This design comes from an exercise in tuning for small area, a short achievable clock period and few clock cycles per item on the open sky130 flow, not from production work.
Where RTL was checked, it was by simulation tests only, not by an equivalence proof against the original.
Some runs may be left out. An edit can pass the tests and still lose a function that they never use.
Function not checked in runs 14 to 16: the RTL went through the layout flow alone.

--- flow/config.mk ---
export PLATFORM = sky130hd
export DESIGN_NAME = Binary_to_BCD
export DESIGN_NICKNAME = Binary_to_BCD
export VERILOG_FILES = /design/flow/design.v
export SDC_FILE = /design/flow/constraint.sdc
export NUM_CORES = 4
export LEC_CHECK = 0
export ABC_AREA = 1
export CAP_MARGIN = 20
export CORE_MARGIN = 2
export CORE_UTILIZATION = 40
export PLACE_DENSITY = 0.6
export SLEW_MARGIN = 20
--- flow/constraint.sdc ---
create_clock -name core_clock -period 5.0 [get_ports {clk}]
set_input_delay 1.0000 -clock core_clock [delete_from_list [all_inputs] [get_ports {clk}]]
set_output_delay 1.0000 -clock core_clock [all_outputs]
set_load 0.01 [all_outputs]
--- flow/design.v ---
module Binary_to_BCD
  #(parameter INPUT_WIDTH = 28,
    parameter DECIMAL_DIGITS = 8)
  (
   input                         clk,
   input                         rst,
   input [INPUT_WIDTH-1:0]       i_Binary,
   input                         i_Start,
   output [DECIMAL_DIGITS*4-1:0] o_BCD,
   output                        o_DV
   );
  function [3:0] add3(input [3:0] d, input en);
    reg c;
    begin
      c = en & (d[3] | (d[2] & (d[1] | d[0])));
      add3 = {c | d[3], c ? d[3] & d[0] : d[2], c ? (d[3] ? ~d[0] : d[1] & d[0]) : d[1], d[0] ^ c};
    end
  endfunction
  reg [33:0] r_R;
  reg        r_Busy, r_DV;
  reg [6:0] r_T;    
  reg [33:0] w_L;
  always @* begin
    w_L = {i_Binary, 6'b0};
    w_L = {w_L[32:0], w_L[33]};
    w_L = {w_L[32:0], w_L[33]};
    w_L = {w_L[32:0], w_L[33]};
    w_L[3:0] = add3(w_L[3:0], 1'b1);
    w_L = {w_L[32:0], w_L[33]};
  end
  reg [33:0] w_S;
  always @* begin
    w_S = r_R;
    w_S[3:0] = add3(w_S[3:0], 1'b1);
    w_S[7:4] = add3(w_S[7:4], 1'b1);
    w_S[11:8] = add3(w_S[11:8], r_T[0]);
    w_S[15:12] = add3(w_S[15:12], r_T[1]);
    w_S[19:16] = add3(w_S[19:16], r_T[3]);
    w_S[23:20] = add3(w_S[23:20], r_T[4]);
    w_S[27:24] = add3(w_S[27:24], r_T[5]);
    w_S = {w_S[32:0], w_S[33]};
    w_S[3:0] = add3(w_S[3:0], 1'b1);
    w_S[7:4] = add3(w_S[7:4], 1'b1);
    w_S[11:8] = add3(w_S[11:8], r_T[0]);
    w_S[15:12] = add3(w_S[15:12], r_T[1]);
    w_S[19:16] = add3(w_S[19:16], r_T[2]);
    w_S[23:20] = add3(w_S[23:20], r_T[4]);
    w_S[27:24] = add3(w_S[27:24], r_T[5]);
    w_S[31:28] = add3(w_S[31:28], r_T[6]);
    w_S = {w_S[32:0], w_S[33]};
    w_S[3:0] = add3(w_S[3:0], 1'b1);
    w_S[7:4] = add3(w_S[7:4], 1'b1);
    w_S[11:8] = add3(w_S[11:8], 1'b1);
    w_S[15:12] = add3(w_S[15:12], r_T[1]);
    w_S[19:16] = add3(w_S[19:16], r_T[2]);
    w_S[23:20] = add3(w_S[23:20], r_T[3]);
    w_S[27:24] = add3(w_S[27:24], r_T[5]);
    w_S[31:28] = add3(w_S[31:28], r_T[6]);
    w_S = {w_S[32:0], w_S[33]};
  end
  always @(posedge clk) begin
    r_R <= r_Busy ? w_S : w_L;
    r_T <= r_Busy ? {r_T[5:0], 1'b1} : 7'b0;
    if (rst) begin
      r_Busy <= 1'b0;
      r_DV   <= 1'b0;
    end else if (r_Busy) begin
      r_Busy <= ~r_T[6];
      r_DV   <= r_T[6];
    end else begin
      r_Busy <= i_Start;
      r_DV   <= 1'b0;
    end
  end
  assign o_BCD = r_R[31:0];
  assign o_DV  = r_DV;
endmodule
--- flow/run.sh ---
#!/bin/bash
# synth_recipe.tcl (not shown) runs the flow's synth.tcl, then flattens the netlist and writes it again
# the make line also repeats each setting of config.mk as NAME=value (left out here)
make -C /OpenROAD-flow-scripts/flow DESIGN_CONFIG=/design/flow/config.mk WORK_HOME=/design/flow/orfs CLKGATE_MAP_FILE= SYNTH_SCRIPT=/design/flow/synth_recipe.tcl finish
Run 1, signal wires on met1:
Supply wires on this layer in grey.
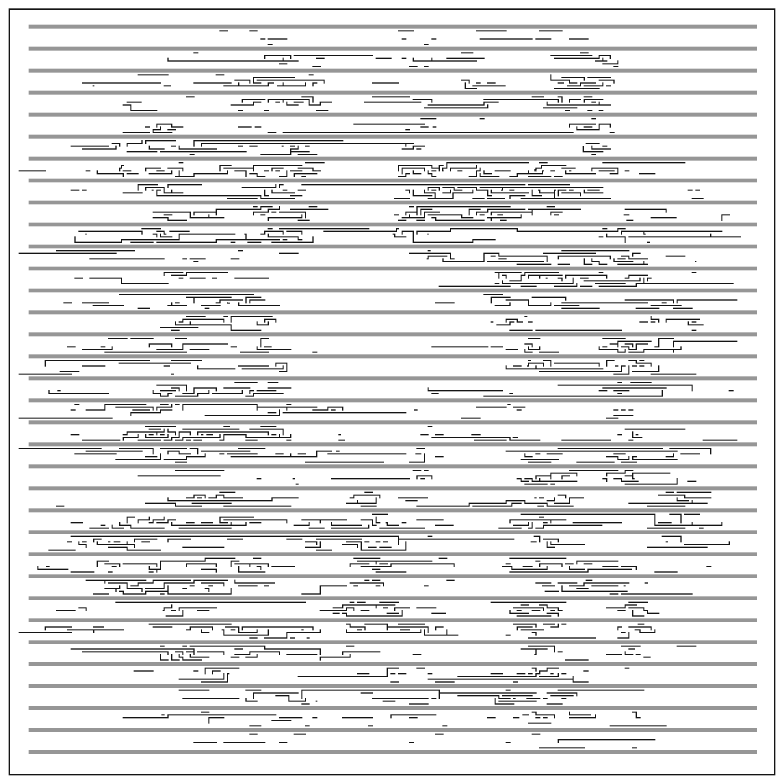
- wire length on this layer: 3,600 um
- main direction: horizontal
- share of all routed wire: 48%
final wirelength: 7580 um
GR met1 Demand/Resource: 21.9%
via count: 3,322

Run 1, cell density map:
9 x 9 tiles, from white (low) to dark blue (high), 0 to 100% covered.
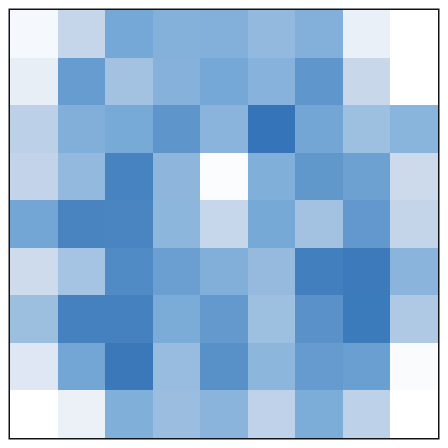
- fullest tile: 72%
- mean over tiles: 42%
- emptiest ninth of the die: top right
- nearly empty tiles: 6.2%

Run 1, the clock network:
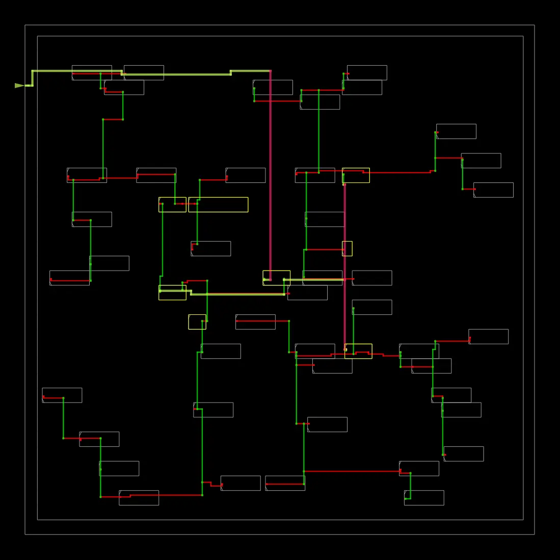
clock buf count: 5
skew final: 10.5 ps

Run 1, wires at chosen ports, followed through buffers:
Scale bar: 20 um.
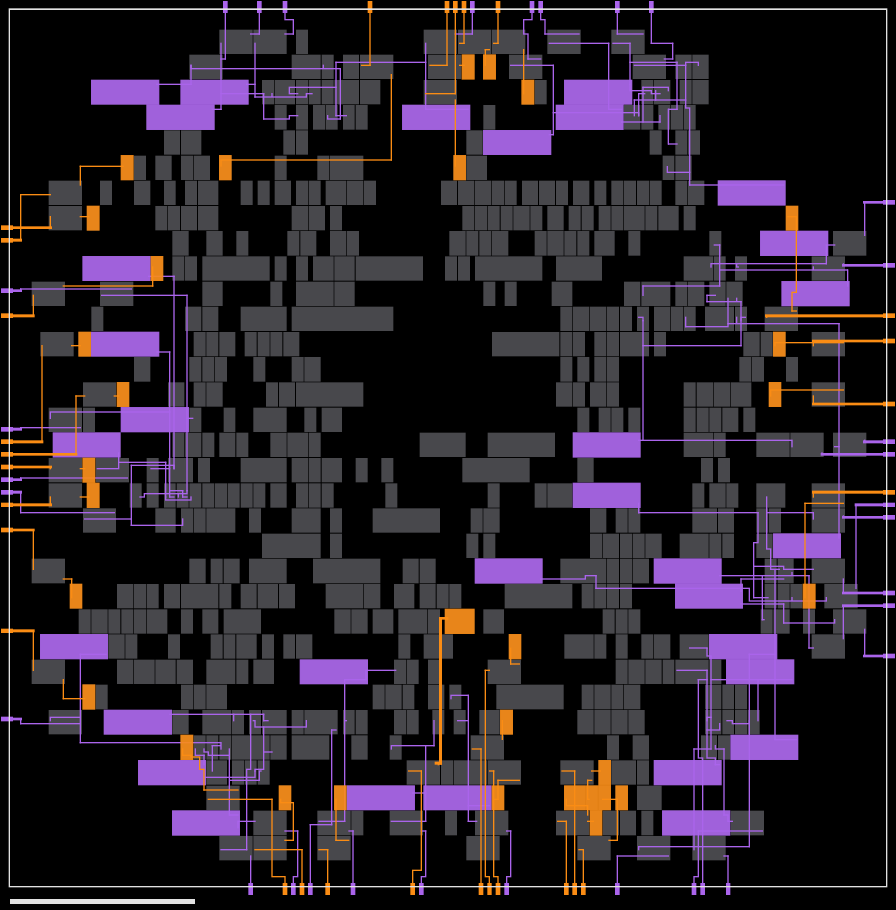
- orange: i_Binary (bits 28; direction input; edge 10 bottom, 9 left, 5 top, 4 right; end cells 31; buffers 28; wire 439 um)
- purple: o_BCD (bits 32; direction output; edge 10 bottom, 9 right, 8 top, 5 left; end cells 32; buffers 32; wire 1,170 um)

-- run 1: layer usage --
metal  vias to the layer above  share of wire, %
met1                      1472                48
met4                         0               1.6
met2                        74                47
li1                       1765                 -
met5                         -                 0
met3                        11               4.2
-- run 1: synthesized netlist by cell type --
cell type	count	area share, %
nand3_2	2	0.61
nor2_4	3	1.0
buf_4	32	7.3
buf_6	2	0.69
a31oi_1	9	1.7
o21a_1	1	0.23
o2111ai_1	1	0.27
nand4_1	4	0.76
o21ai_1	4	0.61
nand2_4	4	1.4
inv_1	59	6.8
nand2_1	192	22
a22oi_1	1	0.23
nand3_4	1	0.53
nand3_1	66	10
dfxtp_1	43	26
clkinv_1	1	0.11
a32oi_1	1	0.27
clkbuf_1	4	0.46
nor2_1	31	3.5
nor2_2	4	0.76
a21oi_1	14	2.1
nand2_2	16	3.1
a21boi_0	1	0.23
buf_2	3	0.46
clkinv_2	1	0.15
o21ai_2	6	1.6
a21oi_2	4	1.1
nand3b_1	3	0.69
nor3_1	2	0.31
inv_2	4	0.46
o21ai_0	21	3.2
xor2_1	4	1.1
-- run 1: per-stage QoR --
stage,hold slack [ps],setup WS [ps]
6_report,434,2680
5_1_grt,456,2610
4_1_cts,442,2660
3_5_place_dp,440,2820
3_3_place_gp,438,2850
2_1_floorplan,374,3280
-- run 1: path summary, 6_finish.rpt --
| kind | to | slack (ps) | depth (start not counted) |
|---|---|---|---|
| worst min-delay path | r_T[5] | 430 | 2 |
| worst max register to register | r_R[22] | 2920 | 13 |
| worst max-delay path | o_BCD[12] | 2680 | 1 |
| worst min register to register | r_T[5] | 430 | 2 |
-- run 1: final cells by class --
class / instances / area [sq um]
clock inverters: 3 / 43.8
clock buffers: 5 / 68.8
multi-input cells: 395 / 1880
fillers: 856 / 4220
inverters: 65 / 245
well taps: 105 / 131
flip-flops and latches: 43 / 861
repair buffers: 64 / 638
-- run 1: flip-flops by register name, summed over array words and instances, names as in the netlist --
register	count
r_DV	1
r_Busy	1
r_T	7
r_R	34
==> flow_metrics.tcl, run 1 <==
set metrics [dict create \
    drtIter0Drc 113 \
    timing.fmax_ghz 0.430 \
    fin_util_pct 47.8 \
    finalNetCount 605 \
    grt_max_degree 49 \
    synthCells 544 \
    drtAntennaViolNets 0 \
    area_growth_pct 18.0 \
    status "no timing/DRC/antenna violations" \
    rsz0062_at_grt "false" \
    grt_pass1_vias 2875 \
    synth_xor_area_share_pct 1.07 \
    synthSimpleGateAreaFrac_pct 44.7 \
    io_buffers 63 \
    grt-busiest-layer "met2" \
    cts_max_level 2 \
    die_width_um 94.5 \
    met2_usage_pct 29.8 \
    syn_avg_cell_area_sq_um 6.03 \
    drv_slew 0 \
    critPathSlowestCell "clkdlybuf4s50_1" \
    cp.required_ps 4000 \
    coreArea_sq_mm 0.00809 \
    cts-buffers-inserted 5 \
    start_util_pct 40.5 \
    tns_ps 0 \
    worstSetupPathType "register to primary output" \
    synthesis.nets 575 \
    dpl.cell_count 672 \
    grt-ovfl-total 0 \
    maxSlewHeadroom_pct 43.3 \
    cts_setup_buffers 0 \
    crit_fanout 7 \
    final_cell_mix "nand2_1, nand3_1, clkdlybuf4s50_1" \
    rr_startpoint "r_R[23]" \
    row_count 33 \
]
Testbench counts for the RTL of run 1, summed over its fixed seeds: cycles 11,520, items 1,280.
==> run 1 -> run 2 <==
--- a/flow/config.mk
+++ b/flow/config.mk
@@ -10,4 +10,5 @@
 export CORE_MARGIN = 2
 export CORE_UTILIZATION = 40
 export PLACE_DENSITY = 0.6
+export SETUP_SLACK_MARGIN = 3.1
 export SLEW_MARGIN = 20
Run 2, cells coloured by class:
Scale bar: 20 um.
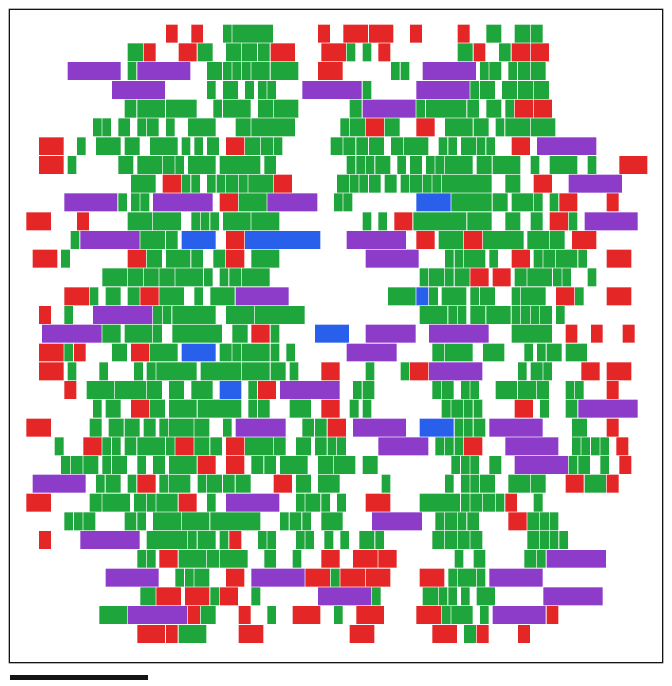
- green: combinational and other logic (cells 460; share of their area 59%)
- blue: clock drivers and dummy loads (cells 8; share of their area 2.4%)
- purple: flops (cells 43; share of their area 20%)
- red: other buffers and delay cells (cells 116; share of their area 19%)
total core area: 0.00809 sq mm
Row Count: 33
cell area after layout: 0.00486 sq mm
Seq/total area: 19.4%

==> flow_metrics.tcl, run 2 <==
set metrics [dict create \
    drv_slew 0 \
    synth_area_leader_cell "dfxtp_1" \
    syn_avg_cell_area_sq_um 6.03 \
    rsz0062_at_grt "true" \
    timing.fmax_ghz 0.502 \
    grt_max_degree 49 \
    fill_cells 760 \
    cts-buffers-inserted 5 \
    fin_util_pct 60.1 \
    syn_area_sq_mm 0.00328 \
    largest_register_ffs 34 \
    io_buffers 63 \
    tns_ps 0 \
    status "no timing/DRC/antenna violations" \
    rrSetupSlack_ps 3010 \
    post-synth-top-count-cell "nand2_1" \
    synthesis.nets 575 \
    start_util_pct 40.5 \
    die_width_um 94.5 \
    grt-ovfl-total 0 \
    regMostFlops "r_R" \
    grt-busiest-layer "met2" \
    cts.sinks 43 \
    maxSlewHeadroom_pct 43.6 \
    largest_registers "r_R: 34 flops, r_T: 7 flops" \
    clock_skew_ps 10.4 \
    cts_max_level 2 \
    use_met3_pct 2.79 \
    worstSetupPathType "register to register" \
    critPathSlowestCell "dfxtp_4" \
    met2_usage_pct 33.2 \
    grt_pass1_vias 2988 \
    hold_violations 0 \
    drtIter0Drc 88 \
    crit_fanout 5 \
    synth_common_cells "nand2_1, nand3_1, inv_1" \
    area_growth_pct 48.3 \
    endpoint_kind "register" \
    cp.required_ps 5200 \
    finalNetCount 657 \
    synthCells 544 \
    dpl.cell_count 672 \
    synthFlopType "dfxtp_1" \
    synth_top_area_share_pct 26.2 \
    synthArstFlopShare_pct 0 \
    hold-worst-slack_ps 421 \
    final_cell_mix "nand2_1, buf_4, nand2_2" \
]
Run 2, signal wires on met1:
Supply wires on this layer in grey.
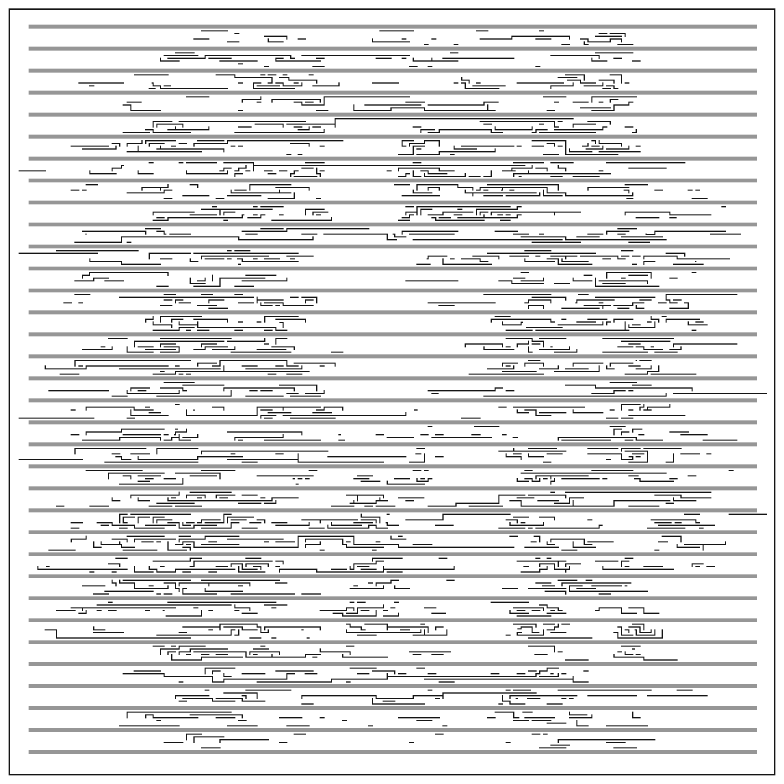
final wirelength: 9590 um
GR met1 Demand/Resource: 22.4%
via count: 3,695

run 2: cell counts after synthesis:
Identical to the previous run, type by type.
run 2: routing by layer:
| layer | part of all wire (%) | wire length (um) | vias up |
|---|---|---|---|
| li1 | - | - | 1882 |
| met1 | 44 | 4210 | 1720 |
| met2 | 51 | 4880 | 74 |
| met3 | 3.2 | 305 | 19 |
| met4 | 2.1 | 203 | 0 |
| met5 | 0 | 0 | - |
run 2: tightest hold or removal path, cell delays in order, from the launching register on:
cell and delay [ps]:
dfxtp_2 330, nand2_1 50, inv_1 30
run 2: stage by stage:
step	worst slack, ps	cell area, sq um
3_3_place_gp	2850	3760
3_5_place_dp	2820	3760
6_report	3010	4860
5_1_grt	2910	4860
2_1_floorplan	3280	3280
4_1_cts	3080	4170
run 2: cell type report:
type / instances / area, sq um / area share, %
Clock buffer: 5 / 68.8 / 1.42
Clock inverter: 3 / 43.8 / 0.901
Inverter: 65 / 268 / 5.51
Multi-Input combinational cell: 395 / 2520 / 51.9
Sequential cell: 43 / 942 / 19.4
Tap cell: 105 / 131 / 2.70
Timing Repair Buffer: 116 / 886 / 18.2
run 2: worst paths after layout:
kind                            startpoint  cells past startpoint      end
worst max-delay path               r_R[23]                     15  r_R[22]
worst min-delay path                r_T[4]                      2   r_T[5]
worst max register to register     r_R[23]                     15  r_R[22]
worst min register to register      r_T[4]                      2   r_T[5]
run 2: what timing repair did:
| item | 4_1_cts | 5_1_grt |
|---|---|---|
| resized for setup | 176 | 190 |
| pin swaps | 12 | 75 |
| endpoints found under the setup margin | 58 | 59 |
| buffers inserted | 16 | 36 |
| hold buffers | 0 | 0 |
run 2: cell families (layout without fill, tap and decap cells):
| family | after synthesis | after routing | synth area share, % |
|---|---|---|---|
| simple gates | 328 | 328 | 44.7 |
| flops | 43 | 43 | 26.2 |
| compound gates | 63 | 63 | 11.6 |
| xor+xnor | 4 | 4 | 1.07 |
| buf+inv | 106 | 189 | 16.4 |
Run 2, cell density map:
9 x 9 tiles, from white (low) to dark blue (high), 0 to 100% covered.
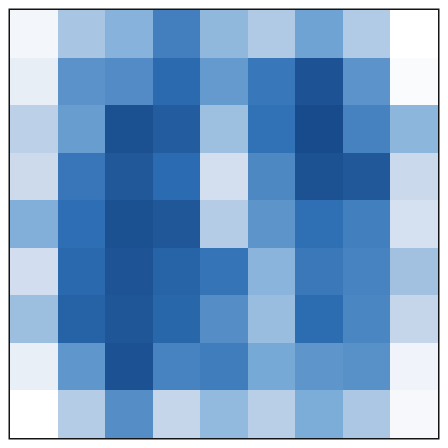

==> run 2 -> run 3 <==
--- a/flow/config.mk
+++ b/flow/config.mk
@@ -5,10 +5,9 @@
 export SDC_FILE = /design/flow/constraint.sdc
 export NUM_CORES = 4
 export LEC_CHECK = 0
-export ABC_AREA = 1
+export ABC_AREA = 0
 export CAP_MARGIN = 20
 export CORE_MARGIN = 2
 export CORE_UTILIZATION = 40
 export PLACE_DENSITY = 0.6
-export SETUP_SLACK_MARGIN = 3.1
 export SLEW_MARGIN = 20
Run 3, cell density map:
10 x 10 tiles, from white (low) to dark blue (high), 0 to 100% covered.
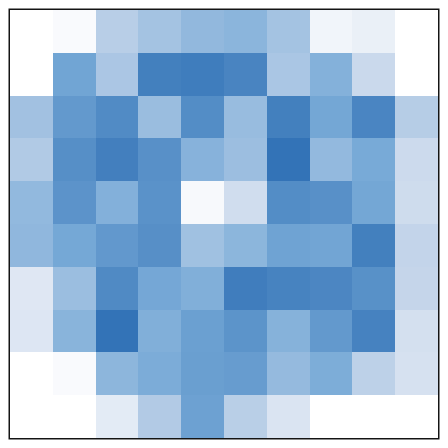
total core area: 0.00964 sq mm
initial core utilization: 40.8%
Util after Layout: 45.9%

==> flow_metrics.tcl, run 3 <==
set metrics [dict create \
    post-synth-top-count-cell "nor2_1" \
    dp_slack_ps 2470 \
    rr_endpoint "r_R[21]" \
    rrSetupSlack_ps 2430 \
    cts.hold.buffers_added 0 \
    maxSlewHeadroom_pct 44.5 \
    finalNetCount 584 \
    grt-ovfl-total 0 \
    timing.fmax_ghz 0.373 \
    dpl.cell_count 679 \
    area_growth_pct 12.4 \
    holdPathEnd "r_R[0]" \
    crit_fanout 18 \
    clock_skew_ps 5.00 \
    cts-buffers-inserted 5 \
    regMostFlops "r_R" \
    rsz0062_at_grt "false" \
    grt_max_degree 55 \
    min_delay_path_depth 1 \
    synth_edf_count 0 \
    cts-resized-gates 0 \
    die_width_um 103 \
    rr_worst_depth 7 \
    largest_registers "r_R: 34 flops, r_T: 7 flops" \
    vias 4051 \
    status "no timing/DRC/antenna violations" \
    drv_slew 0 \
    wl_um 10000 \
    synthCells 560 \
    synthFlopType "dfxtp_1" \
    layout_setup_ws_ps 2320 \
    largest_register_ffs 34 \
]
Run 3, wires at chosen ports, followed through buffers:
Scale bar: 20 um.
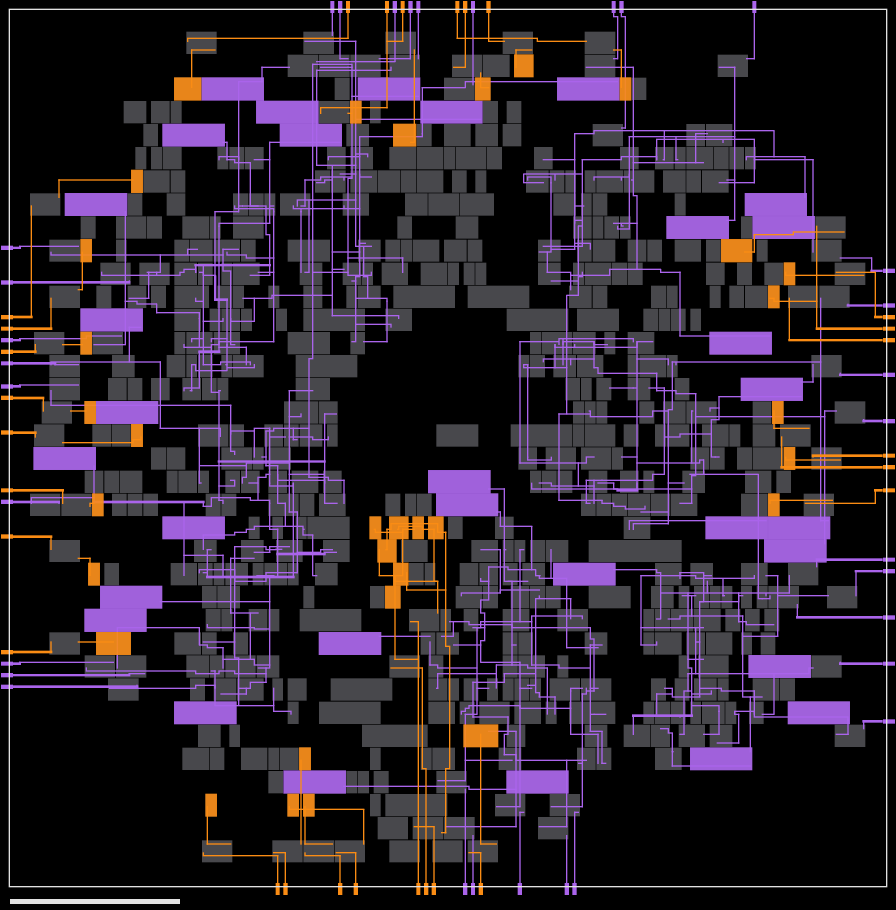
Port Buffers: 63
I/O pins: 64

-- run 3: kinds of logic after synthesis --
| logic type | count (synthesis) | synth area share (%) |
|---|---|---|
| mux | 5 | 1.37 |
| xor+xnor | 8 | 1.78 |
| simple gates | 180 | 22.5 |
| compound gates | 218 | 38.4 |
| fa+ha+maj | 2 | 0.509 |
| buf+inv | 104 | 13.5 |
| flops | 43 | 21.9 |
-- run 3: per-layer routing --
| layer | share of wire [%] | up-vias | routed length (um) | GRT usage (%) |
|---|---|---|---|---|
| met5 | 0 | - | 0 | 0 |
| met4 | 0.75 | 0 | 75 | 4.45 |
| met3 | 5.5 | 7 | 552 | 2.92 |
| met2 | 46 | 128 | 4610 | 30.7 |
| met1 | 48 | 1881 | 4760 | 26.2 |
| li1 | - | 2035 | - | - |
-- run 3: final cells by class --
| class | instances | area (sq um) | area share (%) |
|---|---|---|---|
| inverters | 26 | 97.6 | 2.21 |
| clock inverters | 2 | 35.0 | 0.793 |
| flip-flops and latches | 43 | 862 | 19.5 |
| multi-input cells | 413 | 2540 | 57.4 |
| clock buffers | 6 | 82.6 | 1.87 |
| well taps | 133 | 166 | 3.76 |
| repair buffers | 64 | 638 | 14.4 |
-- run 3: worst max path at each step --
stage                        from       end  slack [ps]
after floorplan           r_R[17]   r_R[17]        2870
after global placement    r_R[20]   r_R[25]        2510
after global routing       r_R[2]  o_BCD[2]        2200
after detailed placement  r_R[20]   r_R[25]        2470
after CTS                  r_R[2]  o_BCD[2]        2290
final                      r_R[2]  o_BCD[2]        2320
==> run 3 -> run 4 <==
==> flow/flow/run.sh (new file) <==
#!/bin/bash
# The standard layout (standard.sh, unchanged synthesis and steps), with
# the port buffers that buffer_ports inserts made sky130_fd_sc_hd__buf_1 cells
# instead of its default pick. Every tool's output goes to standard_flow.log here;
# ORFS also keeps each step's log under orfs/logs.
set -euo pipefail
bash standard.sh 'BUFFER_PORTS_ARGS=-buffer_cell sky130_fd_sc_hd__buf_1' finish > standard_flow.log 2>&1
==> flow/standard.sh (new file) <==
#!/bin/bash
# synth_recipe.tcl (not shown) runs the flow's synth.tcl, then flattens the netlist and writes it again
# the make line also repeats each setting of config.mk as NAME=value (left out here)
make -C /OpenROAD-flow-scripts/flow DESIGN_CONFIG=/design/flow/config.mk WORK_HOME=/design/flow/orfs CLKGATE_MAP_FILE= SYNTH_SCRIPT=/design/flow/synth_recipe.tcl "${@:-finish}"
--- a/flow/config.mk
+++ b/flow/config.mk
@@ -5,7 +5,7 @@
 export SDC_FILE = /design/flow/constraint.sdc
 export NUM_CORES = 4
 export LEC_CHECK = 0
-export ABC_AREA = 0
+export ABC_AREA = 1
 export CAP_MARGIN = 20
 export CORE_MARGIN = 2
 export CORE_UTILIZATION = 40
removed: flow/run.sh
==> flow_metrics.tcl, run 4 <==
set metrics [dict create \
    endpoint_kind "register" \
    multi_input_area_sq_mm 0.00188 \
    maxSlewHeadroom_pct 49.3 \
    cts-buffers-inserted 5 \
    post-synth-top-count-cell "nand2_1" \
    status "no timing/DRC/antenna violations" \
    area_growth_pct 6.10 \
    synthArstFlopShare_pct 0 \
    die_width_um 94.5 \
    grt_pass1_vias 3111 \
    timing.fmax_ghz 0.475 \
    grt_max_degree 49 \
    synthCells 544 \
    finalNetCount 605 \
    row_count 33 \
    fill_cells 916 \
    syn_avg_cell_area_sq_um 6.03 \
    cts-resized-gates 0 \
    crit_fanout 13 \
    cp.required_ps 5180 \
    largest_registers "r_R: 34 flops, r_T: 7 flops" \
    io_pins 64 \
    rsz0062_at_grt "false" \
    start_util_pct 40.5 \
    synth_common_cells "nand2_1, nand3_1, inv_1" \
]
run 4: worst min-delay path, cell delays in order (launching register included):
cell     delay, ps
dfxtp_1        330
nand2_1         50
inv_1           30
run 4: through the flow:
stage,util (%),hold slack [ps]
floorplan,-,374
global placement,41.5,440
detailed placement,41.5,442
CTS,43.0,445
global route,43.0,469
finish,43.0,441
run 4: layout make-up:
class                      instances  area share (%)
multi-input combinational        395            54.0
sequential                        43            24.7
inverter                          65            7.05
timing repair buffer              64            7.01
tap                              105            3.78
clock buffer                       6            2.37
clock inverter                     2            1.01
run 4: routing by layer:
metal / part of all wire [%] / GRT usage, % / vias to the layer above
li1: - / - / 1759
met3: 3.0 / 3.51 / 4
met2: 50 / 31.8 / 44
met1: 47 / 21.5 / 1478
met5: 0 / 0 / -
met4: 0.76 / 4.47 / 0
run 4: logic make-up after synthesis:
family,count (synthesis),share of synthesized area [%]
flip-flops,43,26.2
buffers and inverters,106,16.4
XOR/XNOR,4,1.07
AND/OR/NAND/NOR,328,44.7
AO/OA/AOI/OAI,63,11.6
run 4: worst paths after layout:
kind          start  endpoint  slack (ps)  cells after the start
max          r_T[1]   r_R[18]        2900                     15
min          r_T[4]    r_T[5]         440                      2
max reg2reg  r_T[1]   r_R[18]        2900                     15
min reg2reg  r_T[4]    r_T[5]         440                      2
Run 4, cell density map:
9 x 9 tiles, from white (low) to dark blue (high), 0 to 100% covered.
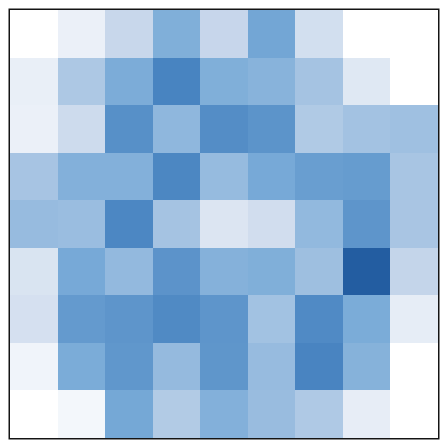
- mean over tiles: 38%
- nearly empty tiles: 8.6%
- fullest tile: 82%
- tiles over 75% full: 1.2%
- emptiest ninth of the die: top right

Run 4, signal wires on met1:
Supply wires on this layer in grey.
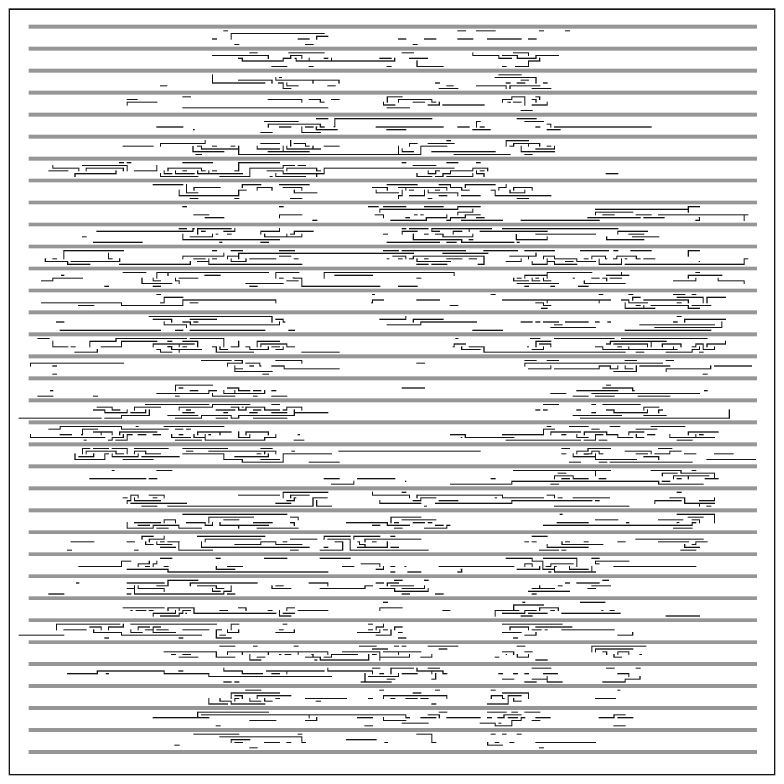
final wirelength: 7510 um
GR met1 Demand/Resource: 21.5%
via count: 3,285

==> run 4 -> run 5 <==
--- a/flow/config.mk
+++ b/flow/config.mk
@@ -10,4 +10,5 @@
 export CORE_MARGIN = 2
 export CORE_UTILIZATION = 40
 export PLACE_DENSITY = 0.6
+export SETUP_SLACK_MARGIN = 2.9
 export SLEW_MARGIN = 20
Run 5, cells coloured by class:
Scale bar: 20 um.
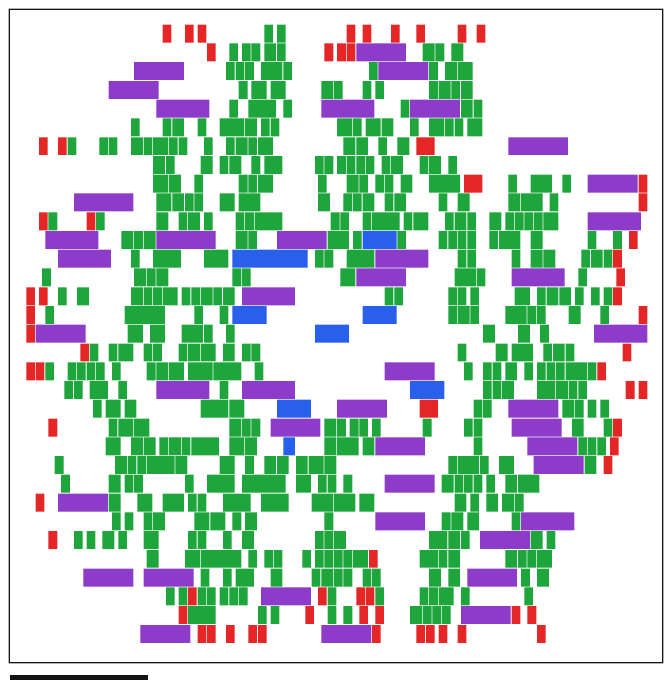
cell area after layout: 0.00363 sq mm
Seq/total area: 24.4%
total core area: 0.00809 sq mm
Util after Layout: 44.8%

==> flow_metrics.tcl, run 5 <==
set metrics [dict create \
    synth_area_leader_cell "dfxtp_1" \
    maxSlewHeadroom_pct 49.0 \
    grt_max_degree 49 \
    finalNetCount 607 \
    cts.sinks 43 \
    fill_cells 917 \
    drtIter0Drc 124 \
    rsz0062_at_grt "false" \
    timing.fmax_ghz 0.510 \
    synth_area_leaders "dfxtp_1, nand2_1, nand3_1" \
    syn_area_sq_mm 0.00328 \
    endpoint_kind "register" \
    vias 3344 \
    hold-worst-slack_ps 431 \
    routed-wl-met2_um 3910 \
    crit_fanout 5 \
    dp_slack_ps 2920 \
    regMostFlops "r_R" \
    layout_setup_ws_ps 3040 \
    synth_edf_count 0 \
    wl_um 7750 \
    synthFlopType "dfxtp_1" \
    status "no timing/DRC/antenna violations" \
    synthArstFlopShare_pct 0 \
    synthCells 544 \
    dpl.cell_count 672 \
    drv_slew 0 \
    cts_max_level 2 \
    cp.required_ps 5180 \
    grt_pass1_vias 3111 \
    row_count 33 \
]
Run 5, the clock network:
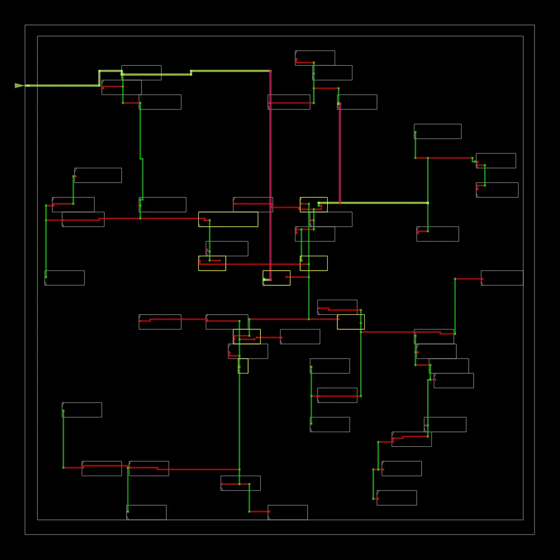
skew final: 10.5 ps
Num CTS Buffers: 5
sequential cells: 43

## run 5: worst max-delay path, delay by kind of cell, from the launching register on
| family | cells | cell delay [ps] |
|---|---|---|
| buffers and inverters | 2 | 210 |
| flip-flops | 1 | 340 |
| AND/OR/NAND/NOR | 14 | 1310 |
## run 5: layout make-up
type	instances	area [sq um]	area share (%)
Clock buffer	6	82.6	2.28
Clock inverter	2	35.0	0.966
Inverter	65	245	6.76
Multi-Input combinational cell	395	1990	54.8
Sequential cell	43	887	24.4
Tap cell	105	131	3.62
Timing Repair Buffer	66	259	7.14
## run 5: cells by family (layout without fill, tap and decap cells)
family,after synthesis,count (layout),synth area share [%]
simple gates,328,328,44.7
compound gates,63,63,11.6
xor+xnor,4,4,1.07
buf+inv,106,139,16.4
flops,43,43,26.2
## run 5: worst paths after layout
path | endpoint | slack [ps] | startpoint
hold reg to reg | r_T[5] | 430 | r_T[4]
setup / recovery | r_R[22] | 3040 | r_R[19]
hold / removal | r_T[5] | 430 | r_T[4]
setup reg to reg | r_R[22] | 3040 | r_R[19]
## run 5: repair_timing
item                       4_1_cts  5_1_grt
buffers inserted                 0        2
gates resized for setup          1       58
pin swaps                        0       12
setup endpoints to repair        2       26
## run 5: stage by stage
stage | area, sq um | utilization [%]
final | 3630 | 44.8
after global routing | 3630 | 44.8
after CTS | 3480 | 43.0
after detailed placement | 3360 | 41.5
after global placement | 3360 | 41.5
after floorplan | 3280 | -
## run 5: per-layer routing
metal	up-vias	track usage, %
met1	1512	21.5
met3	4	3.51
li1	1771	-
met5	-	0
met2	57	31.8
met4	0	4.47
==> run 5 -> run 6 <==
--- a/flow/config.mk
+++ b/flow/config.mk
@@ -10,5 +10,5 @@
 export CORE_MARGIN = 2
 export CORE_UTILIZATION = 40
 export PLACE_DENSITY = 0.6
-export SETUP_SLACK_MARGIN = 2.9
+export SETUP_SLACK_MARGIN = 3.05
 export SLEW_MARGIN = 20
Run 6, the clock network:
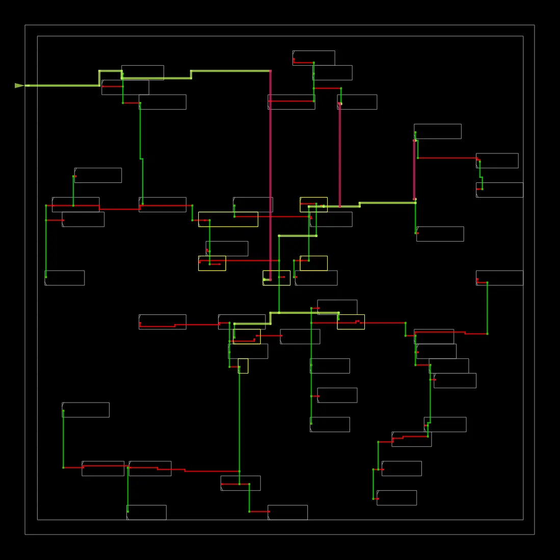
clock buf count: 6
skew final: 11.3 ps

Run 6, cells coloured by class:
Scale bar: 20 um.
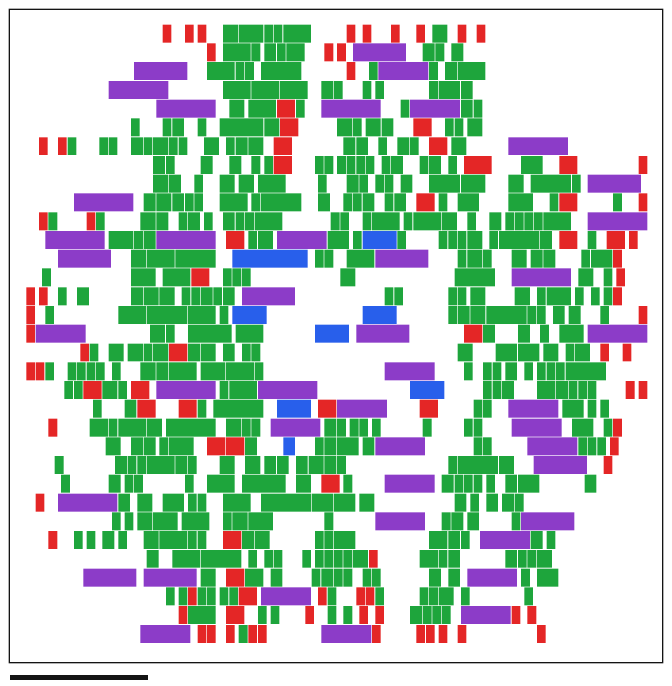
Util after Layout: 52.5%
Seq/total area: 21.7%
cell area after layout: 0.00425 sq mm

==> flow_metrics.tcl, run 6 <==
set metrics [dict create \
    drv_slew 0 \
    cts-buffers-inserted 5 \
    grt_pass1_vias 3120 \
    critPathSlowestCell "dfxtp_4" \
    syn_area_sq_mm 0.00328 \
    cts.hold.buffers_added 0 \
    synth_common_cells "nand2_1, nand3_1, inv_1" \
    synthFlopType "dfxtp_1" \
    synthArstFlopShare_pct 0 \
    io_buffers 63 \
    status "no timing/DRC/antenna violations" \
    largest_register_ffs 34 \
    finalNetCount 633 \
    cts.sinks 43 \
    tns_ps 0 \
    cp_top_family "flip-flops" \
    vias 3524 \
    maxSlewHeadroom_pct 47.6 \
    rsz0062_at_grt "true" \
    synth_edf_count 0 \
    grt-busiest-layer "met2" \
    row_count 33 \
    synth_area_leaders "dfxtp_1, nand2_1, nand3_1" \
    synthCells 544 \
    drtAntennaViolNets 0 \
    largest_registers "r_R: 34 flops, r_T: 7 flops" \
    synth_area_leader_cell "dfxtp_1" \
    worstSetupPathType "register to primary output" \
    endpoint_kind "primary output" \
    io_pins 64 \
    cts_max_level 2 \
    area_growth_pct 29.6 \
    timing.fmax_ghz 0.516 \
    synthesis.nets 575 \
    use_met3_pct 3.27 \
    final_cell_mix "nand2_1, buf_1, nand3_1" \
    post-synth-top-count-cell "nand2_1" \
    syn_avg_cell_area_sq_um 6.03 \
]
run 6: repair_timing:
item,in CTS,in global routing
endpoints found under the setup margin,21,35
buffers inserted,2,26
resized for setup,21,159
pin swaps,3,50
run 6: cell families (layout without fill, tap and decap cells):
logic type,Yosys count,count (layout),share of synthesized area [%]
flops,43,43,26.2
simple gates,328,328,44.7
xor+xnor,4,4,1.07
buf+inv,106,165,16.4
compound gates,63,63,11.6
run 6: worst paths after layout:
path                    to  slack, ps    start
setup / recovery  o_BCD[8]       3060   r_R[8]
hold / removal      r_T[5]        430   r_T[4]
setup reg to reg   r_R[22]       3080  r_R[21]
hold reg to reg     r_T[5]        430   r_T[4]
run 6: worst reg2reg max path, stage by stage, from the launching register on:
cell,delay [ps]
dfxtp_4,360
nand3b_1,190
nand2_2,170
nand2_2,100
o21ai_4,80
nor2_4,50
nor2_4,190
nand3_2,140
nand2_4,90
nand2_2,50
nand2_2,70
nand2_4,60
nand2_4,90
nand2_2,60
nand3_2,70
nand2_1,50
run 6: per-layer routing:
metal  wire (um)  vias up
li1            -     1818
met1        3740     1632
met2        4400       66
met3         276        8
met4          87        0
met5           0        -
run 6: cell type report:
class,count,area [sq um]
Timing Repair Buffer,92,458
Fill cell,837,3840
Multi-Input combinational cell,395,2370
Clock buffer,6,82.6
Sequential cell,43,923
Clock inverter,2,35.0
Inverter,65,251
Tap cell,105,131
run 6: per-stage QoR:
step           util [%]  setup slack (ps)  cells  instance area (sq um)
2_1_floorplan         -              3280    544                   3280
3_3_place_gp       41.5              2950    672                   3360
3_5_place_dp       41.5              2920    672                   3360
4_1_cts            43.7              3050    682                   3540
5_1_grt            52.5              2940    708                   4250
6_report           52.5              3060    708                   4250
==> run 6 -> run 7 <==
--- a/flow/config.mk
+++ b/flow/config.mk
@@ -10,5 +10,5 @@
 export CORE_MARGIN = 2
 export CORE_UTILIZATION = 40
 export PLACE_DENSITY = 0.6
-export SETUP_SLACK_MARGIN = 3.05
+export SETUP_SLACK_MARGIN = 2.85
 export SLEW_MARGIN = 20
Run 7, the clock network:
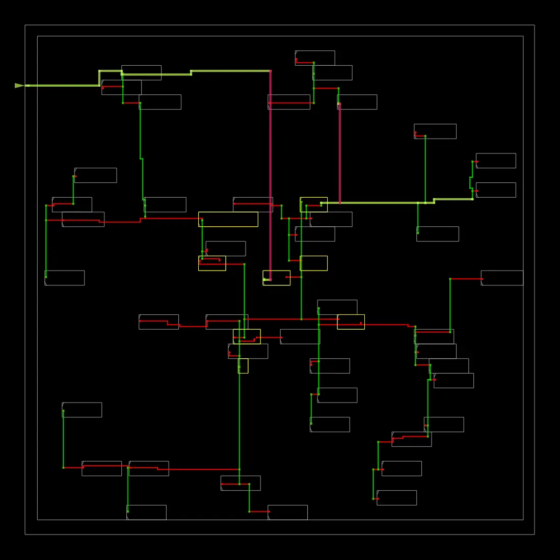
skew final: 9.00 ps

==> flow_metrics.tcl, run 7 <==
set metrics [dict create \
    coreArea_sq_mm 0.00809 \
    vias 3330 \
    start_util_pct 40.5 \
    rrSetupSlack_ps 3000 \
    postLayoutCellArea_sq_mm 0.00354 \
    syn_area_sq_mm 0.00328 \
    finalNetCount 607 \
    synthFlopType "dfxtp_1" \
    regMostFlops "r_R" \
    cts.hold.buffers_added 0 \
    synth_area_leader_cell "dfxtp_1" \
    synthesis.nets 575 \
    syn_avg_cell_area_sq_um 6.03 \
    area_growth_pct 7.90 \
    post-synth-top-count-cell "nand2_1" \
    synth_edf_count 0 \
    io_buffers 63 \
    grt_pass1_vias 3111 \
    synth_top_area_share_pct 26.2 \
    placed_cell_area_sq_mm 0.00336 \
    row_count 33 \
    drv_slew 0 \
    endpoint_kind "register" \
    status "no timing/DRC/antenna violations" \
    cp.required_ps 5190 \
    io_pins 64 \
    maxSlewHeadroom_pct 48.9 \
    crit_fanout 4 \
    timing.fmax_ghz 0.500 \
    hold_violations 0 \
    largest_register_ffs 34 \
    die_width_um 94.5 \
    grt-ovfl-total 0 \
    largest_registers "r_R: 34 flops, r_T: 7 flops" \
]
Run 7, wires at chosen ports, followed through buffers:
Scale bar: 20 um.
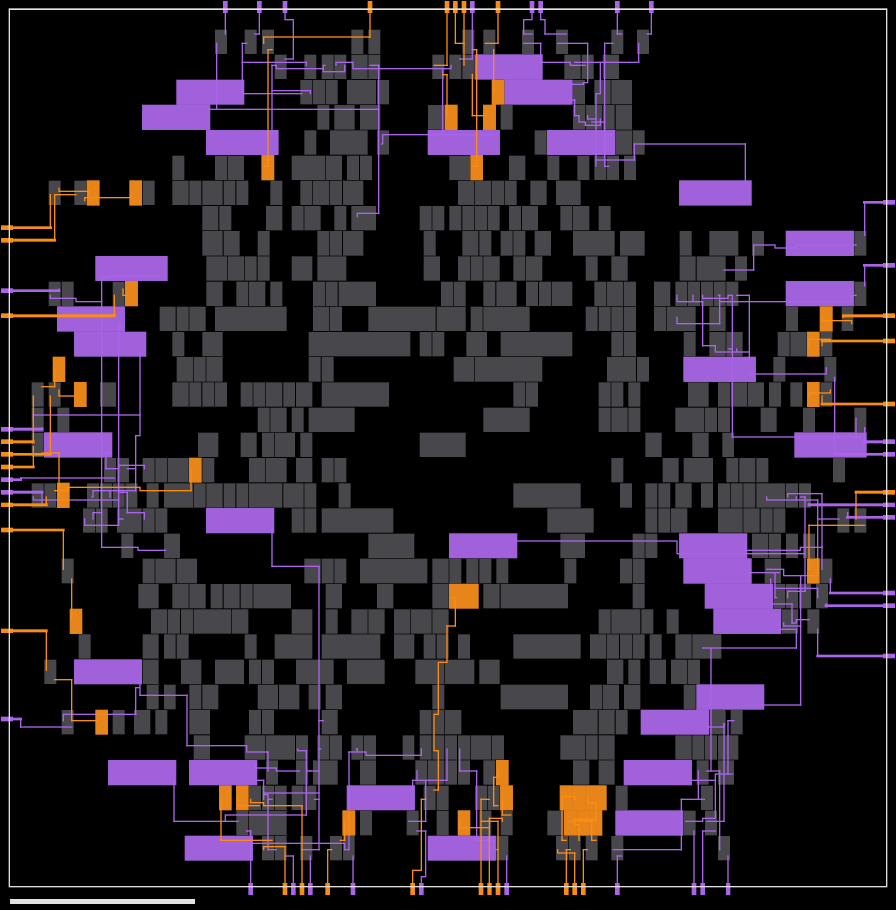

-- run 7: final cells by class --
class | count | area [sq um] | share of cell area [%]
clock buffer | 6 | 82.6 | 2.33
clock inverter | 2 | 35.0 | 0.990
inverter | 65 | 245 | 6.93
multi-input combinational | 395 | 1910 | 54.0
sequential | 43 | 873 | 24.7
tap | 105 | 131 | 3.71
timing repair buffer | 66 | 259 | 7.32
-- run 7: final timing paths --
check | start | end | cells past startpoint
max | r_R[10] | r_R[9] | 14
min | r_T[4] | r_T[5] | 2
max reg2reg | r_R[10] | r_R[9] | 14
min reg2reg | r_T[4] | r_T[5] | 2
-- run 7: metrics by stage --
stage	instances	util [%]	hold WS, ps
after global placement	672	41.5	440
after CTS	680	43.0	445
final	682	43.7	434
after global routing	682	43.7	462
after detailed placement	672	41.5	442
after floorplan	544	-	374
-- run 7: worst max-delay path, cell delays in order (launching register included) --
cell     delay (ps)
dfxtp_1         390
inv_1            80
o21ai_2         190
nand2_1         130
a21oi_2         210
buf_4           140
nand2_1          40
nand2_1         120
inv_1            80
nand2_1          60
nand2_1          70
o21ai_2         180
nand3_1         100
nand2_1          70
nor2_1           40
-- run 7: logic make-up (layout without fill, tap and decap cells) --
family	after synthesis	in the layout	share of synthesized area, %
and+or+nand+nor	328	328	44.7
xor gates and xnor gates	4	4	1.07
buffers and inverters	106	139	16.4
DFF	43	43	26.2
AOI/OAI and AO/OA	63	63	11.6
-- run 7: timing repair --
action	4_1_cts	5_1_grt
setup endpoints to repair	0	21
setup buffers	0	2
gates resized for setup	0	25
-- run 7: layer usage --
| layer | part of all wire, % | vias up | track usage (%) |
|---|---|---|---|
| met1 | 45 | 1503 | 21.5 |
| met2 | 50 | 59 | 31.8 |
| li1 | - | 1764 | - |
| met4 | 0.75 | 0 | 4.47 |
| met5 | 0 | - | 0 |
| met3 | 3.8 | 4 | 3.51 |
==> run 7 -> run 8 <==
--- a/flow/config.mk
+++ b/flow/config.mk
@@ -10,5 +10,5 @@
 export CORE_MARGIN = 2
 export CORE_UTILIZATION = 40
 export PLACE_DENSITY = 0.6
-export SETUP_SLACK_MARGIN = 2.85
+export SETUP_SLACK_MARGIN = 2.95
 export SLEW_MARGIN = 20
Run 8, cells coloured by class:
Scale bar: 20 um.
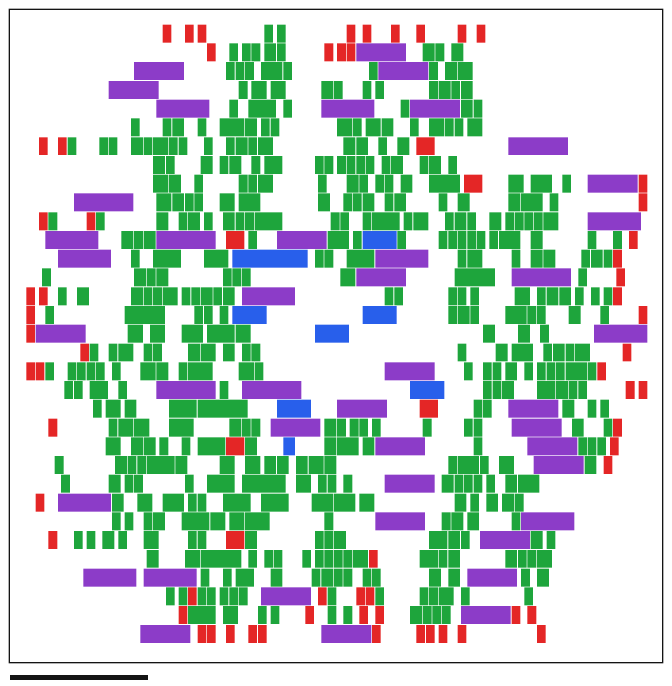
Seq/total area: 24.2%
cell area after layout: 0.00372 sq mm
Util after Layout: 45.9%

==> flow_metrics.tcl, run 8 <==
set metrics [dict create \
    synth_common_cells "nand2_1, nand3_1, inv_1" \
    synthFlopType "dfxtp_1" \
    maxSlewHeadroom_pct 49.2 \
    drtIter0Drc 107 \
    status "no timing/DRC/antenna violations" \
    largest_registers "r_R: 34 flops, r_T: 7 flops" \
    dpl.cell_count 672 \
    drv_slew 0 \
    clock_skew_ps 11.0 \
    syn_area_sq_mm 0.00328 \
    endpoint_kind "register" \
    coreArea_sq_mm 0.00809 \
    synthesis.nets 575 \
    io_pins 64 \
    synth_top_area_share_pct 26.2 \
    path_depth 16 \
    slowest_delay_ps 340 \
    largest_register_ffs 34 \
    finalNetCount 610 \
    vias 3339 \
    cts-buffers-inserted 5 \
    synth_edf_count 0 \
    cp_top_family "simple AND/OR/NAND/NOR gates" \
    fill_cells 908 \
    die_width_um 94.5 \
    rsz0062_at_grt "true" \
    critPathSlowestCell "dfxtp_2" \
    cp_num_buf_inv 2 \
    tns_ps 0 \
    timing.fmax_ghz 0.515 \
]
Run 8, cell density map:
9 x 9 tiles, from white (low) to dark blue (high), 0 to 100% covered.
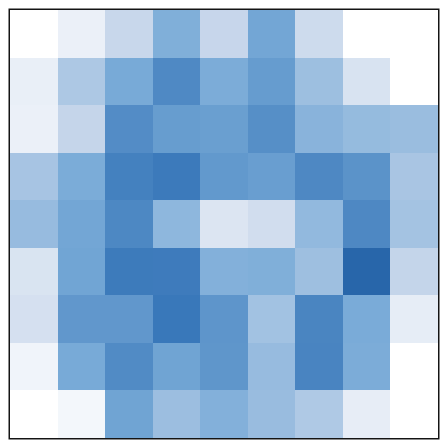
- tiles over 75% full: 1.2%
- mean over tiles: 40%
- nearly empty tiles: 8.6%
- fullest tile: 78%
initial core utilization: 40.5%

## run 8: cell type report
type                            count  area [sq um]  area share (%)
Clock inverter                      2          35.0           0.943
Timing Repair Buffer               69           282            7.58
Sequential cell                    43           898            24.2
Inverter                           65           245            6.60
Multi-Input combinational cell    395          2040            54.9
Clock buffer                        6          82.6            2.22
Tap cell                          105           131            3.54
## run 8: per-layer routing
layer | global-route usage (%) | up-vias | share of wire, %
met5 | 0 | - | 0
met4 | 4.47 | 0 | 0.73
met3 | 3.51 | 4 | 3.7
met2 | 31.8 | 52 | 50
met1 | 21.5 | 1509 | 45
li1 | - | 1774 | -
## run 8: path summary, 6_finish.rpt
| path | startpoint | endpoint | slack (ps) |
|---|---|---|---|
| worst max-delay path | r_R[19] | r_R[21] | 3060 |
| worst min-delay path | r_T[4] | r_T[5] | 430 |
| worst min register to register | r_T[4] | r_T[5] | 430 |
| worst max register to register | r_R[19] | r_R[21] | 3060 |
## run 8: cells by family (layout without fill, tap and decap cells)
| group | after synthesis | after routing | share of synthesized area [%] |
|---|---|---|---|
| simple gates | 328 | 328 | 44.7 |
| buf+inv | 106 | 142 | 16.4 |
| compound gates | 63 | 63 | 11.6 |
| flops | 43 | 43 | 26.2 |
| xor+xnor | 4 | 4 | 1.07 |
## run 8: worst min-delay path: cells and delay by family (launching register included)
family	cells	cell delay [ps]
buf+inv	1	30
flops	1	330
simple gates	1	50
## run 8: metrics by stage
step	setup WS (ps)	cell area [sq um]
6_report	3060	3720
5_1_grt	2880	3720
4_1_cts	2960	3480
3_5_place_dp	2920	3360
3_3_place_gp	2950	3360
2_1_floorplan	3280	3280
## run 8: what timing repair did
action	CTS	global route
gates resized for setup	2	80
hold buffers	0	0
endpoints found under the setup margin	4	30
buffers inserted	0	5
pin swaps	0	19
==> run 8 -> run 9 <==
--- a/flow/config.mk
+++ b/flow/config.mk
@@ -8,7 +8,7 @@
 export ABC_AREA = 1
 export CAP_MARGIN = 20
 export CORE_MARGIN = 2
-export CORE_UTILIZATION = 40
-export PLACE_DENSITY = 0.6
+export CORE_UTILIZATION = 55
+export PLACE_DENSITY = 0.7
 export SETUP_SLACK_MARGIN = 2.95
 export SLEW_MARGIN = 20
==> flow_metrics.tcl, run 9 <==
set metrics [dict create \
    status "no timing/DRC/antenna violations" \
    rsz0062_at_grt "true" \
    start_util_pct 56.1 \
    synth_top_family_by_area "simple AND/OR/NAND/NOR gates" \
    fill_cells 559 \
    die_width_um 81.2 \
    grt_max_degree 49 \
    finalNetCount 618 \
    drv_slew 0 \
    syn_avg_cell_area_sq_um 6.03 \
    grt_pass1_vias 2883 \
    area_growth_pct 13.8 \
    wl_um 7660 \
    syn_area_sq_mm 0.00328 \
    min_delay_path_depth 2 \
    synthCells 544 \
    cp_num_buf_inv 1 \
    coreArea_sq_mm 0.00585 \
    synthArstFlopShare_pct 0 \
    path_cells "inv_2 -> nor2_4 -> nand2_4 -> nand2_1 -> o21ai_4 -> nor2_2 -> nor2_4 -> nand2_4 -> nand2_4 -> o21ai_2 -> nand2_2 -> nand2_2 -> nand3_1 -> nand3_1 -> nand2_1" \
    tns_ps 0 \
    row_count 28 \
    grt-ovfl-total 0 \
    regMostFlops "r_R" \
    final_cell_mix "nand2_1, nand3_1, buf_1" \
    post-synth-top-count-cell "nand2_1" \
    postLayoutCellArea_sq_mm 0.00373 \
]
## run 9: changes by cell type in the layout (fill, tap and decap cells not counted), sizes merged
cell and delta:
buf +8, clkinvlp +1, bufinv -1
## run 9: repair_timing
item / CTS / global route
pin swaps: 1 / 20
setup buffers: 0 / 13
setup endpoints to repair: 3 / 29
endpoints found under the hold margin: 0 / 0
gates resized for setup: 4 / 80
## run 9: final timing paths
| kind | slack [ps] | end | start |
|---|---|---|---|
| max | 3100 | r_R[29] | r_T[5] |
| min | 440 | r_T[5] | r_T[4] |
| max reg2reg | 3100 | r_R[29] | r_T[5] |
| min reg2reg | 440 | r_T[5] | r_T[4] |
## run 9: through the flow
step	hold slack (ps)	setup slack [ps]	utilization [%]	cells
after floorplan	374	3280	-	544
after global placement	437	2930	56.8	642
after detailed placement	446	2930	56.8	642
after CTS	453	2960	58.4	650
after global routing	451	2940	63.8	663
final	443	3100	63.8	663
## run 9: routing by layer
metal  share of wire [%]  vias up  track usage, %
met2                  47       89            39.2
met3                 4.2       16            4.22
li1                    -     1795               -
met5                   0        -               0
met1                  47     1519            29.0
met4                 1.7        0            6.44
## run 9: layout make-up
| class | instances | area (sq um) | share of cell area, % |
|---|---|---|---|
| clock inverter | 2 | 12.5 | 0.335 |
| timing repair buffer | 77 | 342 | 9.15 |
| sequential | 43 | 900 | 24.1 |
| tap | 75 | 93.8 | 2.51 |
| clock buffer | 6 | 72.6 | 1.94 |
| inverter | 65 | 245 | 6.57 |
| multi-input combinational | 395 | 2070 | 55.4 |
## run 9: worst min-delay path, cell delays in order (launching register included)
cell and delay [ps]:
dfxtp_2 330, nand2_1 50, inv_1 30
## run 9: kinds of logic (layout without fill, tap and decap cells)
| group | Yosys count | after routing |
|---|---|---|
| simple gates | 328 | 328 |
| buf+inv | 106 | 150 |
| compound gates | 63 | 63 |
| flops | 43 | 43 |
| xor+xnor | 4 | 4 |
Run 9, wires at chosen ports, followed through buffers:
Scale bar: 20 um.
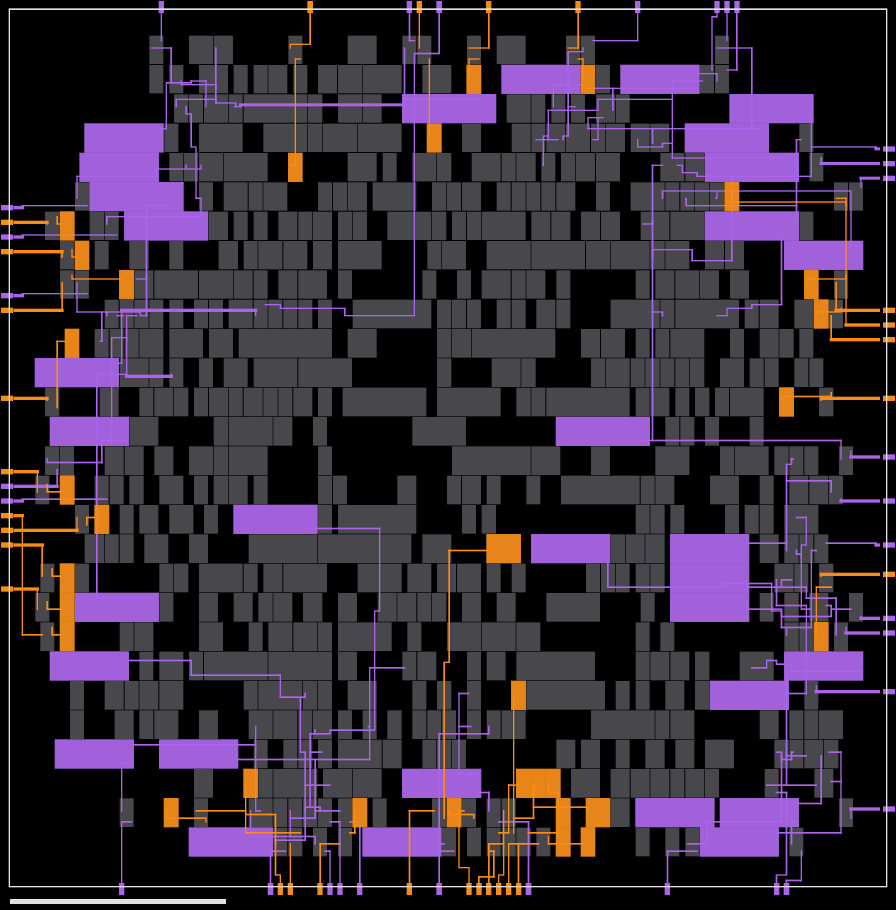
- orange: i_Binary (bits 28; direction input; edge 10 bottom, 9 left, 5 right, 4 top; end cells 31; buffers 28; wire 345 um)
- purple: o_BCD (bits 32; direction output; edge 10 bottom, 10 right, 7 top, 5 left; end cells 32; buffers 32; wire 1,030 um)

Run 9, the clock network:
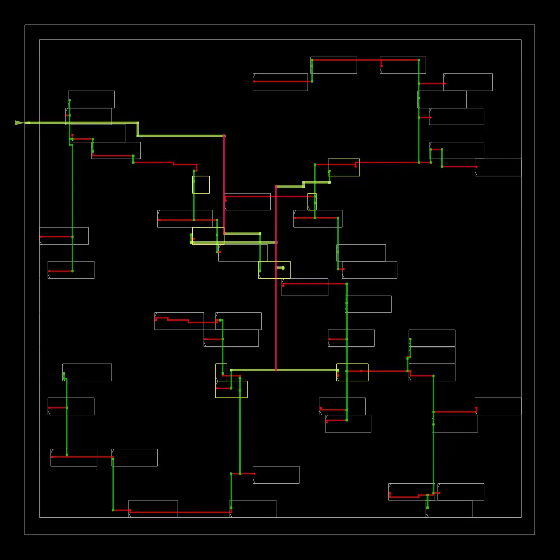
number of clock sinks: 43
skew final: 9.36 ps
clock latency on the worst-skew pair: 300 ps

==> run 9 -> run 10 <==
--- a/flow/config.mk
+++ b/flow/config.mk
@@ -10,5 +10,5 @@
 export CORE_MARGIN = 2
 export CORE_UTILIZATION = 55
 export PLACE_DENSITY = 0.7
-export SETUP_SLACK_MARGIN = 2.95
+export SETUP_SLACK_MARGIN = 2.9
 export SLEW_MARGIN = 20
Run 10, cell density map:
8 x 8 tiles, from white (low) to dark blue (high), 0 to 100% covered.
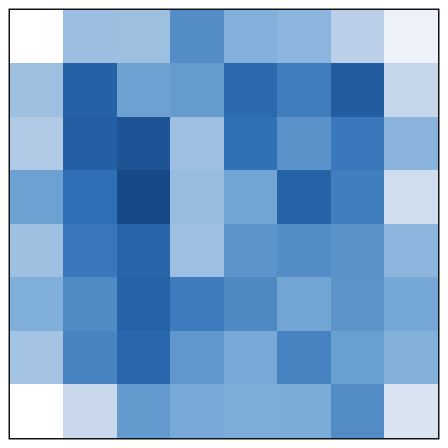
- mean over tiles: 53%
- nearly empty tiles: 3.1%
- fullest tile: 90%

==> flow_metrics.tcl, run 10 <==
set metrics [dict create \
    synthCells 544 \
    syn_avg_cell_area_sq_um 6.03 \
    cp_num_buf_inv 1 \
    synth_area_leader_cell "dfxtp_1" \
    grt_max_degree 49 \
    synthesis.nets 575 \
    regMostFlops "r_R" \
    hold_violations 0 \
    finalNetCount 610 \
    maxSlewHeadroom_pct 46.4 \
    timing.fmax_ghz 0.519 \
    cp_top_family "simple AND/OR/NAND/NOR gates" \
    io_pins 64 \
    synth_top_area_share_pct 26.2 \
    hold-worst-slack_ps 447 \
    die_width_um 81.2 \
    largest_registers "r_R: 34 flops, r_T: 7 flops" \
    crit_top_cell "nand2_4" \
    placed_cell_area_sq_mm 0.00332 \
    status "no timing/DRC/antenna violations" \
    cts.sinks 43 \
    slowest_delay_ps 400 \
    wl_um 7550 \
    tns_ps 0 \
    final_cell_mix "nand2_1, nand3_1, buf_1" \
    cts_max_level 2 \
    layout_setup_ws_ps 3070 \
    synth_edf_count 0 \
    cts-buffers-inserted 5 \
    rsz0062_at_grt "true" \
    dpl.cell_count 642 \
    drv_slew 0 \
    area_growth_pct 10.1 \
    drtIter0Drc 163 \
    grt_pass1_vias 2883 \
    clk_latency_ps 300 \
    synthArstFlopShare_pct 0 \
    endpoint_kind "register" \
    dp_slack_ps 2930 \
    row_count 28 \
    path_cells "inv_2 -> nor2_4 -> nand2_4 -> nand2_1 -> o21ai_4 -> nor2_2 -> nor2_4 -> nand2_4 -> nand2_4 -> o21ai_2 -> nand2_2 -> nand2_2 -> nand3_1 -> nand3_1 -> nand2_1" \
    drtAntennaViolNets 0 \
    critPathSlowestCell "dfxtp_2" \
]
Run 10, signal wires on met1:
Supply wires on this layer in grey.
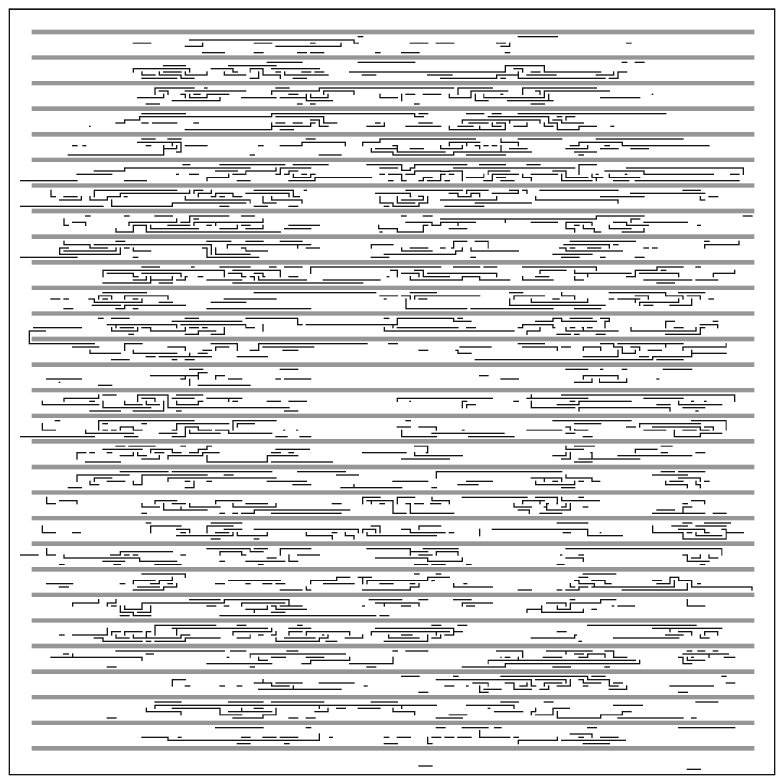
- longest straight run: 29.9 um
- share of all routed wire: 47%
- wire length on this layer: 3,520 um
- main direction: horizontal
- nets with wire on the layer: 553
via count: 3,381
GR met1 Demand/Resource: 29.0%

run 10: cell counts after synthesis:
No cell type changed its count.
run 10: path summary, 6_finish.rpt:
path / from / to / slack [ps] / cells past startpoint
setup / recovery: r_T[5] / r_R[29] / 3070 / 15
hold / removal: r_T[4] / r_T[5] / 450 / 2
setup reg to reg: r_T[5] / r_R[29] / 3070 / 15
hold reg to reg: r_T[4] / r_T[5] / 450 / 2
run 10: metal layers:
metal / vias up / part of all wire, % / GRT usage, %
li1: 1770 / - / -
met1: 1524 / 47 / 29.0
met2: 77 / 48 / 39.2
met3: 10 / 4.1 / 4.22
met4: 0 / 1.3 / 6.44
met5: - / 0 / 0
run 10: worst register-to-register path: cells and delay by family, from the launching register on:
kind	cells	cell delay (ps)
DFF	1	400
AOI/OAI and AO/OA	2	220
buffers and inverters	1	90
and+or+nand+nor	12	1120
run 10: area by class of cell:
| class | instances | area [sq um] | share of cell area, % |
|---|---|---|---|
| well taps | 75 | 93.8 | 2.60 |
| clock buffers | 6 | 72.6 | 2.01 |
| inverters | 65 | 245 | 6.79 |
| clock inverters | 2 | 12.5 | 0.346 |
| repair buffers | 69 | 282 | 7.79 |
| multi-input cells | 395 | 2010 | 55.7 |
| flip-flops and latches | 43 | 893 | 24.7 |
run 10: kinds of logic (layout without fill, tap and decap cells):
| family | Yosys count | count (layout) | synth area share [%] |
|---|---|---|---|
| compound gates | 63 | 63 | 11.6 |
| flops | 43 | 43 | 26.2 |
| buf+inv | 106 | 142 | 16.4 |
| xor+xnor | 4 | 4 | 1.07 |
| simple gates | 328 | 328 | 44.7 |
run 10: timing repair:
| item | CTS | global route |
|---|---|---|
| resized for setup | 1 | 65 |
| endpoints found under the setup margin | 1 | 27 |
| pin swaps | 0 | 16 |
| buffers inserted | 0 | 5 |
==> run 10 -> run 11 <==
--- a/flow/config.mk
+++ b/flow/config.mk
@@ -9,6 +9,7 @@
 export CAP_MARGIN = 20
 export CORE_MARGIN = 2
 export CORE_UTILIZATION = 55
+export GPL_TIMING_DRIVEN = 1
 export PLACE_DENSITY = 0.7
 export SETUP_SLACK_MARGIN = 2.9
 export SLEW_MARGIN = 20
Run 11, the clock network:
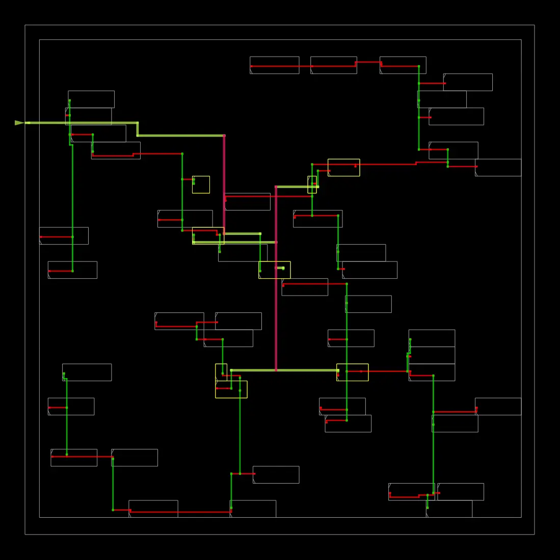
skew final: 8.21 ps

==> flow_metrics.tcl, run 11 <==
set metrics [dict create \
    synth_area_leader_cell "dfxtp_1" \
    maxSlewHeadroom_pct 46.4 \
    wl_met1_um 3520 \
    final_cell_mix "nand2_1, nand3_1, buf_1" \
    grt-busiest-layer "met2" \
    regMostFlops "r_R" \
    synth_top_area_share_pct 26.2 \
    drtIter0Drc 163 \
    critPathSlowestCell "dfxtp_2" \
    path_cells "inv_2 -> nor2_4 -> nand2_4 -> nand2_1 -> o21ai_4 -> nor2_2 -> nor2_4 -> nand2_4 -> nand2_4 -> o21ai_2 -> nand2_2 -> nand2_2 -> nand3_1 -> nand3_1 -> nand2_1" \
    met2_usage_pct 39.2 \
    hold_violations 0 \
    rrSetupSlack_ps 3070 \
    synth_edf_count 0 \
    slowest_delay_ps 400 \
    synthFlopType "dfxtp_1" \
    status "no timing/DRC/antenna violations" \
    synthesis.nets 575 \
    fill_cells 575 \
    cts.sinks 43 \
    drtAntennaViolNets 0 \
    grt_use_met1_pct 29.0 \
    clk_latency_ps 300 \
    hold-worst-slack_ps 447 \
    crit_fanout 7 \
    tns_ps 0 \
    start_util_pct 56.1 \
    cp_top_family "simple AND/OR/NAND/NOR gates" \
    fin_util_pct 61.7 \
    area_growth_pct 10.1 \
    io_buffers 63 \
    cts_max_level 2 \
    synth_common_cells "nand2_1, nand3_1, inv_1" \
    wl_um 7550 \
    grt_max_degree 49 \
    coreArea_sq_mm 0.00585 \
    grt-ovfl-total 0 \
    routed-wl-met2_um 3630 \
    grt_pass1_vias 2883 \
    cp.required_ps 5190 \
    io_pins 64 \
    wl_met3_um 312 \
    syn_area_sq_mm 0.00328 \
    synthArstFlopShare_pct 0 \
    cts-buffers-inserted 5 \
    cts.hold.buffers_added 0 \
    synth_area_leaders "dfxtp_1, nand2_1, nand3_1" \
    cp_num_buf_inv 1 \
    post-synth-top-count-cell "nand2_1" \
    drv_slew 0 \
    synthCells 544 \
    endpoint_kind "register" \
]
Run 11, wires at chosen ports, followed through buffers:
Scale bar: 20 um.
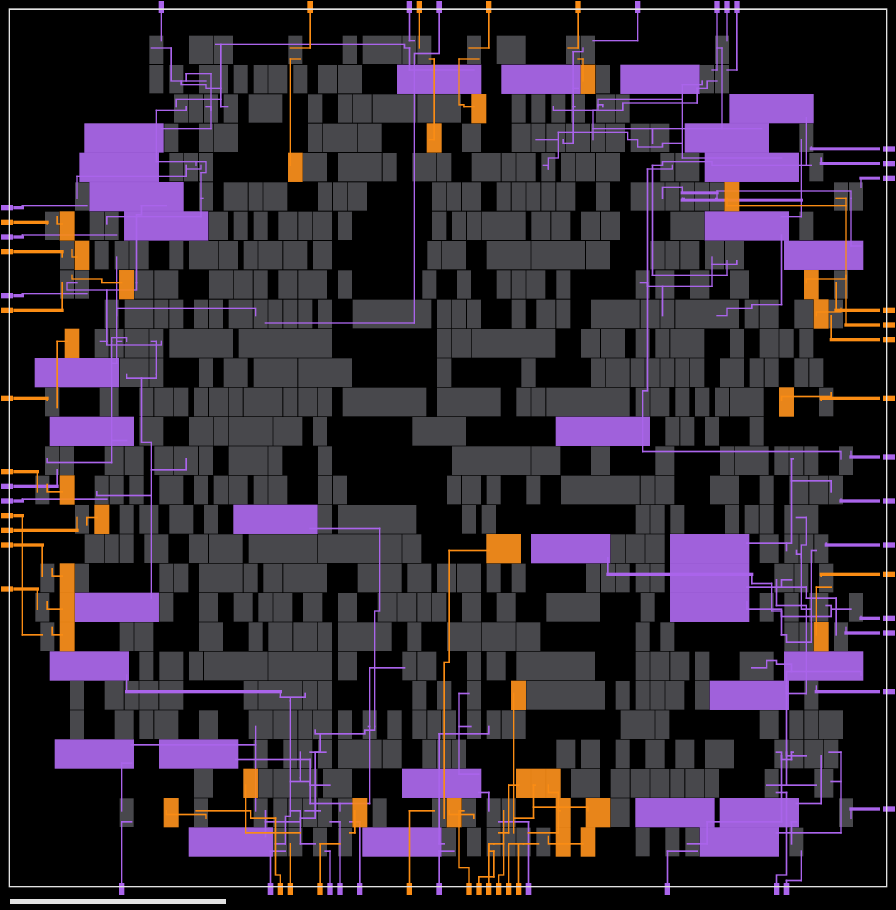
- orange: i_Binary (bits 28; direction input; edge 10 bottom, 9 left, 5 right, 4 top; end cells 31; buffers 28; wire 350 um)
- purple: o_BCD (bits 32; direction output; edge 10 bottom, 10 right, 7 top, 5 left; end cells 32; buffers 32; wire 1,060 um)

==> run 11: cell counts in the layout (fill, tap and decap cells not counted) <==
No cell type changed its count.
==> run 11: worst paths after layout <==
| kind | start | to | cells after the start |
|---|---|---|---|
| max | r_T[5] | r_R[29] | 15 |
| min | r_T[4] | r_T[5] | 2 |
| max reg2reg | r_T[5] | r_R[29] | 15 |
| min reg2reg | r_T[4] | r_T[5] | 2 |
==> run 11: kinds of logic (layout without fill, tap and decap cells) <==
kind of cell | Yosys count | after routing | synth area share [%]
and+or+nand+nor | 328 | 328 | 44.7
buffers and inverters | 106 | 142 | 16.4
AOI/OAI and AO/OA | 63 | 63 | 11.6
DFF | 43 | 43 | 26.2
xor gates and xnor gates | 4 | 4 | 1.07
==> run 11: timing repair <==
action / in CTS / in global routing
hold endpoints to repair: 0 / 0
resized for setup: 1 / 65
setup endpoints to repair: 1 / 27
buffers inserted: 0 / 5
pin swaps: 0 / 16
==> run 11: worst reg2reg max path, cell delays in order (launching register included) <==
cell and delay [ps]:
dfxtp_2 400, inv_2 90, nor2_4 140, nand2_4 90
nand2_1 120, o21ai_4 90, nor2_2 130, nor2_4 60
nand2_4 130, nand2_4 80, o21ai_2 130, nand2_2 80
nand2_2 90, nand3_1 70, nand3_1 80, nand2_1 50
==> run 11: area by class of cell <==
class / count / area, sq um / share of cell area [%]
Clock buffer: 6 / 72.6 / 2.01
Sequential cell: 43 / 893 / 24.7
Clock inverter: 2 / 12.5 / 0.346
Tap cell: 75 / 93.8 / 2.60
Inverter: 65 / 245 / 6.79
Multi-Input combinational cell: 395 / 2010 / 55.7
Timing Repair Buffer: 69 / 282 / 7.79
==> run 11: per-stage QoR <==
step	cells	setup slack, ps	area [sq um]
after CTS	650	2900	3410
after global placement	642	2930	3320
after detailed placement	642	2930	3320
after floorplan	544	3280	3280
after global routing	655	2870	3610
final	655	3070	3610
Run 11, cells coloured by class:
Scale bar: 20 um.
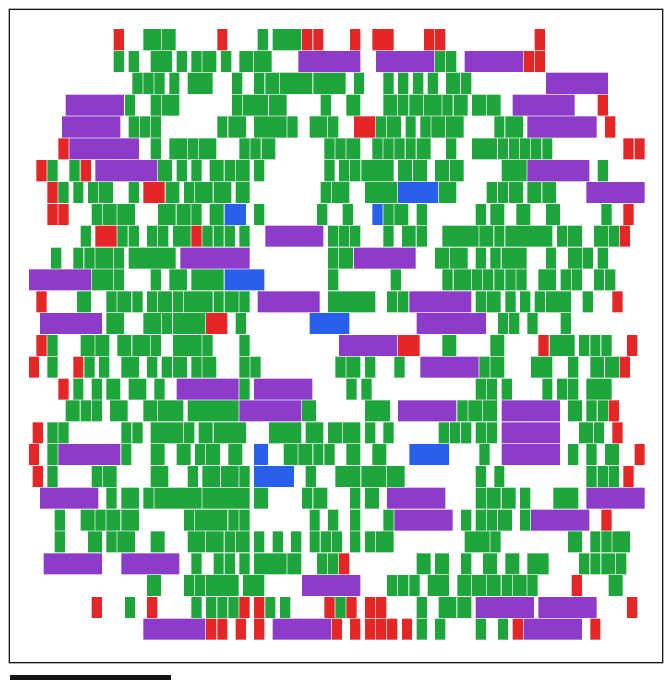

==> run 11 -> run 12 <==
--- a/flow/config.mk
+++ b/flow/config.mk
@@ -8,8 +8,7 @@
 export ABC_AREA = 1
 export CAP_MARGIN = 20
 export CORE_MARGIN = 2
-export CORE_UTILIZATION = 55
-export GPL_TIMING_DRIVEN = 1
-export PLACE_DENSITY = 0.7
+export CORE_UTILIZATION = 65
+export PLACE_DENSITY = 0.8
 export SETUP_SLACK_MARGIN = 2.9
 export SLEW_MARGIN = 20
Run 12, cells coloured by class:
Scale bar: 20 um.
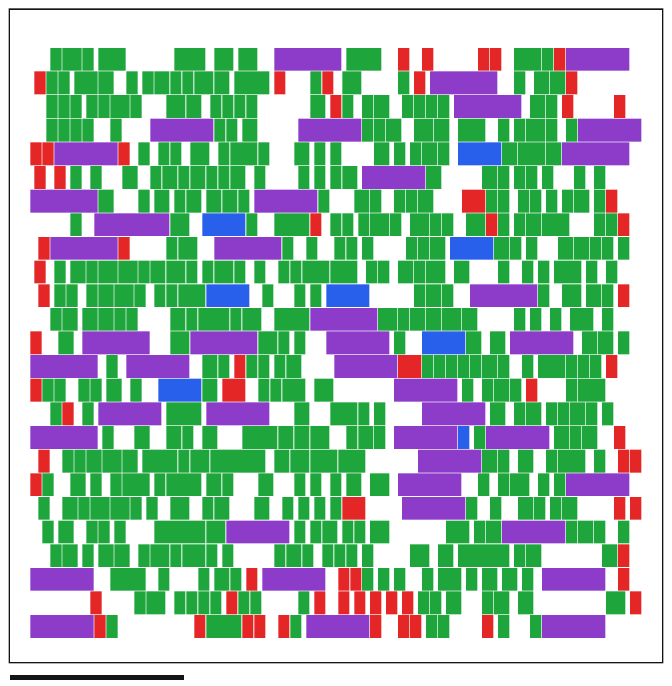
- red: other buffers and delay cells (cells 67; share of their area 7.7%)
- purple: flops (cells 43; share of their area 26%)
- green: combinational and other logic (cells 460; share of their area 64%)
- blue: clock drivers and dummy loads (cells 8; share of their area 2.9%)
Util after Layout: 73.8%
Row Count: 25
Seq/total area: 24.9%
total core area: 0.00479 sq mm
cell area after layout: 0.00353 sq mm

==> flow_metrics.tcl, run 12 <==
set metrics [dict create \
    hold_violations 0 \
    vias 3399 \
    final_cell_mix "nand2_1, nand3_1, buf_1" \
    cts.sinks 43 \
    grt-ovfl-total 0 \
    syn_avg_cell_area_sq_um 6.03 \
    min_delay_path_depth 2 \
    synthArstFlopShare_pct 0 \
    dpl.cell_count 634 \
    clk_latency_ps 300 \
    status "no timing/DRC/antenna violations" \
    rr_worst_depth 15 \
    area_growth_pct 7.67 \
    post-synth-top-count-cell "nand2_1" \
    die_width_um 75.0 \
    synthesis.nets 575 \
    endpoint_kind "register" \
    grt_pass1_vias 2981 \
    synth_common_cells "nand2_1, nand3_1, inv_1" \
    synth_top_area_share_pct 26.2 \
    synth_area_leader_cell "dfxtp_1" \
    cp_num_buf_inv 2 \
    synth_edf_count 0 \
    cts-buffers-inserted 5 \
]
Run 12, the clock network:
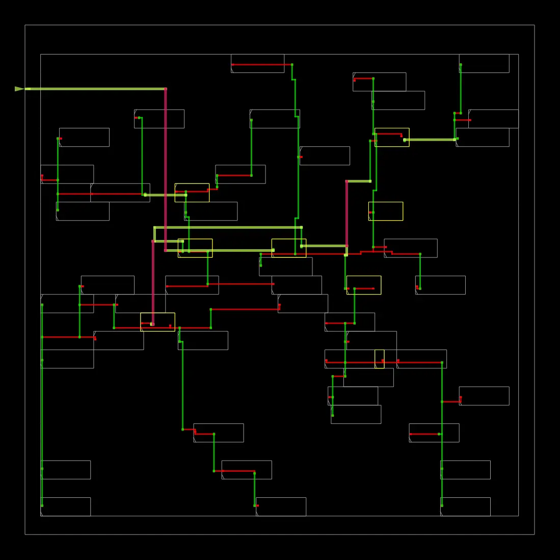
skew final: 13.9 ps
clock buf count: 8

[run 12: cell count changes in the layout (fill, tap and decap cells not counted), moves of 3 or more]
| cell | change |
|---|---|
| dfxtp_1 | +4 |
| dfxtp_4 | -3 |
| inv_2 | -5 |
| nand2_1 | +5 |
| a21oi_2 | +3 |
| a21oi_4 | -3 |
| inv_1 | +5 |
| nand2_4 | -3 |
[run 12: tightest hold or removal path, delay by kind of cell, from the launching register on]
family	cells	cell delay, ps
simple gates	1	50
flops	1	330
buf+inv	1	30
[run 12: kinds of logic after synthesis]
group	Yosys count	share of synthesized area, %
and+or+nand+nor	328	44.7
buffers and inverters	106	16.4
AOI/OAI and AO/OA	63	11.6
DFF	43	26.2
xor gates and xnor gates	4	1.07
[run 12: final timing paths]
check / slack (ps) / start / end
min: 440 / r_T[4] / r_T[5]
min reg2reg: 440 / r_T[4] / r_T[5]
max: 3020 / r_R[23] / r_R[27]
max reg2reg: 3020 / r_R[23] / r_R[27]
[run 12: cell type report]
class	instances	share of cell area, %
clock buffer	8	2.83
sequential	43	24.9
multi-input combinational	395	55.4
timing repair buffer	67	7.55
inverter	65	6.95
tap	67	2.37
[run 12: timing repair]
item	CTS	global route
endpoints found under the hold margin	0	0
hold buffers	0	0
endpoints found under the setup margin	0	25
setup buffers	0	3
resized for setup	0	43
[run 12: through the flow]
| step | worst slack (ps) | hold slack [ps] |
|---|---|---|
| 3_3_place_gp | 3070 | 442 |
| 6_report | 3020 | 445 |
| 4_1_cts | 2950 | 453 |
| 3_5_place_dp | 2980 | 440 |
| 2_1_floorplan | 3280 | 374 |
| 5_1_grt | 2850 | 467 |
[run 12: routing by layer]
metal  vias up  global-route usage [%]  share of wire (%)  routed length, um
met1      1515                    31.7                 44               3290
li1       1769                       -                  -                  -
met2        97                    48.6                 49               3680
met5         -                       0                  0                  0
met4         0                    8.33                2.2                165
met3        18                    5.09                4.5                337
Run 12, wires at chosen ports, followed through buffers:
Scale bar: 20 um.
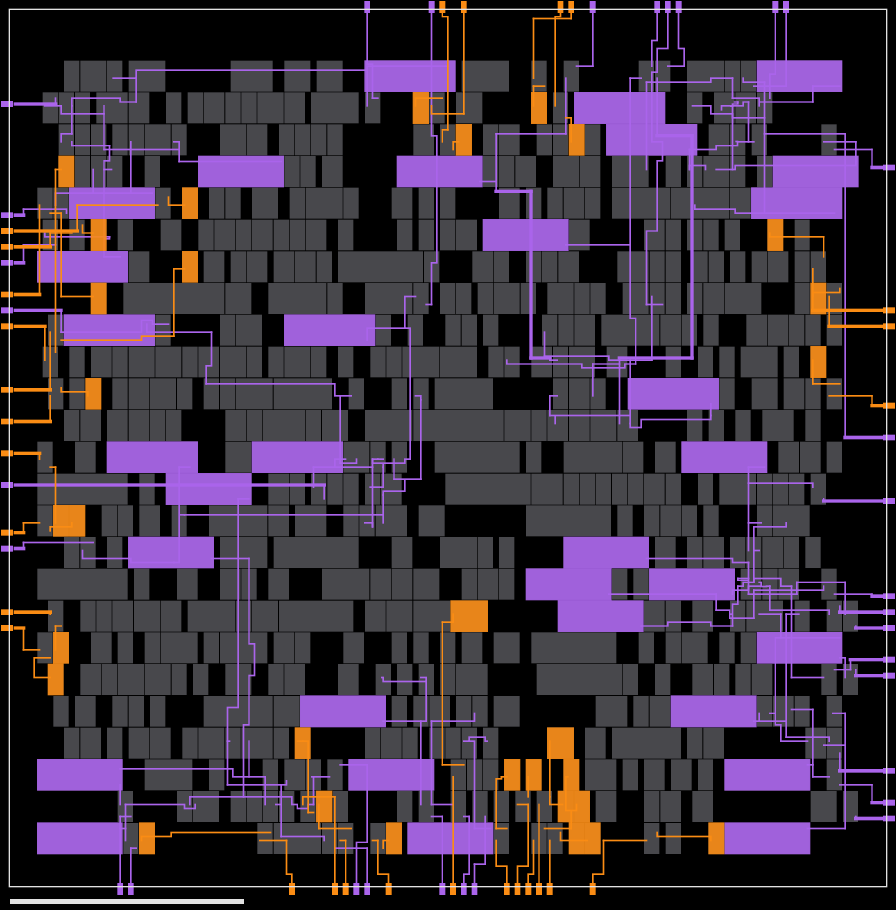

==> run 12 -> run 13 <==
--- a/flow/config.mk
+++ b/flow/config.mk
@@ -8,7 +8,6 @@
 export ABC_AREA = 1
 export CAP_MARGIN = 20
 export CORE_MARGIN = 2
-export CORE_UTILIZATION = 65
-export PLACE_DENSITY = 0.8
-export SETUP_SLACK_MARGIN = 2.9
+export CORE_UTILIZATION = 60
+export PLACE_DENSITY = 0.75
 export SLEW_MARGIN = 20
Run 13, wires at chosen ports, followed through buffers:
Scale bar: 20 um.
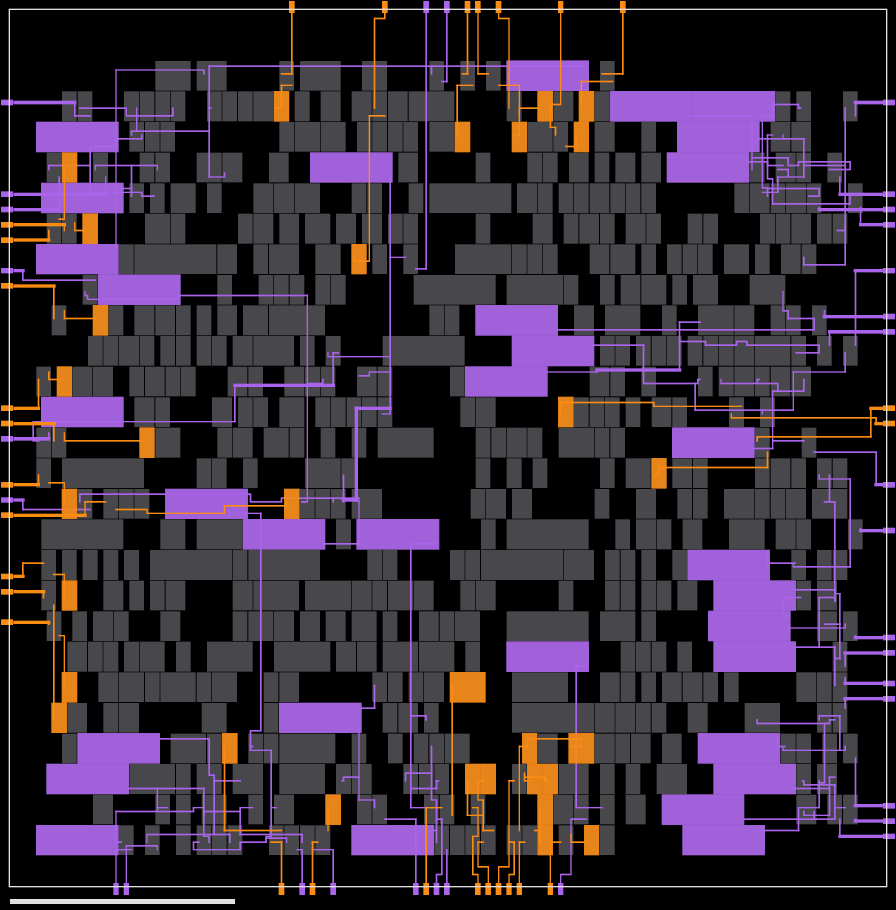

Run 13, the clock network:
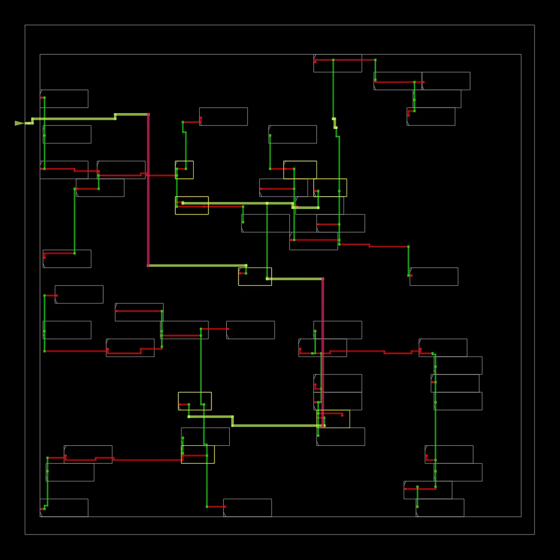
clock buf count: 7
skew final: 9.41 ps

==> flow_metrics.tcl, run 13 <==
set metrics [dict create \
    post-synth-top-count-cell "nand2_1" \
    io_pins 64 \
    cts-resized-gates 0 \
    synth_top_area_share_pct 26.2 \
    drtIter0Drc 137 \
    hp-start "r_T[4]" \
    area_growth_pct 4.35 \
    synth_edf_count 0 \
    fill_cells 542 \
    largest_registers "r_R: 34 flops, r_T: 7 flops" \
    status "no timing/DRC/antenna violations" \
    clk_latency_ps 300 \
    synthFlopType "dfxtp_1" \
    synth_common_cells "nand2_1, nand3_1, inv_1" \
    io_buffers 63 \
    synth_area_leaders "dfxtp_1, nand2_1, nand3_1" \
    syn_area_sq_mm 0.00328 \
    maxSlewHeadroom_pct 51.1 \
    min_delay_path_depth 2 \
    grt-ovfl-total 0 \
    cp.required_ps 5190 \
    final_cell_mix "nand2_1, nand3_1, buf_1" \
    start_util_pct 63.0 \
    syn_avg_cell_area_sq_um 6.03 \
    rr_endpoint "r_R[18]" \
    rr_worst_depth 15 \
    coreArea_sq_mm 0.00520 \
    regMostFlops "r_R" \
    rrSetupSlack_ps 2860 \
    largest_register_ffs 34 \
    synthesis.nets 575 \
    timing.fmax_ghz 0.467 \
    grt_pass1_vias 2953 \
    fin_cells 645 \
    worstSetupPathType "register to register" \
    synthCells 544 \
    endpoint_kind "register" \
    cts_max_level 2 \
    grt_max_degree 49 \
    synth_area_leader_cell "dfxtp_1" \
    dpl.cell_count 637 \
    wl_um 6980 \
    die_width_um 77.9 \
    rsz0062_at_grt "false" \
    synthArstFlopShare_pct 0 \
    cts.sinks 43 \
    drv_slew 0 \
    tns_ps 0 \
    holdPathEnd "r_T[5]" \
    rr_startpoint "r_T[1]" \
    cts-buffers-inserted 5 \
]
-- run 13: cell counts after synthesis --
Identical to the previous run, type by type.
-- run 13: worst max-delay path, cell delays in order (launching register included) --
cell and delay [ps]:
dfxtp_1 590, nand2_1 190, nand2_1 90, nand2_1 60, inv_1 110, nand2_2 100
nand2_2 110, nand2_1 160, inv_1 110, nand2_1 60, nand2_1 70, nand2_2 70
nand2_2 100, nand2_1 50, nand3_1 90, nand2_1 60
-- run 13: layer usage --
metal / global-route usage [%] / vias to the layer above / wire, um
met2: 40.2 / 77 / 3140
met1: 31.9 / 1442 / 3460
met3: 4.07 / 8 / 301
met5: 0 / - / 0
met4: 6.14 / 0 / 76
li1: - / 1765 / -
-- run 13: cell type report --
type	count	area (sq um)	share of cell area (%)
well taps	70	87.6	2.56
clock inverters	1	7.51	0.219
inverters	65	245	7.17
multi-input cells	395	1880	55.0
repair buffers	64	244	7.13
clock buffers	7	96.3	2.82
flip-flops and latches	43	861	25.2
-- run 13: cells by family (layout without fill, tap and decap cells) --
family / Yosys count / in the layout / synth area share, %
compound gates: 63 / 63 / 11.6
xor+xnor: 4 / 4 / 1.07
buf+inv: 106 / 137 / 16.4
flops: 43 / 43 / 26.2
simple gates: 328 / 328 / 44.7
-- run 13: stage by stage --
step                      area [sq um]  utilization [%]  hold WS [ps]  setup slack [ps]
after floorplan                   3280                -           374              3280
after global placement            3320             63.7           435              3010
after detailed placement          3320             63.7           447              2920
after CTS                         3420             65.7           460              2880
after global routing              3420             65.7           480              2590
final                             3420             65.7           457              2860
-- run 13: how the worst max path moves through the flow --
stage                start       to  slack, ps  depth (start not counted)
floorplan           r_T[5]  r_R[25]       3280                         15
global placement    r_T[1]  r_R[18]       3010                         15
detailed placement  r_T[1]  r_R[18]       2920                         15
CTS                 r_T[1]  r_R[18]       2880                         15
global route        r_T[1]  r_R[18]       2590                         15
finish              r_T[1]  r_R[18]       2860                         15
==> run 13 -> run 14 <==
--- a/flow/design.v
+++ b/flow/design.v
@@ -17,7 +17,7 @@
     end
   endfunction
   reg [33:0] r_R;
-  reg        r_Busy, r_DV;
+  reg        r_Busy;
   reg [6:0] r_T;    
   reg [33:0] w_L;
   always @* begin
@@ -60,18 +60,15 @@
   end
   always @(posedge clk) begin
     r_R <= r_Busy ? w_S : w_L;
-    r_T <= r_Busy ? {r_T[5:0], 1'b1} : 7'b0;
+    r_T <= r_Busy & ~rst ? {r_T[5:0], 1'b1} : 7'b0;
     if (rst) begin
       r_Busy <= 1'b0;
-      r_DV   <= 1'b0;
     end else if (r_Busy) begin
       r_Busy <= ~r_T[6];
-      r_DV   <= r_T[6];
     end else begin
       r_Busy <= i_Start;
-      r_DV   <= 1'b0;
     end
   end
   assign o_BCD = r_R[31:0];
-  assign o_DV  = r_DV;
+  assign o_DV  = r_T[6] & ~r_Busy;
 endmodule
--- a/flow/config.mk
+++ b/flow/config.mk
@@ -8,6 +8,6 @@
 export ABC_AREA = 1
 export CAP_MARGIN = 20
 export CORE_MARGIN = 2
-export CORE_UTILIZATION = 60
-export PLACE_DENSITY = 0.75
+export CORE_UTILIZATION = 40
+export PLACE_DENSITY = 0.6
 export SLEW_MARGIN = 20
Run 14, cell density map:
9 x 9 tiles, from white (low) to dark blue (high), 0 to 100% covered.
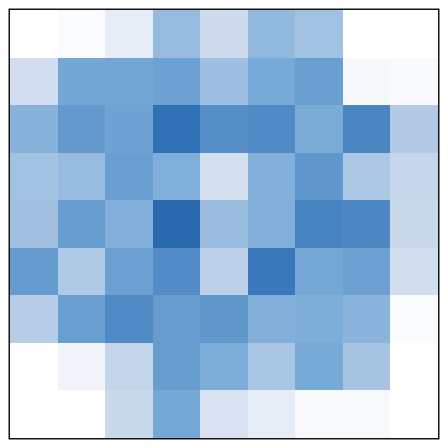
- fullest tile: 77%
- mean over tiles: 37%
- tiles over 75% full: 1.2%
Util after Layout: 43.6%
initial core utilization: 41.4%
total core area: 0.00777 sq mm

Run 14, cells coloured by class:
Scale bar: 20 um.
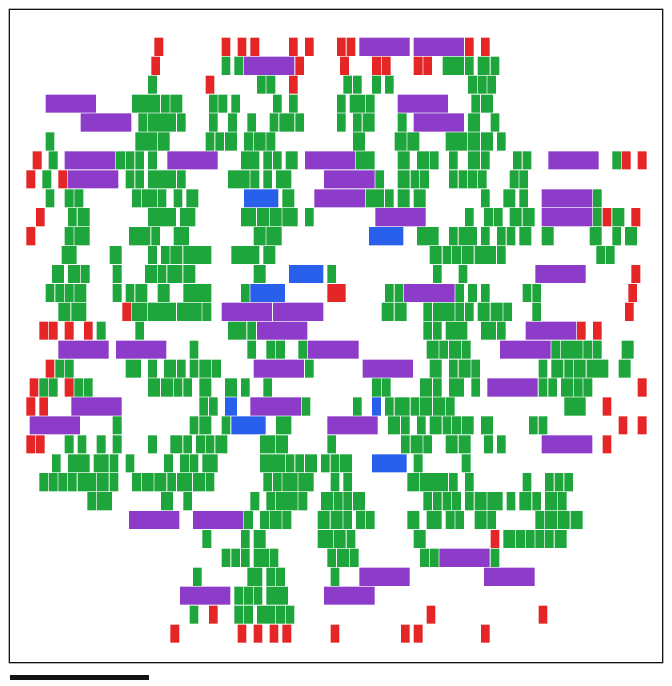
- blue: clock drivers and dummy loads (cells 8; share of their area 2.8%)
- green: combinational and other logic (cells 450; share of their area 64%)
- purple: flops (cells 42; share of their area 26%)
- red: other buffers and delay cells (cells 64; share of their area 7.5%)

==> flow_metrics.tcl, run 14 <==
set metrics [dict create \
    io_pins 64 \
    synth_xor_area_share_pct 1.09 \
    io_buffers 63 \
    wl_met1_um 3600 \
    synthSimpleGateAreaFrac_pct 43.1 \
    postLayoutCellArea_sq_mm 0.00339 \
    drv_slew 0 \
    path_cells "nor2_1 -> buf_1" \
    grt-ovfl-total 0 \
    critPathSlowestCell "dfxtp_1" \
    min_delay_path_depth 2 \
    worstSetupEndpoint "o_DV" \
    path_depth 2 \
    rr_endpoint "r_R[2]" \
    status "no timing/DRC/antenna violations" \
    cp-startpoint "r_Busy" \
    largest_register_ffs 34 \
    post-synth-top-count-cell "nand2_1" \
    slowest_delay_ps 950 \
    synth_area_leaders "dfxtp_1, nand2_1, nand3_1" \
    synthCells 533 \
    synthArstFlopShare_pct 0 \
    dpl.cell_count 658 \
    grt_pass1_vias 2853 \
    synth_area_leader_cell "dfxtp_1" \
    cp_top_family "flip-flops" \
    cp_num_buf_inv 1 \
    synthFlopType "dfxtp_1" \
    synthesis.nets 564 \
    clk_latency_ps 290 \
    cts_setup_buffers 0 \
    maxUsedRoutingLayer "met4" \
    synth_top_area_share_pct 26.1 \
]
## run 14: cell count changes after synthesis, moves of 5 or more
cell,previous run,this run
nand2_1,192,176
nor2_1,31,45
inv_1,59,46
nand3_1,66,58
o21ai_1,4,9
## run 14: cell families after synthesis
logic type	Yosys count
and+or+nand+nor	314
buffers and inverters	99
AOI/OAI and AO/OA	74
DFF	42
xor gates and xnor gates	4
## run 14: tightest hold or removal path, delay by kind of cell, from the launching register on
| kind | cells | cell delay, ps |
|---|---|---|
| flops | 1 | 320 |
| simple gates | 2 | 110 |
## run 14: cell type report
cell class	instances	area, sq um	area share (%)
clock buffer	7	86.3	2.55
clock inverter	1	5.00	0.148
inverter	58	219	6.46
multi-input combinational	392	1860	55.0
sequential	42	841	24.8
tap	102	128	3.77
timing repair buffer	64	244	7.20
## run 14: worst min-delay path by stage
stage	from	endpoint	slack [ps]
CTS	r_R[31]	r_R[0]	470
detailed placement	r_R[31]	r_R[0]	460
global placement	r_R[31]	r_R[0]	460
finish	r_R[31]	r_R[0]	470
global route	r_R[31]	r_R[0]	500
floorplan	r_R[31]	r_R[0]	430
## run 14: per-stage QoR
step | worst slack [ps] | hold slack (ps)
floorplan | 3230 | 427
global placement | 2590 | 462
detailed placement | 2540 | 461
CTS | 2410 | 473
global route | 2170 | 497
finish | 2390 | 466
## run 14: per-layer routing
layer | vias up | track usage [%]
met5 | - | 0
met4 | 0 | 3.99
met3 | 8 | 2.97
met2 | 59 | 28.7
met1 | 1430 | 23.3
li1 | 1732 | -
==> run 14 -> run 15 <==
--- a/flow/config.mk
+++ b/flow/config.mk
@@ -10,4 +10,5 @@
 export CORE_MARGIN = 2
 export CORE_UTILIZATION = 40
 export PLACE_DENSITY = 0.6
+export SETUP_SLACK_MARGIN = 2.95
 export SLEW_MARGIN = 20
==> flow_metrics.tcl, run 15 <==
set metrics [dict create \
    synth_top_area_share_pct 26.1 \
    io_pins 64 \
    synthesis.nets 564 \
    regMostFlops "r_R" \
    synthArstFlopShare_pct 0 \
    syn_avg_cell_area_sq_um 6.04 \
    largest_registers "r_R: 34 flops, r_T: 7 flops, r_Busy: 1 flops" \
    hp-start "r_T[6]" \
    die_width_um 93.7 \
    cp-startpoint "r_Busy" \
    grt_max_degree 21 \
    ff_latch_area_sq_um 885 \
    cts.sinks 42 \
    start_util_pct 41.4 \
    synth_area_leader_cell "dfxtp_1" \
    synth_edf_count 0 \
    status "no timing/DRC/antenna violations" \
    hold-worst-slack_ps 459 \
    synthCells 533 \
    endpoint_kind "primary output" \
    dpl.cell_count 658 \
    tns_ps 0 \
    drtIter0Drc 148 \
    rr_startpoint "r_R[23]" \
    grt-ovfl-total 0 \
    row_count 32 \
    syn_area_sq_mm 0.00322 \
    crit_fanout 15 \
    cts-buffers-inserted 5 \
    post-synth-top-count-cell "nand2_1" \
    cts_max_level 2 \
    hold_violations 0 \
    timing.fmax_ghz 0.493 \
    drv_slew 0 \
    drtAntennaViolNets 0 \
    vias 3397 \
    largest_register_ffs 34 \
    fill_cells 851 \
    wl_um 8180 \
    maxSlewHeadroom_pct 54.1 \
    final_cell_mix "nand2_1, buf_1, nand3_1" \
    fin_cells 683 \
    synthFlopType "dfxtp_1" \
    critPathSlowestCell "dfxtp_4" \
]
[run 15: changes by cell type in the layout (fill, tap and decap cells not counted), sizes merged]
cell,before,now
buf,64,81
clkinv,5,4
inv,54,55
[run 15: final timing paths]
| kind | slack [ps] | depth (start not counted) | to |
|---|---|---|---|
| setup / recovery | 2970 | 2 | o_DV |
| hold / removal | 460 | 1 | r_Busy |
| setup reg to reg | 3010 | 14 | r_R[23] |
| hold reg to reg | 460 | 1 | r_Busy |
[run 15: through the flow]
step                      util (%)  setup WS (ps)  instance area, sq um
after floorplan                  -           3230                  3220
after global placement        42.4           2590                  3300
after detailed placement      42.4           2540                  3300
after CTS                     43.9           2970                  3410
after global routing          50.1           2890                  3890
final                         50.1           2970                  3890
[run 15: cells by family (layout without fill, tap and decap cells)]
logic type      count (synthesis)  in the layout  synth area share [%]
simple gates                  314            314                  43.1
buf+inv                        99            147                  15.9
compound gates                 74             74                  13.8
flops                          42             42                  26.1
xor+xnor                        4              4                  1.09
[run 15: area by class of cell]
class / count / area share (%)
Tap cell: 102 / 3.28
Timing Repair Buffer: 81 / 9.68
Clock inverter: 1 / 0.129
Clock buffer: 7 / 2.22
Inverter: 58 / 5.76
Sequential cell: 42 / 22.7
Multi-Input combinational cell: 392 / 56.2
[run 15: critical path: cells and delay by family (launching register included)]
family                 cells  cell delay, ps
and+or+nand+nor            1             170
buffers and inverters      1             160
DFF                        1             410
[run 15: repair_timing]
| action | in CTS | in global routing |
|---|---|---|
| buffers inserted | 1 | 16 |
| hold buffers | 0 | 0 |
| gates resized for setup | 8 | 112 |
| pin swaps | 0 | 34 |
| endpoints found under the setup margin | 28 | 27 |
[run 15: per-layer routing]
metal | wire [um] | GRT usage (%) | vias to the layer above
met5 | 0 | 0 | -
li1 | - | - | 1775
met1 | 3740 | 23.1 | 1541
met4 | 123 | 4.23 | 0
met2 | 4020 | 29.5 | 69
met3 | 292 | 2.97 | 12
Run 15, wires at chosen ports, followed through buffers:
Scale bar: 20 um.
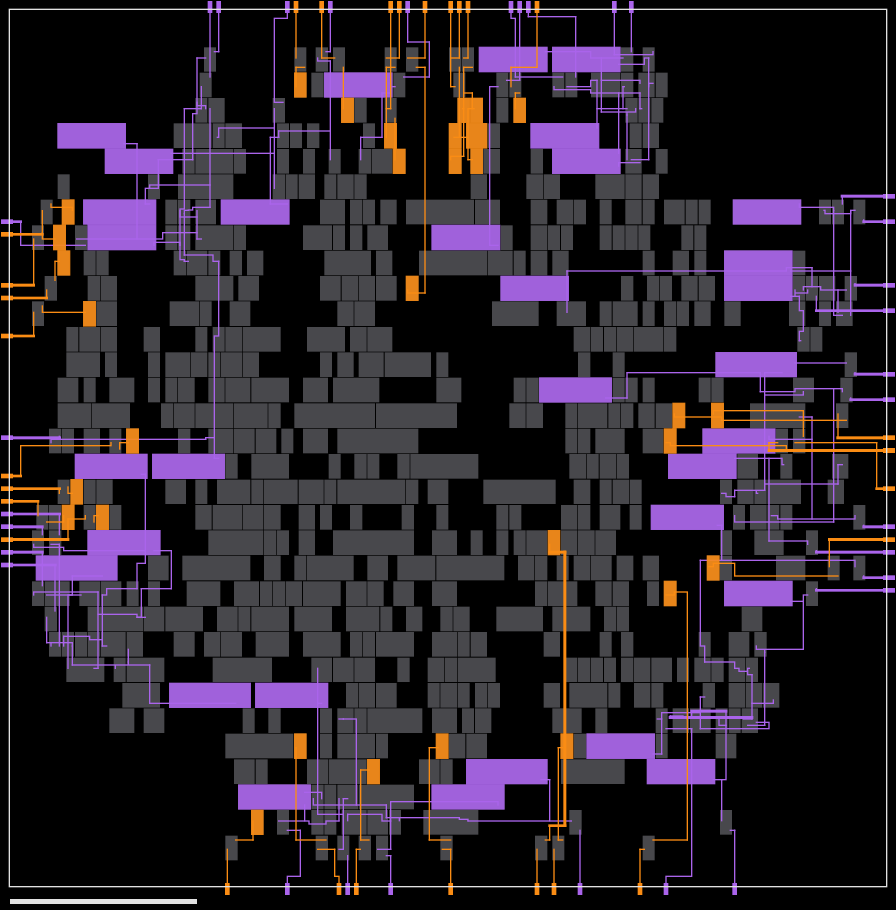
- orange: i_Binary (bits 28; direction input; edge 9 top, 8 left, 7 bottom, 4 right; end cells 31; buffers 28; wire 472 um)
- purple: o_BCD (bits 32; direction output; edge 10 top, 10 right, 6 bottom, 6 left; end cells 32; buffers 33; wire 1,140 um)

Run 15, the clock network:
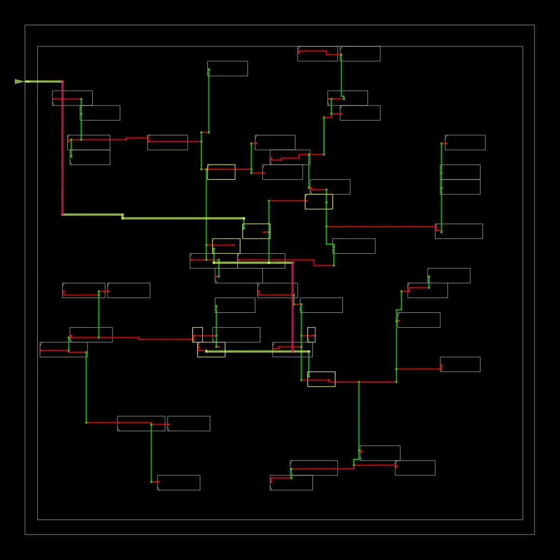
skew final: 4.66 ps
sequential cells: 42

==> run 15 -> run 16 <==
--- a/flow/design.v
+++ b/flow/design.v
@@ -17,8 +17,8 @@
     end
   endfunction
   reg [33:0] r_R;
-  reg        r_Busy;
-  reg [6:0] r_T;    
+  reg        r_Busy, r_DV;
+  reg [4:0] r_T;    
   reg [33:0] w_L;
   always @* begin
     w_L = {i_Binary, 6'b0};
@@ -35,40 +35,51 @@
     w_S[7:4] = add3(w_S[7:4], 1'b1);
     w_S[11:8] = add3(w_S[11:8], r_T[0]);
     w_S[15:12] = add3(w_S[15:12], r_T[1]);
-    w_S[19:16] = add3(w_S[19:16], r_T[3]);
-    w_S[23:20] = add3(w_S[23:20], r_T[4]);
-    w_S[27:24] = add3(w_S[27:24], r_T[5]);
+    w_S[19:16] = add3(w_S[19:16], r_T[2]);
+    w_S[23:20] = add3(w_S[23:20], r_T[3]);
+    w_S[27:24] = add3(w_S[27:24], r_T[4]);
     w_S = {w_S[32:0], w_S[33]};
     w_S[3:0] = add3(w_S[3:0], 1'b1);
     w_S[7:4] = add3(w_S[7:4], 1'b1);
     w_S[11:8] = add3(w_S[11:8], r_T[0]);
     w_S[15:12] = add3(w_S[15:12], r_T[1]);
     w_S[19:16] = add3(w_S[19:16], r_T[2]);
-    w_S[23:20] = add3(w_S[23:20], r_T[4]);
-    w_S[27:24] = add3(w_S[27:24], r_T[5]);
-    w_S[31:28] = add3(w_S[31:28], r_T[6]);
+    w_S[23:20] = add3(w_S[23:20], r_T[3]);
+    w_S[27:24] = add3(w_S[27:24], r_T[4]);
     w_S = {w_S[32:0], w_S[33]};
     w_S[3:0] = add3(w_S[3:0], 1'b1);
     w_S[7:4] = add3(w_S[7:4], 1'b1);
     w_S[11:8] = add3(w_S[11:8], 1'b1);
-    w_S[15:12] = add3(w_S[15:12], r_T[1]);
-    w_S[19:16] = add3(w_S[19:16], r_T[2]);
-    w_S[23:20] = add3(w_S[23:20], r_T[3]);
-    w_S[27:24] = add3(w_S[27:24], r_T[5]);
-    w_S[31:28] = add3(w_S[31:28], r_T[6]);
+    w_S[15:12] = add3(w_S[15:12], r_T[0]);
+    w_S[19:16] = add3(w_S[19:16], r_T[1]);
+    w_S[23:20] = add3(w_S[23:20], r_T[2]);
+    w_S[27:24] = add3(w_S[27:24], r_T[3]);
+    w_S[31:28] = add3(w_S[31:28], r_T[4]);
+    w_S = {w_S[32:0], w_S[33]};
+    w_S[3:0] = add3(w_S[3:0], 1'b1);
+    w_S[7:4] = add3(w_S[7:4], 1'b1);
+    w_S[11:8] = add3(w_S[11:8], 1'b1);
+    w_S[15:12] = add3(w_S[15:12], r_T[0]);
+    w_S[19:16] = add3(w_S[19:16], r_T[1]);
+    w_S[23:20] = add3(w_S[23:20], r_T[2]);
+    w_S[27:24] = add3(w_S[27:24], r_T[3]);
+    w_S[31:28] = add3(w_S[31:28], r_T[4]);
     w_S = {w_S[32:0], w_S[33]};
   end
   always @(posedge clk) begin
     r_R <= r_Busy ? w_S : w_L;
-    r_T <= r_Busy & ~rst ? {r_T[5:0], 1'b1} : 7'b0;
+    r_T <= r_Busy ? {r_T[3:0], 1'b1} : 5'b0;
     if (rst) begin
       r_Busy <= 1'b0;
+      r_DV   <= 1'b0;
     end else if (r_Busy) begin
-      r_Busy <= ~r_T[6];
+      r_Busy <= ~r_T[4];
+      r_DV   <= r_T[4];
     end else begin
       r_Busy <= i_Start;
+      r_DV   <= 1'b0;
     end
   end
   assign o_BCD = r_R[31:0];
-  assign o_DV  = r_T[6] & ~r_Busy;
+  assign o_DV  = r_DV;
 endmodule
--- a/flow/config.mk
+++ b/flow/config.mk
@@ -10,5 +10,4 @@
 export CORE_MARGIN = 2
 export CORE_UTILIZATION = 40
 export PLACE_DENSITY = 0.6
-export SETUP_SLACK_MARGIN = 2.95
 export SLEW_MARGIN = 20
==> flow_metrics.tcl, run 16 <==
set metrics [dict create \
    fill_cells 1003 \
    syn_avg_cell_area_sq_um 5.85 \
    status "no timing/DRC/antenna violations" \
    path_cells "nand2_1 -> nand3_2 -> nand2_1 -> nand2_2 -> nand2_1 -> nand2_2 -> nand2_2 -> a21oi_2 -> nand3_1 -> o21ai_0 -> nand3_1 -> nand2_1 -> nand2_1 -> nand2_2 -> nand2_2 -> a31oi_1" \
    synthSimpleGateAreaFrac_pct 46.5 \
    dp_slack_ps 2200 \
    io_pins 64 \
    start_util_pct 41.3 \
    syn_area_sq_mm 0.00384 \
    grt-ovfl-total 0 \
    synth_area_leader_cell "dfxtp_1" \
    synth_common_cells "nand2_1, nand3_1, inv_1" \
    grt_max_degree 40 \
    cts-buffers-inserted 5 \
    post-synth-top-count-cell "nand2_1" \
    row_count 35 \
    yosys-mux-area-fraction_pct 0 \
    vias 3945 \
    endpoint_kind "register" \
    synth_xor_area_share_pct 1.56 \
    synth_compound_area_share_pct 14.5 \
    cp.required_ps 5210 \
    critPathSlowestCell "dfxtp_1" \
    cts_max_level 2 \
    finalNetCount 711 \
    cts.hold.buffers_added 0 \
    synth_area_leaders "dfxtp_1, nand2_1, nand3_1" \
    cts_setup_buffers 0 \
    drtIter0Drc 119 \
    final_cell_mix "nand2_1, nand3_1, inv_1" \
    synth_top_area_share_pct 21.4 \
    tns_ps 0 \
    largest_registers "r_R: 34 flops, r_T: 5 flops" \
    grt_pass1_vias 3569 \
    ff_latch_area_sq_um 821 \
]
[run 16: cell types whose count changed after synthesis, sizes merged, moves of 2 or more]
cell,before,now
nand2,194,265
nand3,60,94
inv,54,79
nor2,52,34
o21ai,35,40
clkinv,4,0
o211ai,0,4
buf,37,40
clkbuf,4,7
nand3b,3,0
a21boi,2,4
[run 16: worst paths after layout]
kind | startpoint | end | cells past startpoint
worst max register to register | r_T[3] | r_R[24] | 16
worst min register to register | r_R[30] | r_R[0] | 2
worst max-delay path | r_T[3] | r_R[24] | 16
worst min-delay path | r_R[30] | r_R[0] | 2
[run 16: worst register-to-register path: cells and delay by family, from the launching register on]
kind            cells  cell delay, ps
simple gates       13            1330
compound gates      3             660
flops               1             770
[run 16: cell type report]
cell class                      instances  area share, %
Clock buffer                            6           2.05
Clock inverter                          2          0.342
Sequential cell                        41           20.4
Multi-Input combinational cell        489           59.7
Timing Repair Buffer                   64           6.07
Tap cell                              129           4.01
Inverter                               79           7.37
[run 16: layer usage]
metal,share of wire (%),global-route usage [%],vias to the layer above,routed length [um]
met4,1.5,5.33,0,136
li1,-,-,2107,-
met3,3.2,2.46,11,300
met2,48,31.9,65,4460
met5,0,0,-,0
met1,47,23.5,1762,4370
[run 16: per-stage QoR]
stage	instance area, sq um	cells
2_1_floorplan	3840	656
3_3_place_gp	3930	802
3_5_place_dp	3930	802
4_1_cts	4020	810
5_1_grt	4020	810
6_report	4020	810
[run 16: cells by family (layout without fill, tap and decap cells)]
family	count (synthesis)	count (layout)
flip-flops	41	41
buffers and inverters	126	151
AO/OA/AOI/OAI	85	85
XOR/XNOR	6	6
AND/OR/NAND/NOR	398	398
Run 16, wires at chosen ports, followed through buffers:
Scale bar: 20 um.
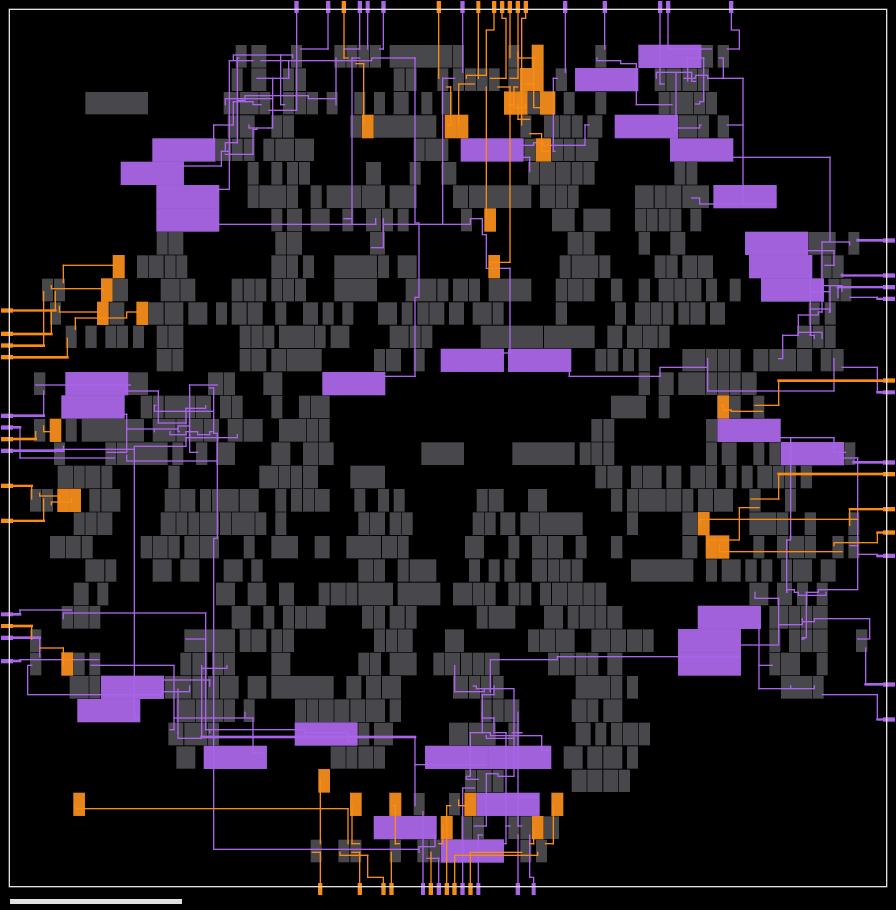
- orange: i_Binary (bits 28; direction input; edge 8 bottom, 8 left, 8 top, 4 right; end cells 31; buffers 28; wire 465 um)
- purple: o_BCD (bits 32; direction output; edge 11 top, 9 right, 6 bottom, 6 left; end cells 32; buffers 32; wire 1,340 um)

Run 16, the clock network:
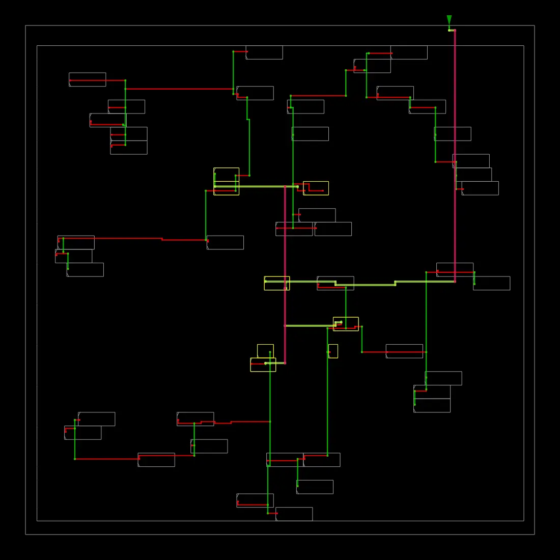
clock buf count: 6
number of clock sinks: 41
skew final: 13.1 ps


## Gallery

Signal wires on met1.
Supply wires on this layer in grey.
shot_01.png
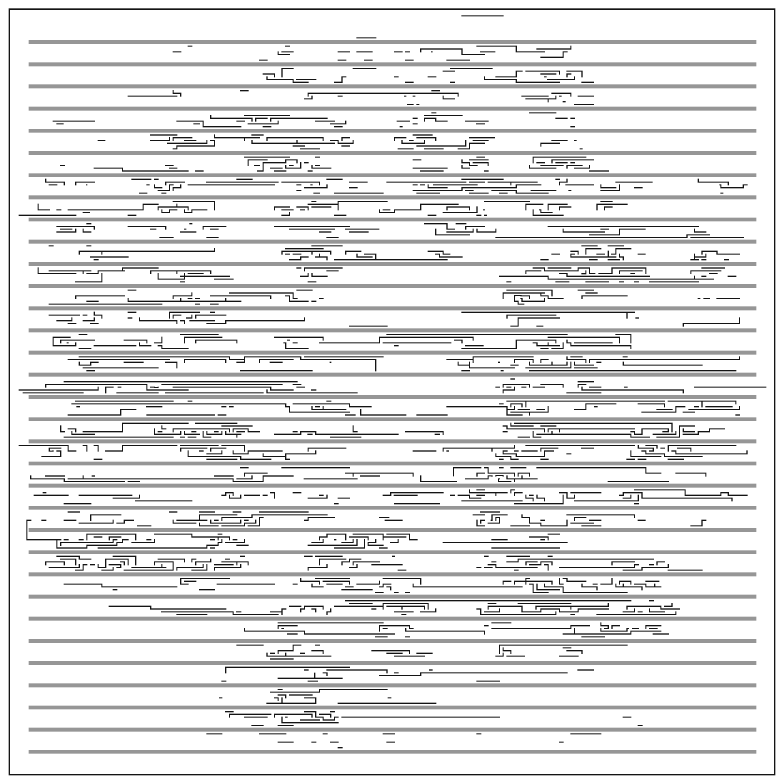
shot_02.png
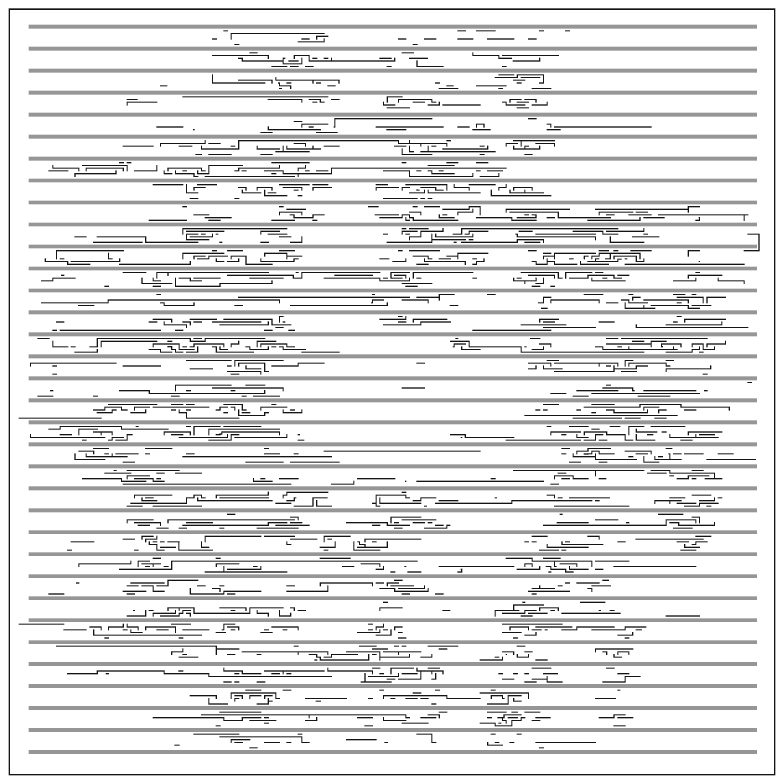
shot_03.png
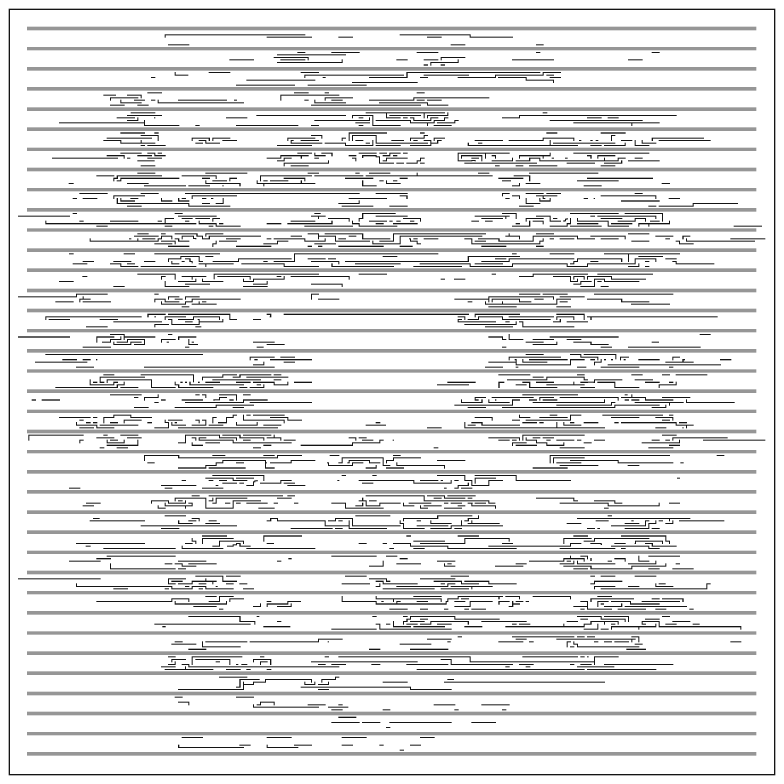
shot_03.png comes from run 3.
shot_02.png comes from run 8.
shot_01.png comes from run 14.

Key to shot_03.png:
- nets with wire on the layer: 526
- main direction: horizontal
- wire length on this layer: 4,760 um


## Gallery

Cell density map.
panel A
8 x 8 tiles, from white (low) to dark blue (high), 0 to 100% covered.
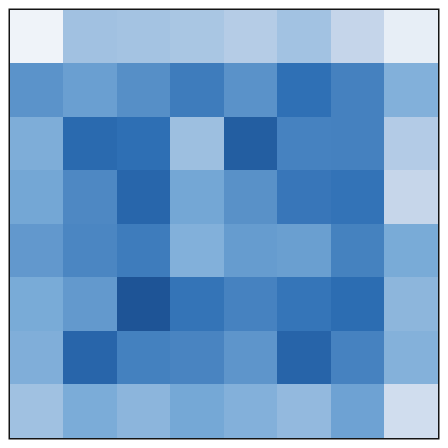
panel B
9 x 9 tiles, from white (low) to dark blue (high), 0 to 100% covered.
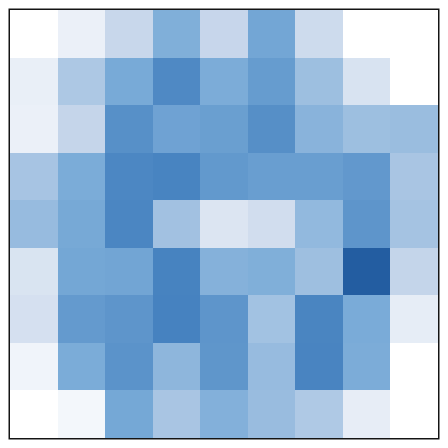
panel C
10 x 10 tiles, from white (low) to dark blue (high), 0 to 100% covered.
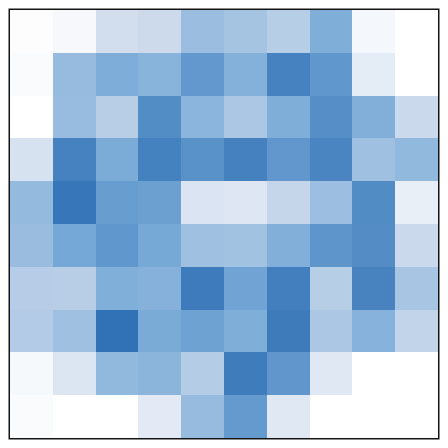
panel D
8 x 8 tiles, from white (low) to dark blue (high), 0 to 100% covered.
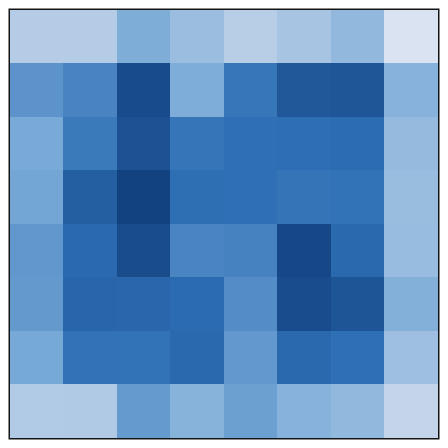
panel E
9 x 9 tiles, from white (low) to dark blue (high), 0 to 100% covered.
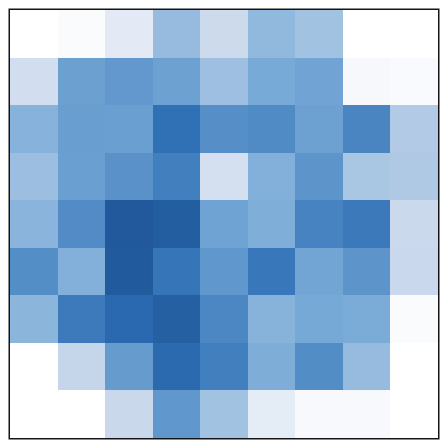
panel F
8 x 8 tiles, from white (low) to dark blue (high), 0 to 100% covered.
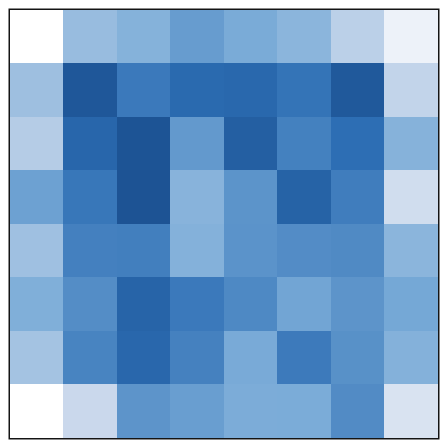
- panel F = run 9
- panel D = run 12
- panel E = run 15
- panel B = run 5
- panel A = run 13
- panel C = run 16

-- afterwards: timing with drivers on the ports --
How much do the figures lean on ideal ports? The routed layouts below were timed once more, with nothing changed but the port constraints. Step 1: set_driving_cell puts a clkbuf_16 on clk and a buf_2 on each other input, an assumption about the parent block. Step 2 moves the port delays by t, midway between the first and last clock arrival at a register: inputs arrive t later, outputs are due t later. That takes back most of the time a late clock gives input paths. a / b / c = ideal / step 1 / step 2; a / b = the first two.
run	t, ns	setup WS [ns]	worst data-port slew with drivers (ns)
run 1	0.331	2.676 / 2.645 / 2.806	0.04
run 2	0.337	3.008 / 3.008 / 2.832	0.04
run 3	0.331	2.316 / 2.286 / 2.426	0.04
run 4	0.319	2.896 / 2.896 / 2.896	0.04
run 5	0.320	3.041 / 3.041 / 3.041	0.04
run 6	0.323	3.063 / 3.030 / 3.081	0.04
run 7	0.319	3.001 / 3.001 / 3.001	0.04
run 8	0.319	3.060 / 3.060 / 3.060	0.04
run 9	0.322	3.098 / 3.096 / 3.098	0.03
run 10	0.321	3.072 / 3.072 / 3.072	0.03
run 11	0.321	3.072 / 3.072 / 3.072	0.03
run 12	0.323	3.025 / 3.025 / 3.025	0.03
run 13	0.324	2.859 / 2.859 / 2.859	0.03
run 14	0.317	2.393 / 2.365 / 2.530	0.04
run 15	0.319	2.973 / 2.944 / 3.012	0.04
run 16	0.329	2.149 / 2.149 / 2.149	0.04
After both steps setup and hold are still met in every run listed. The setup slack of run 2, which loses most, moves by 0.000 ns with the drivers and by -0.176 ns with both steps.
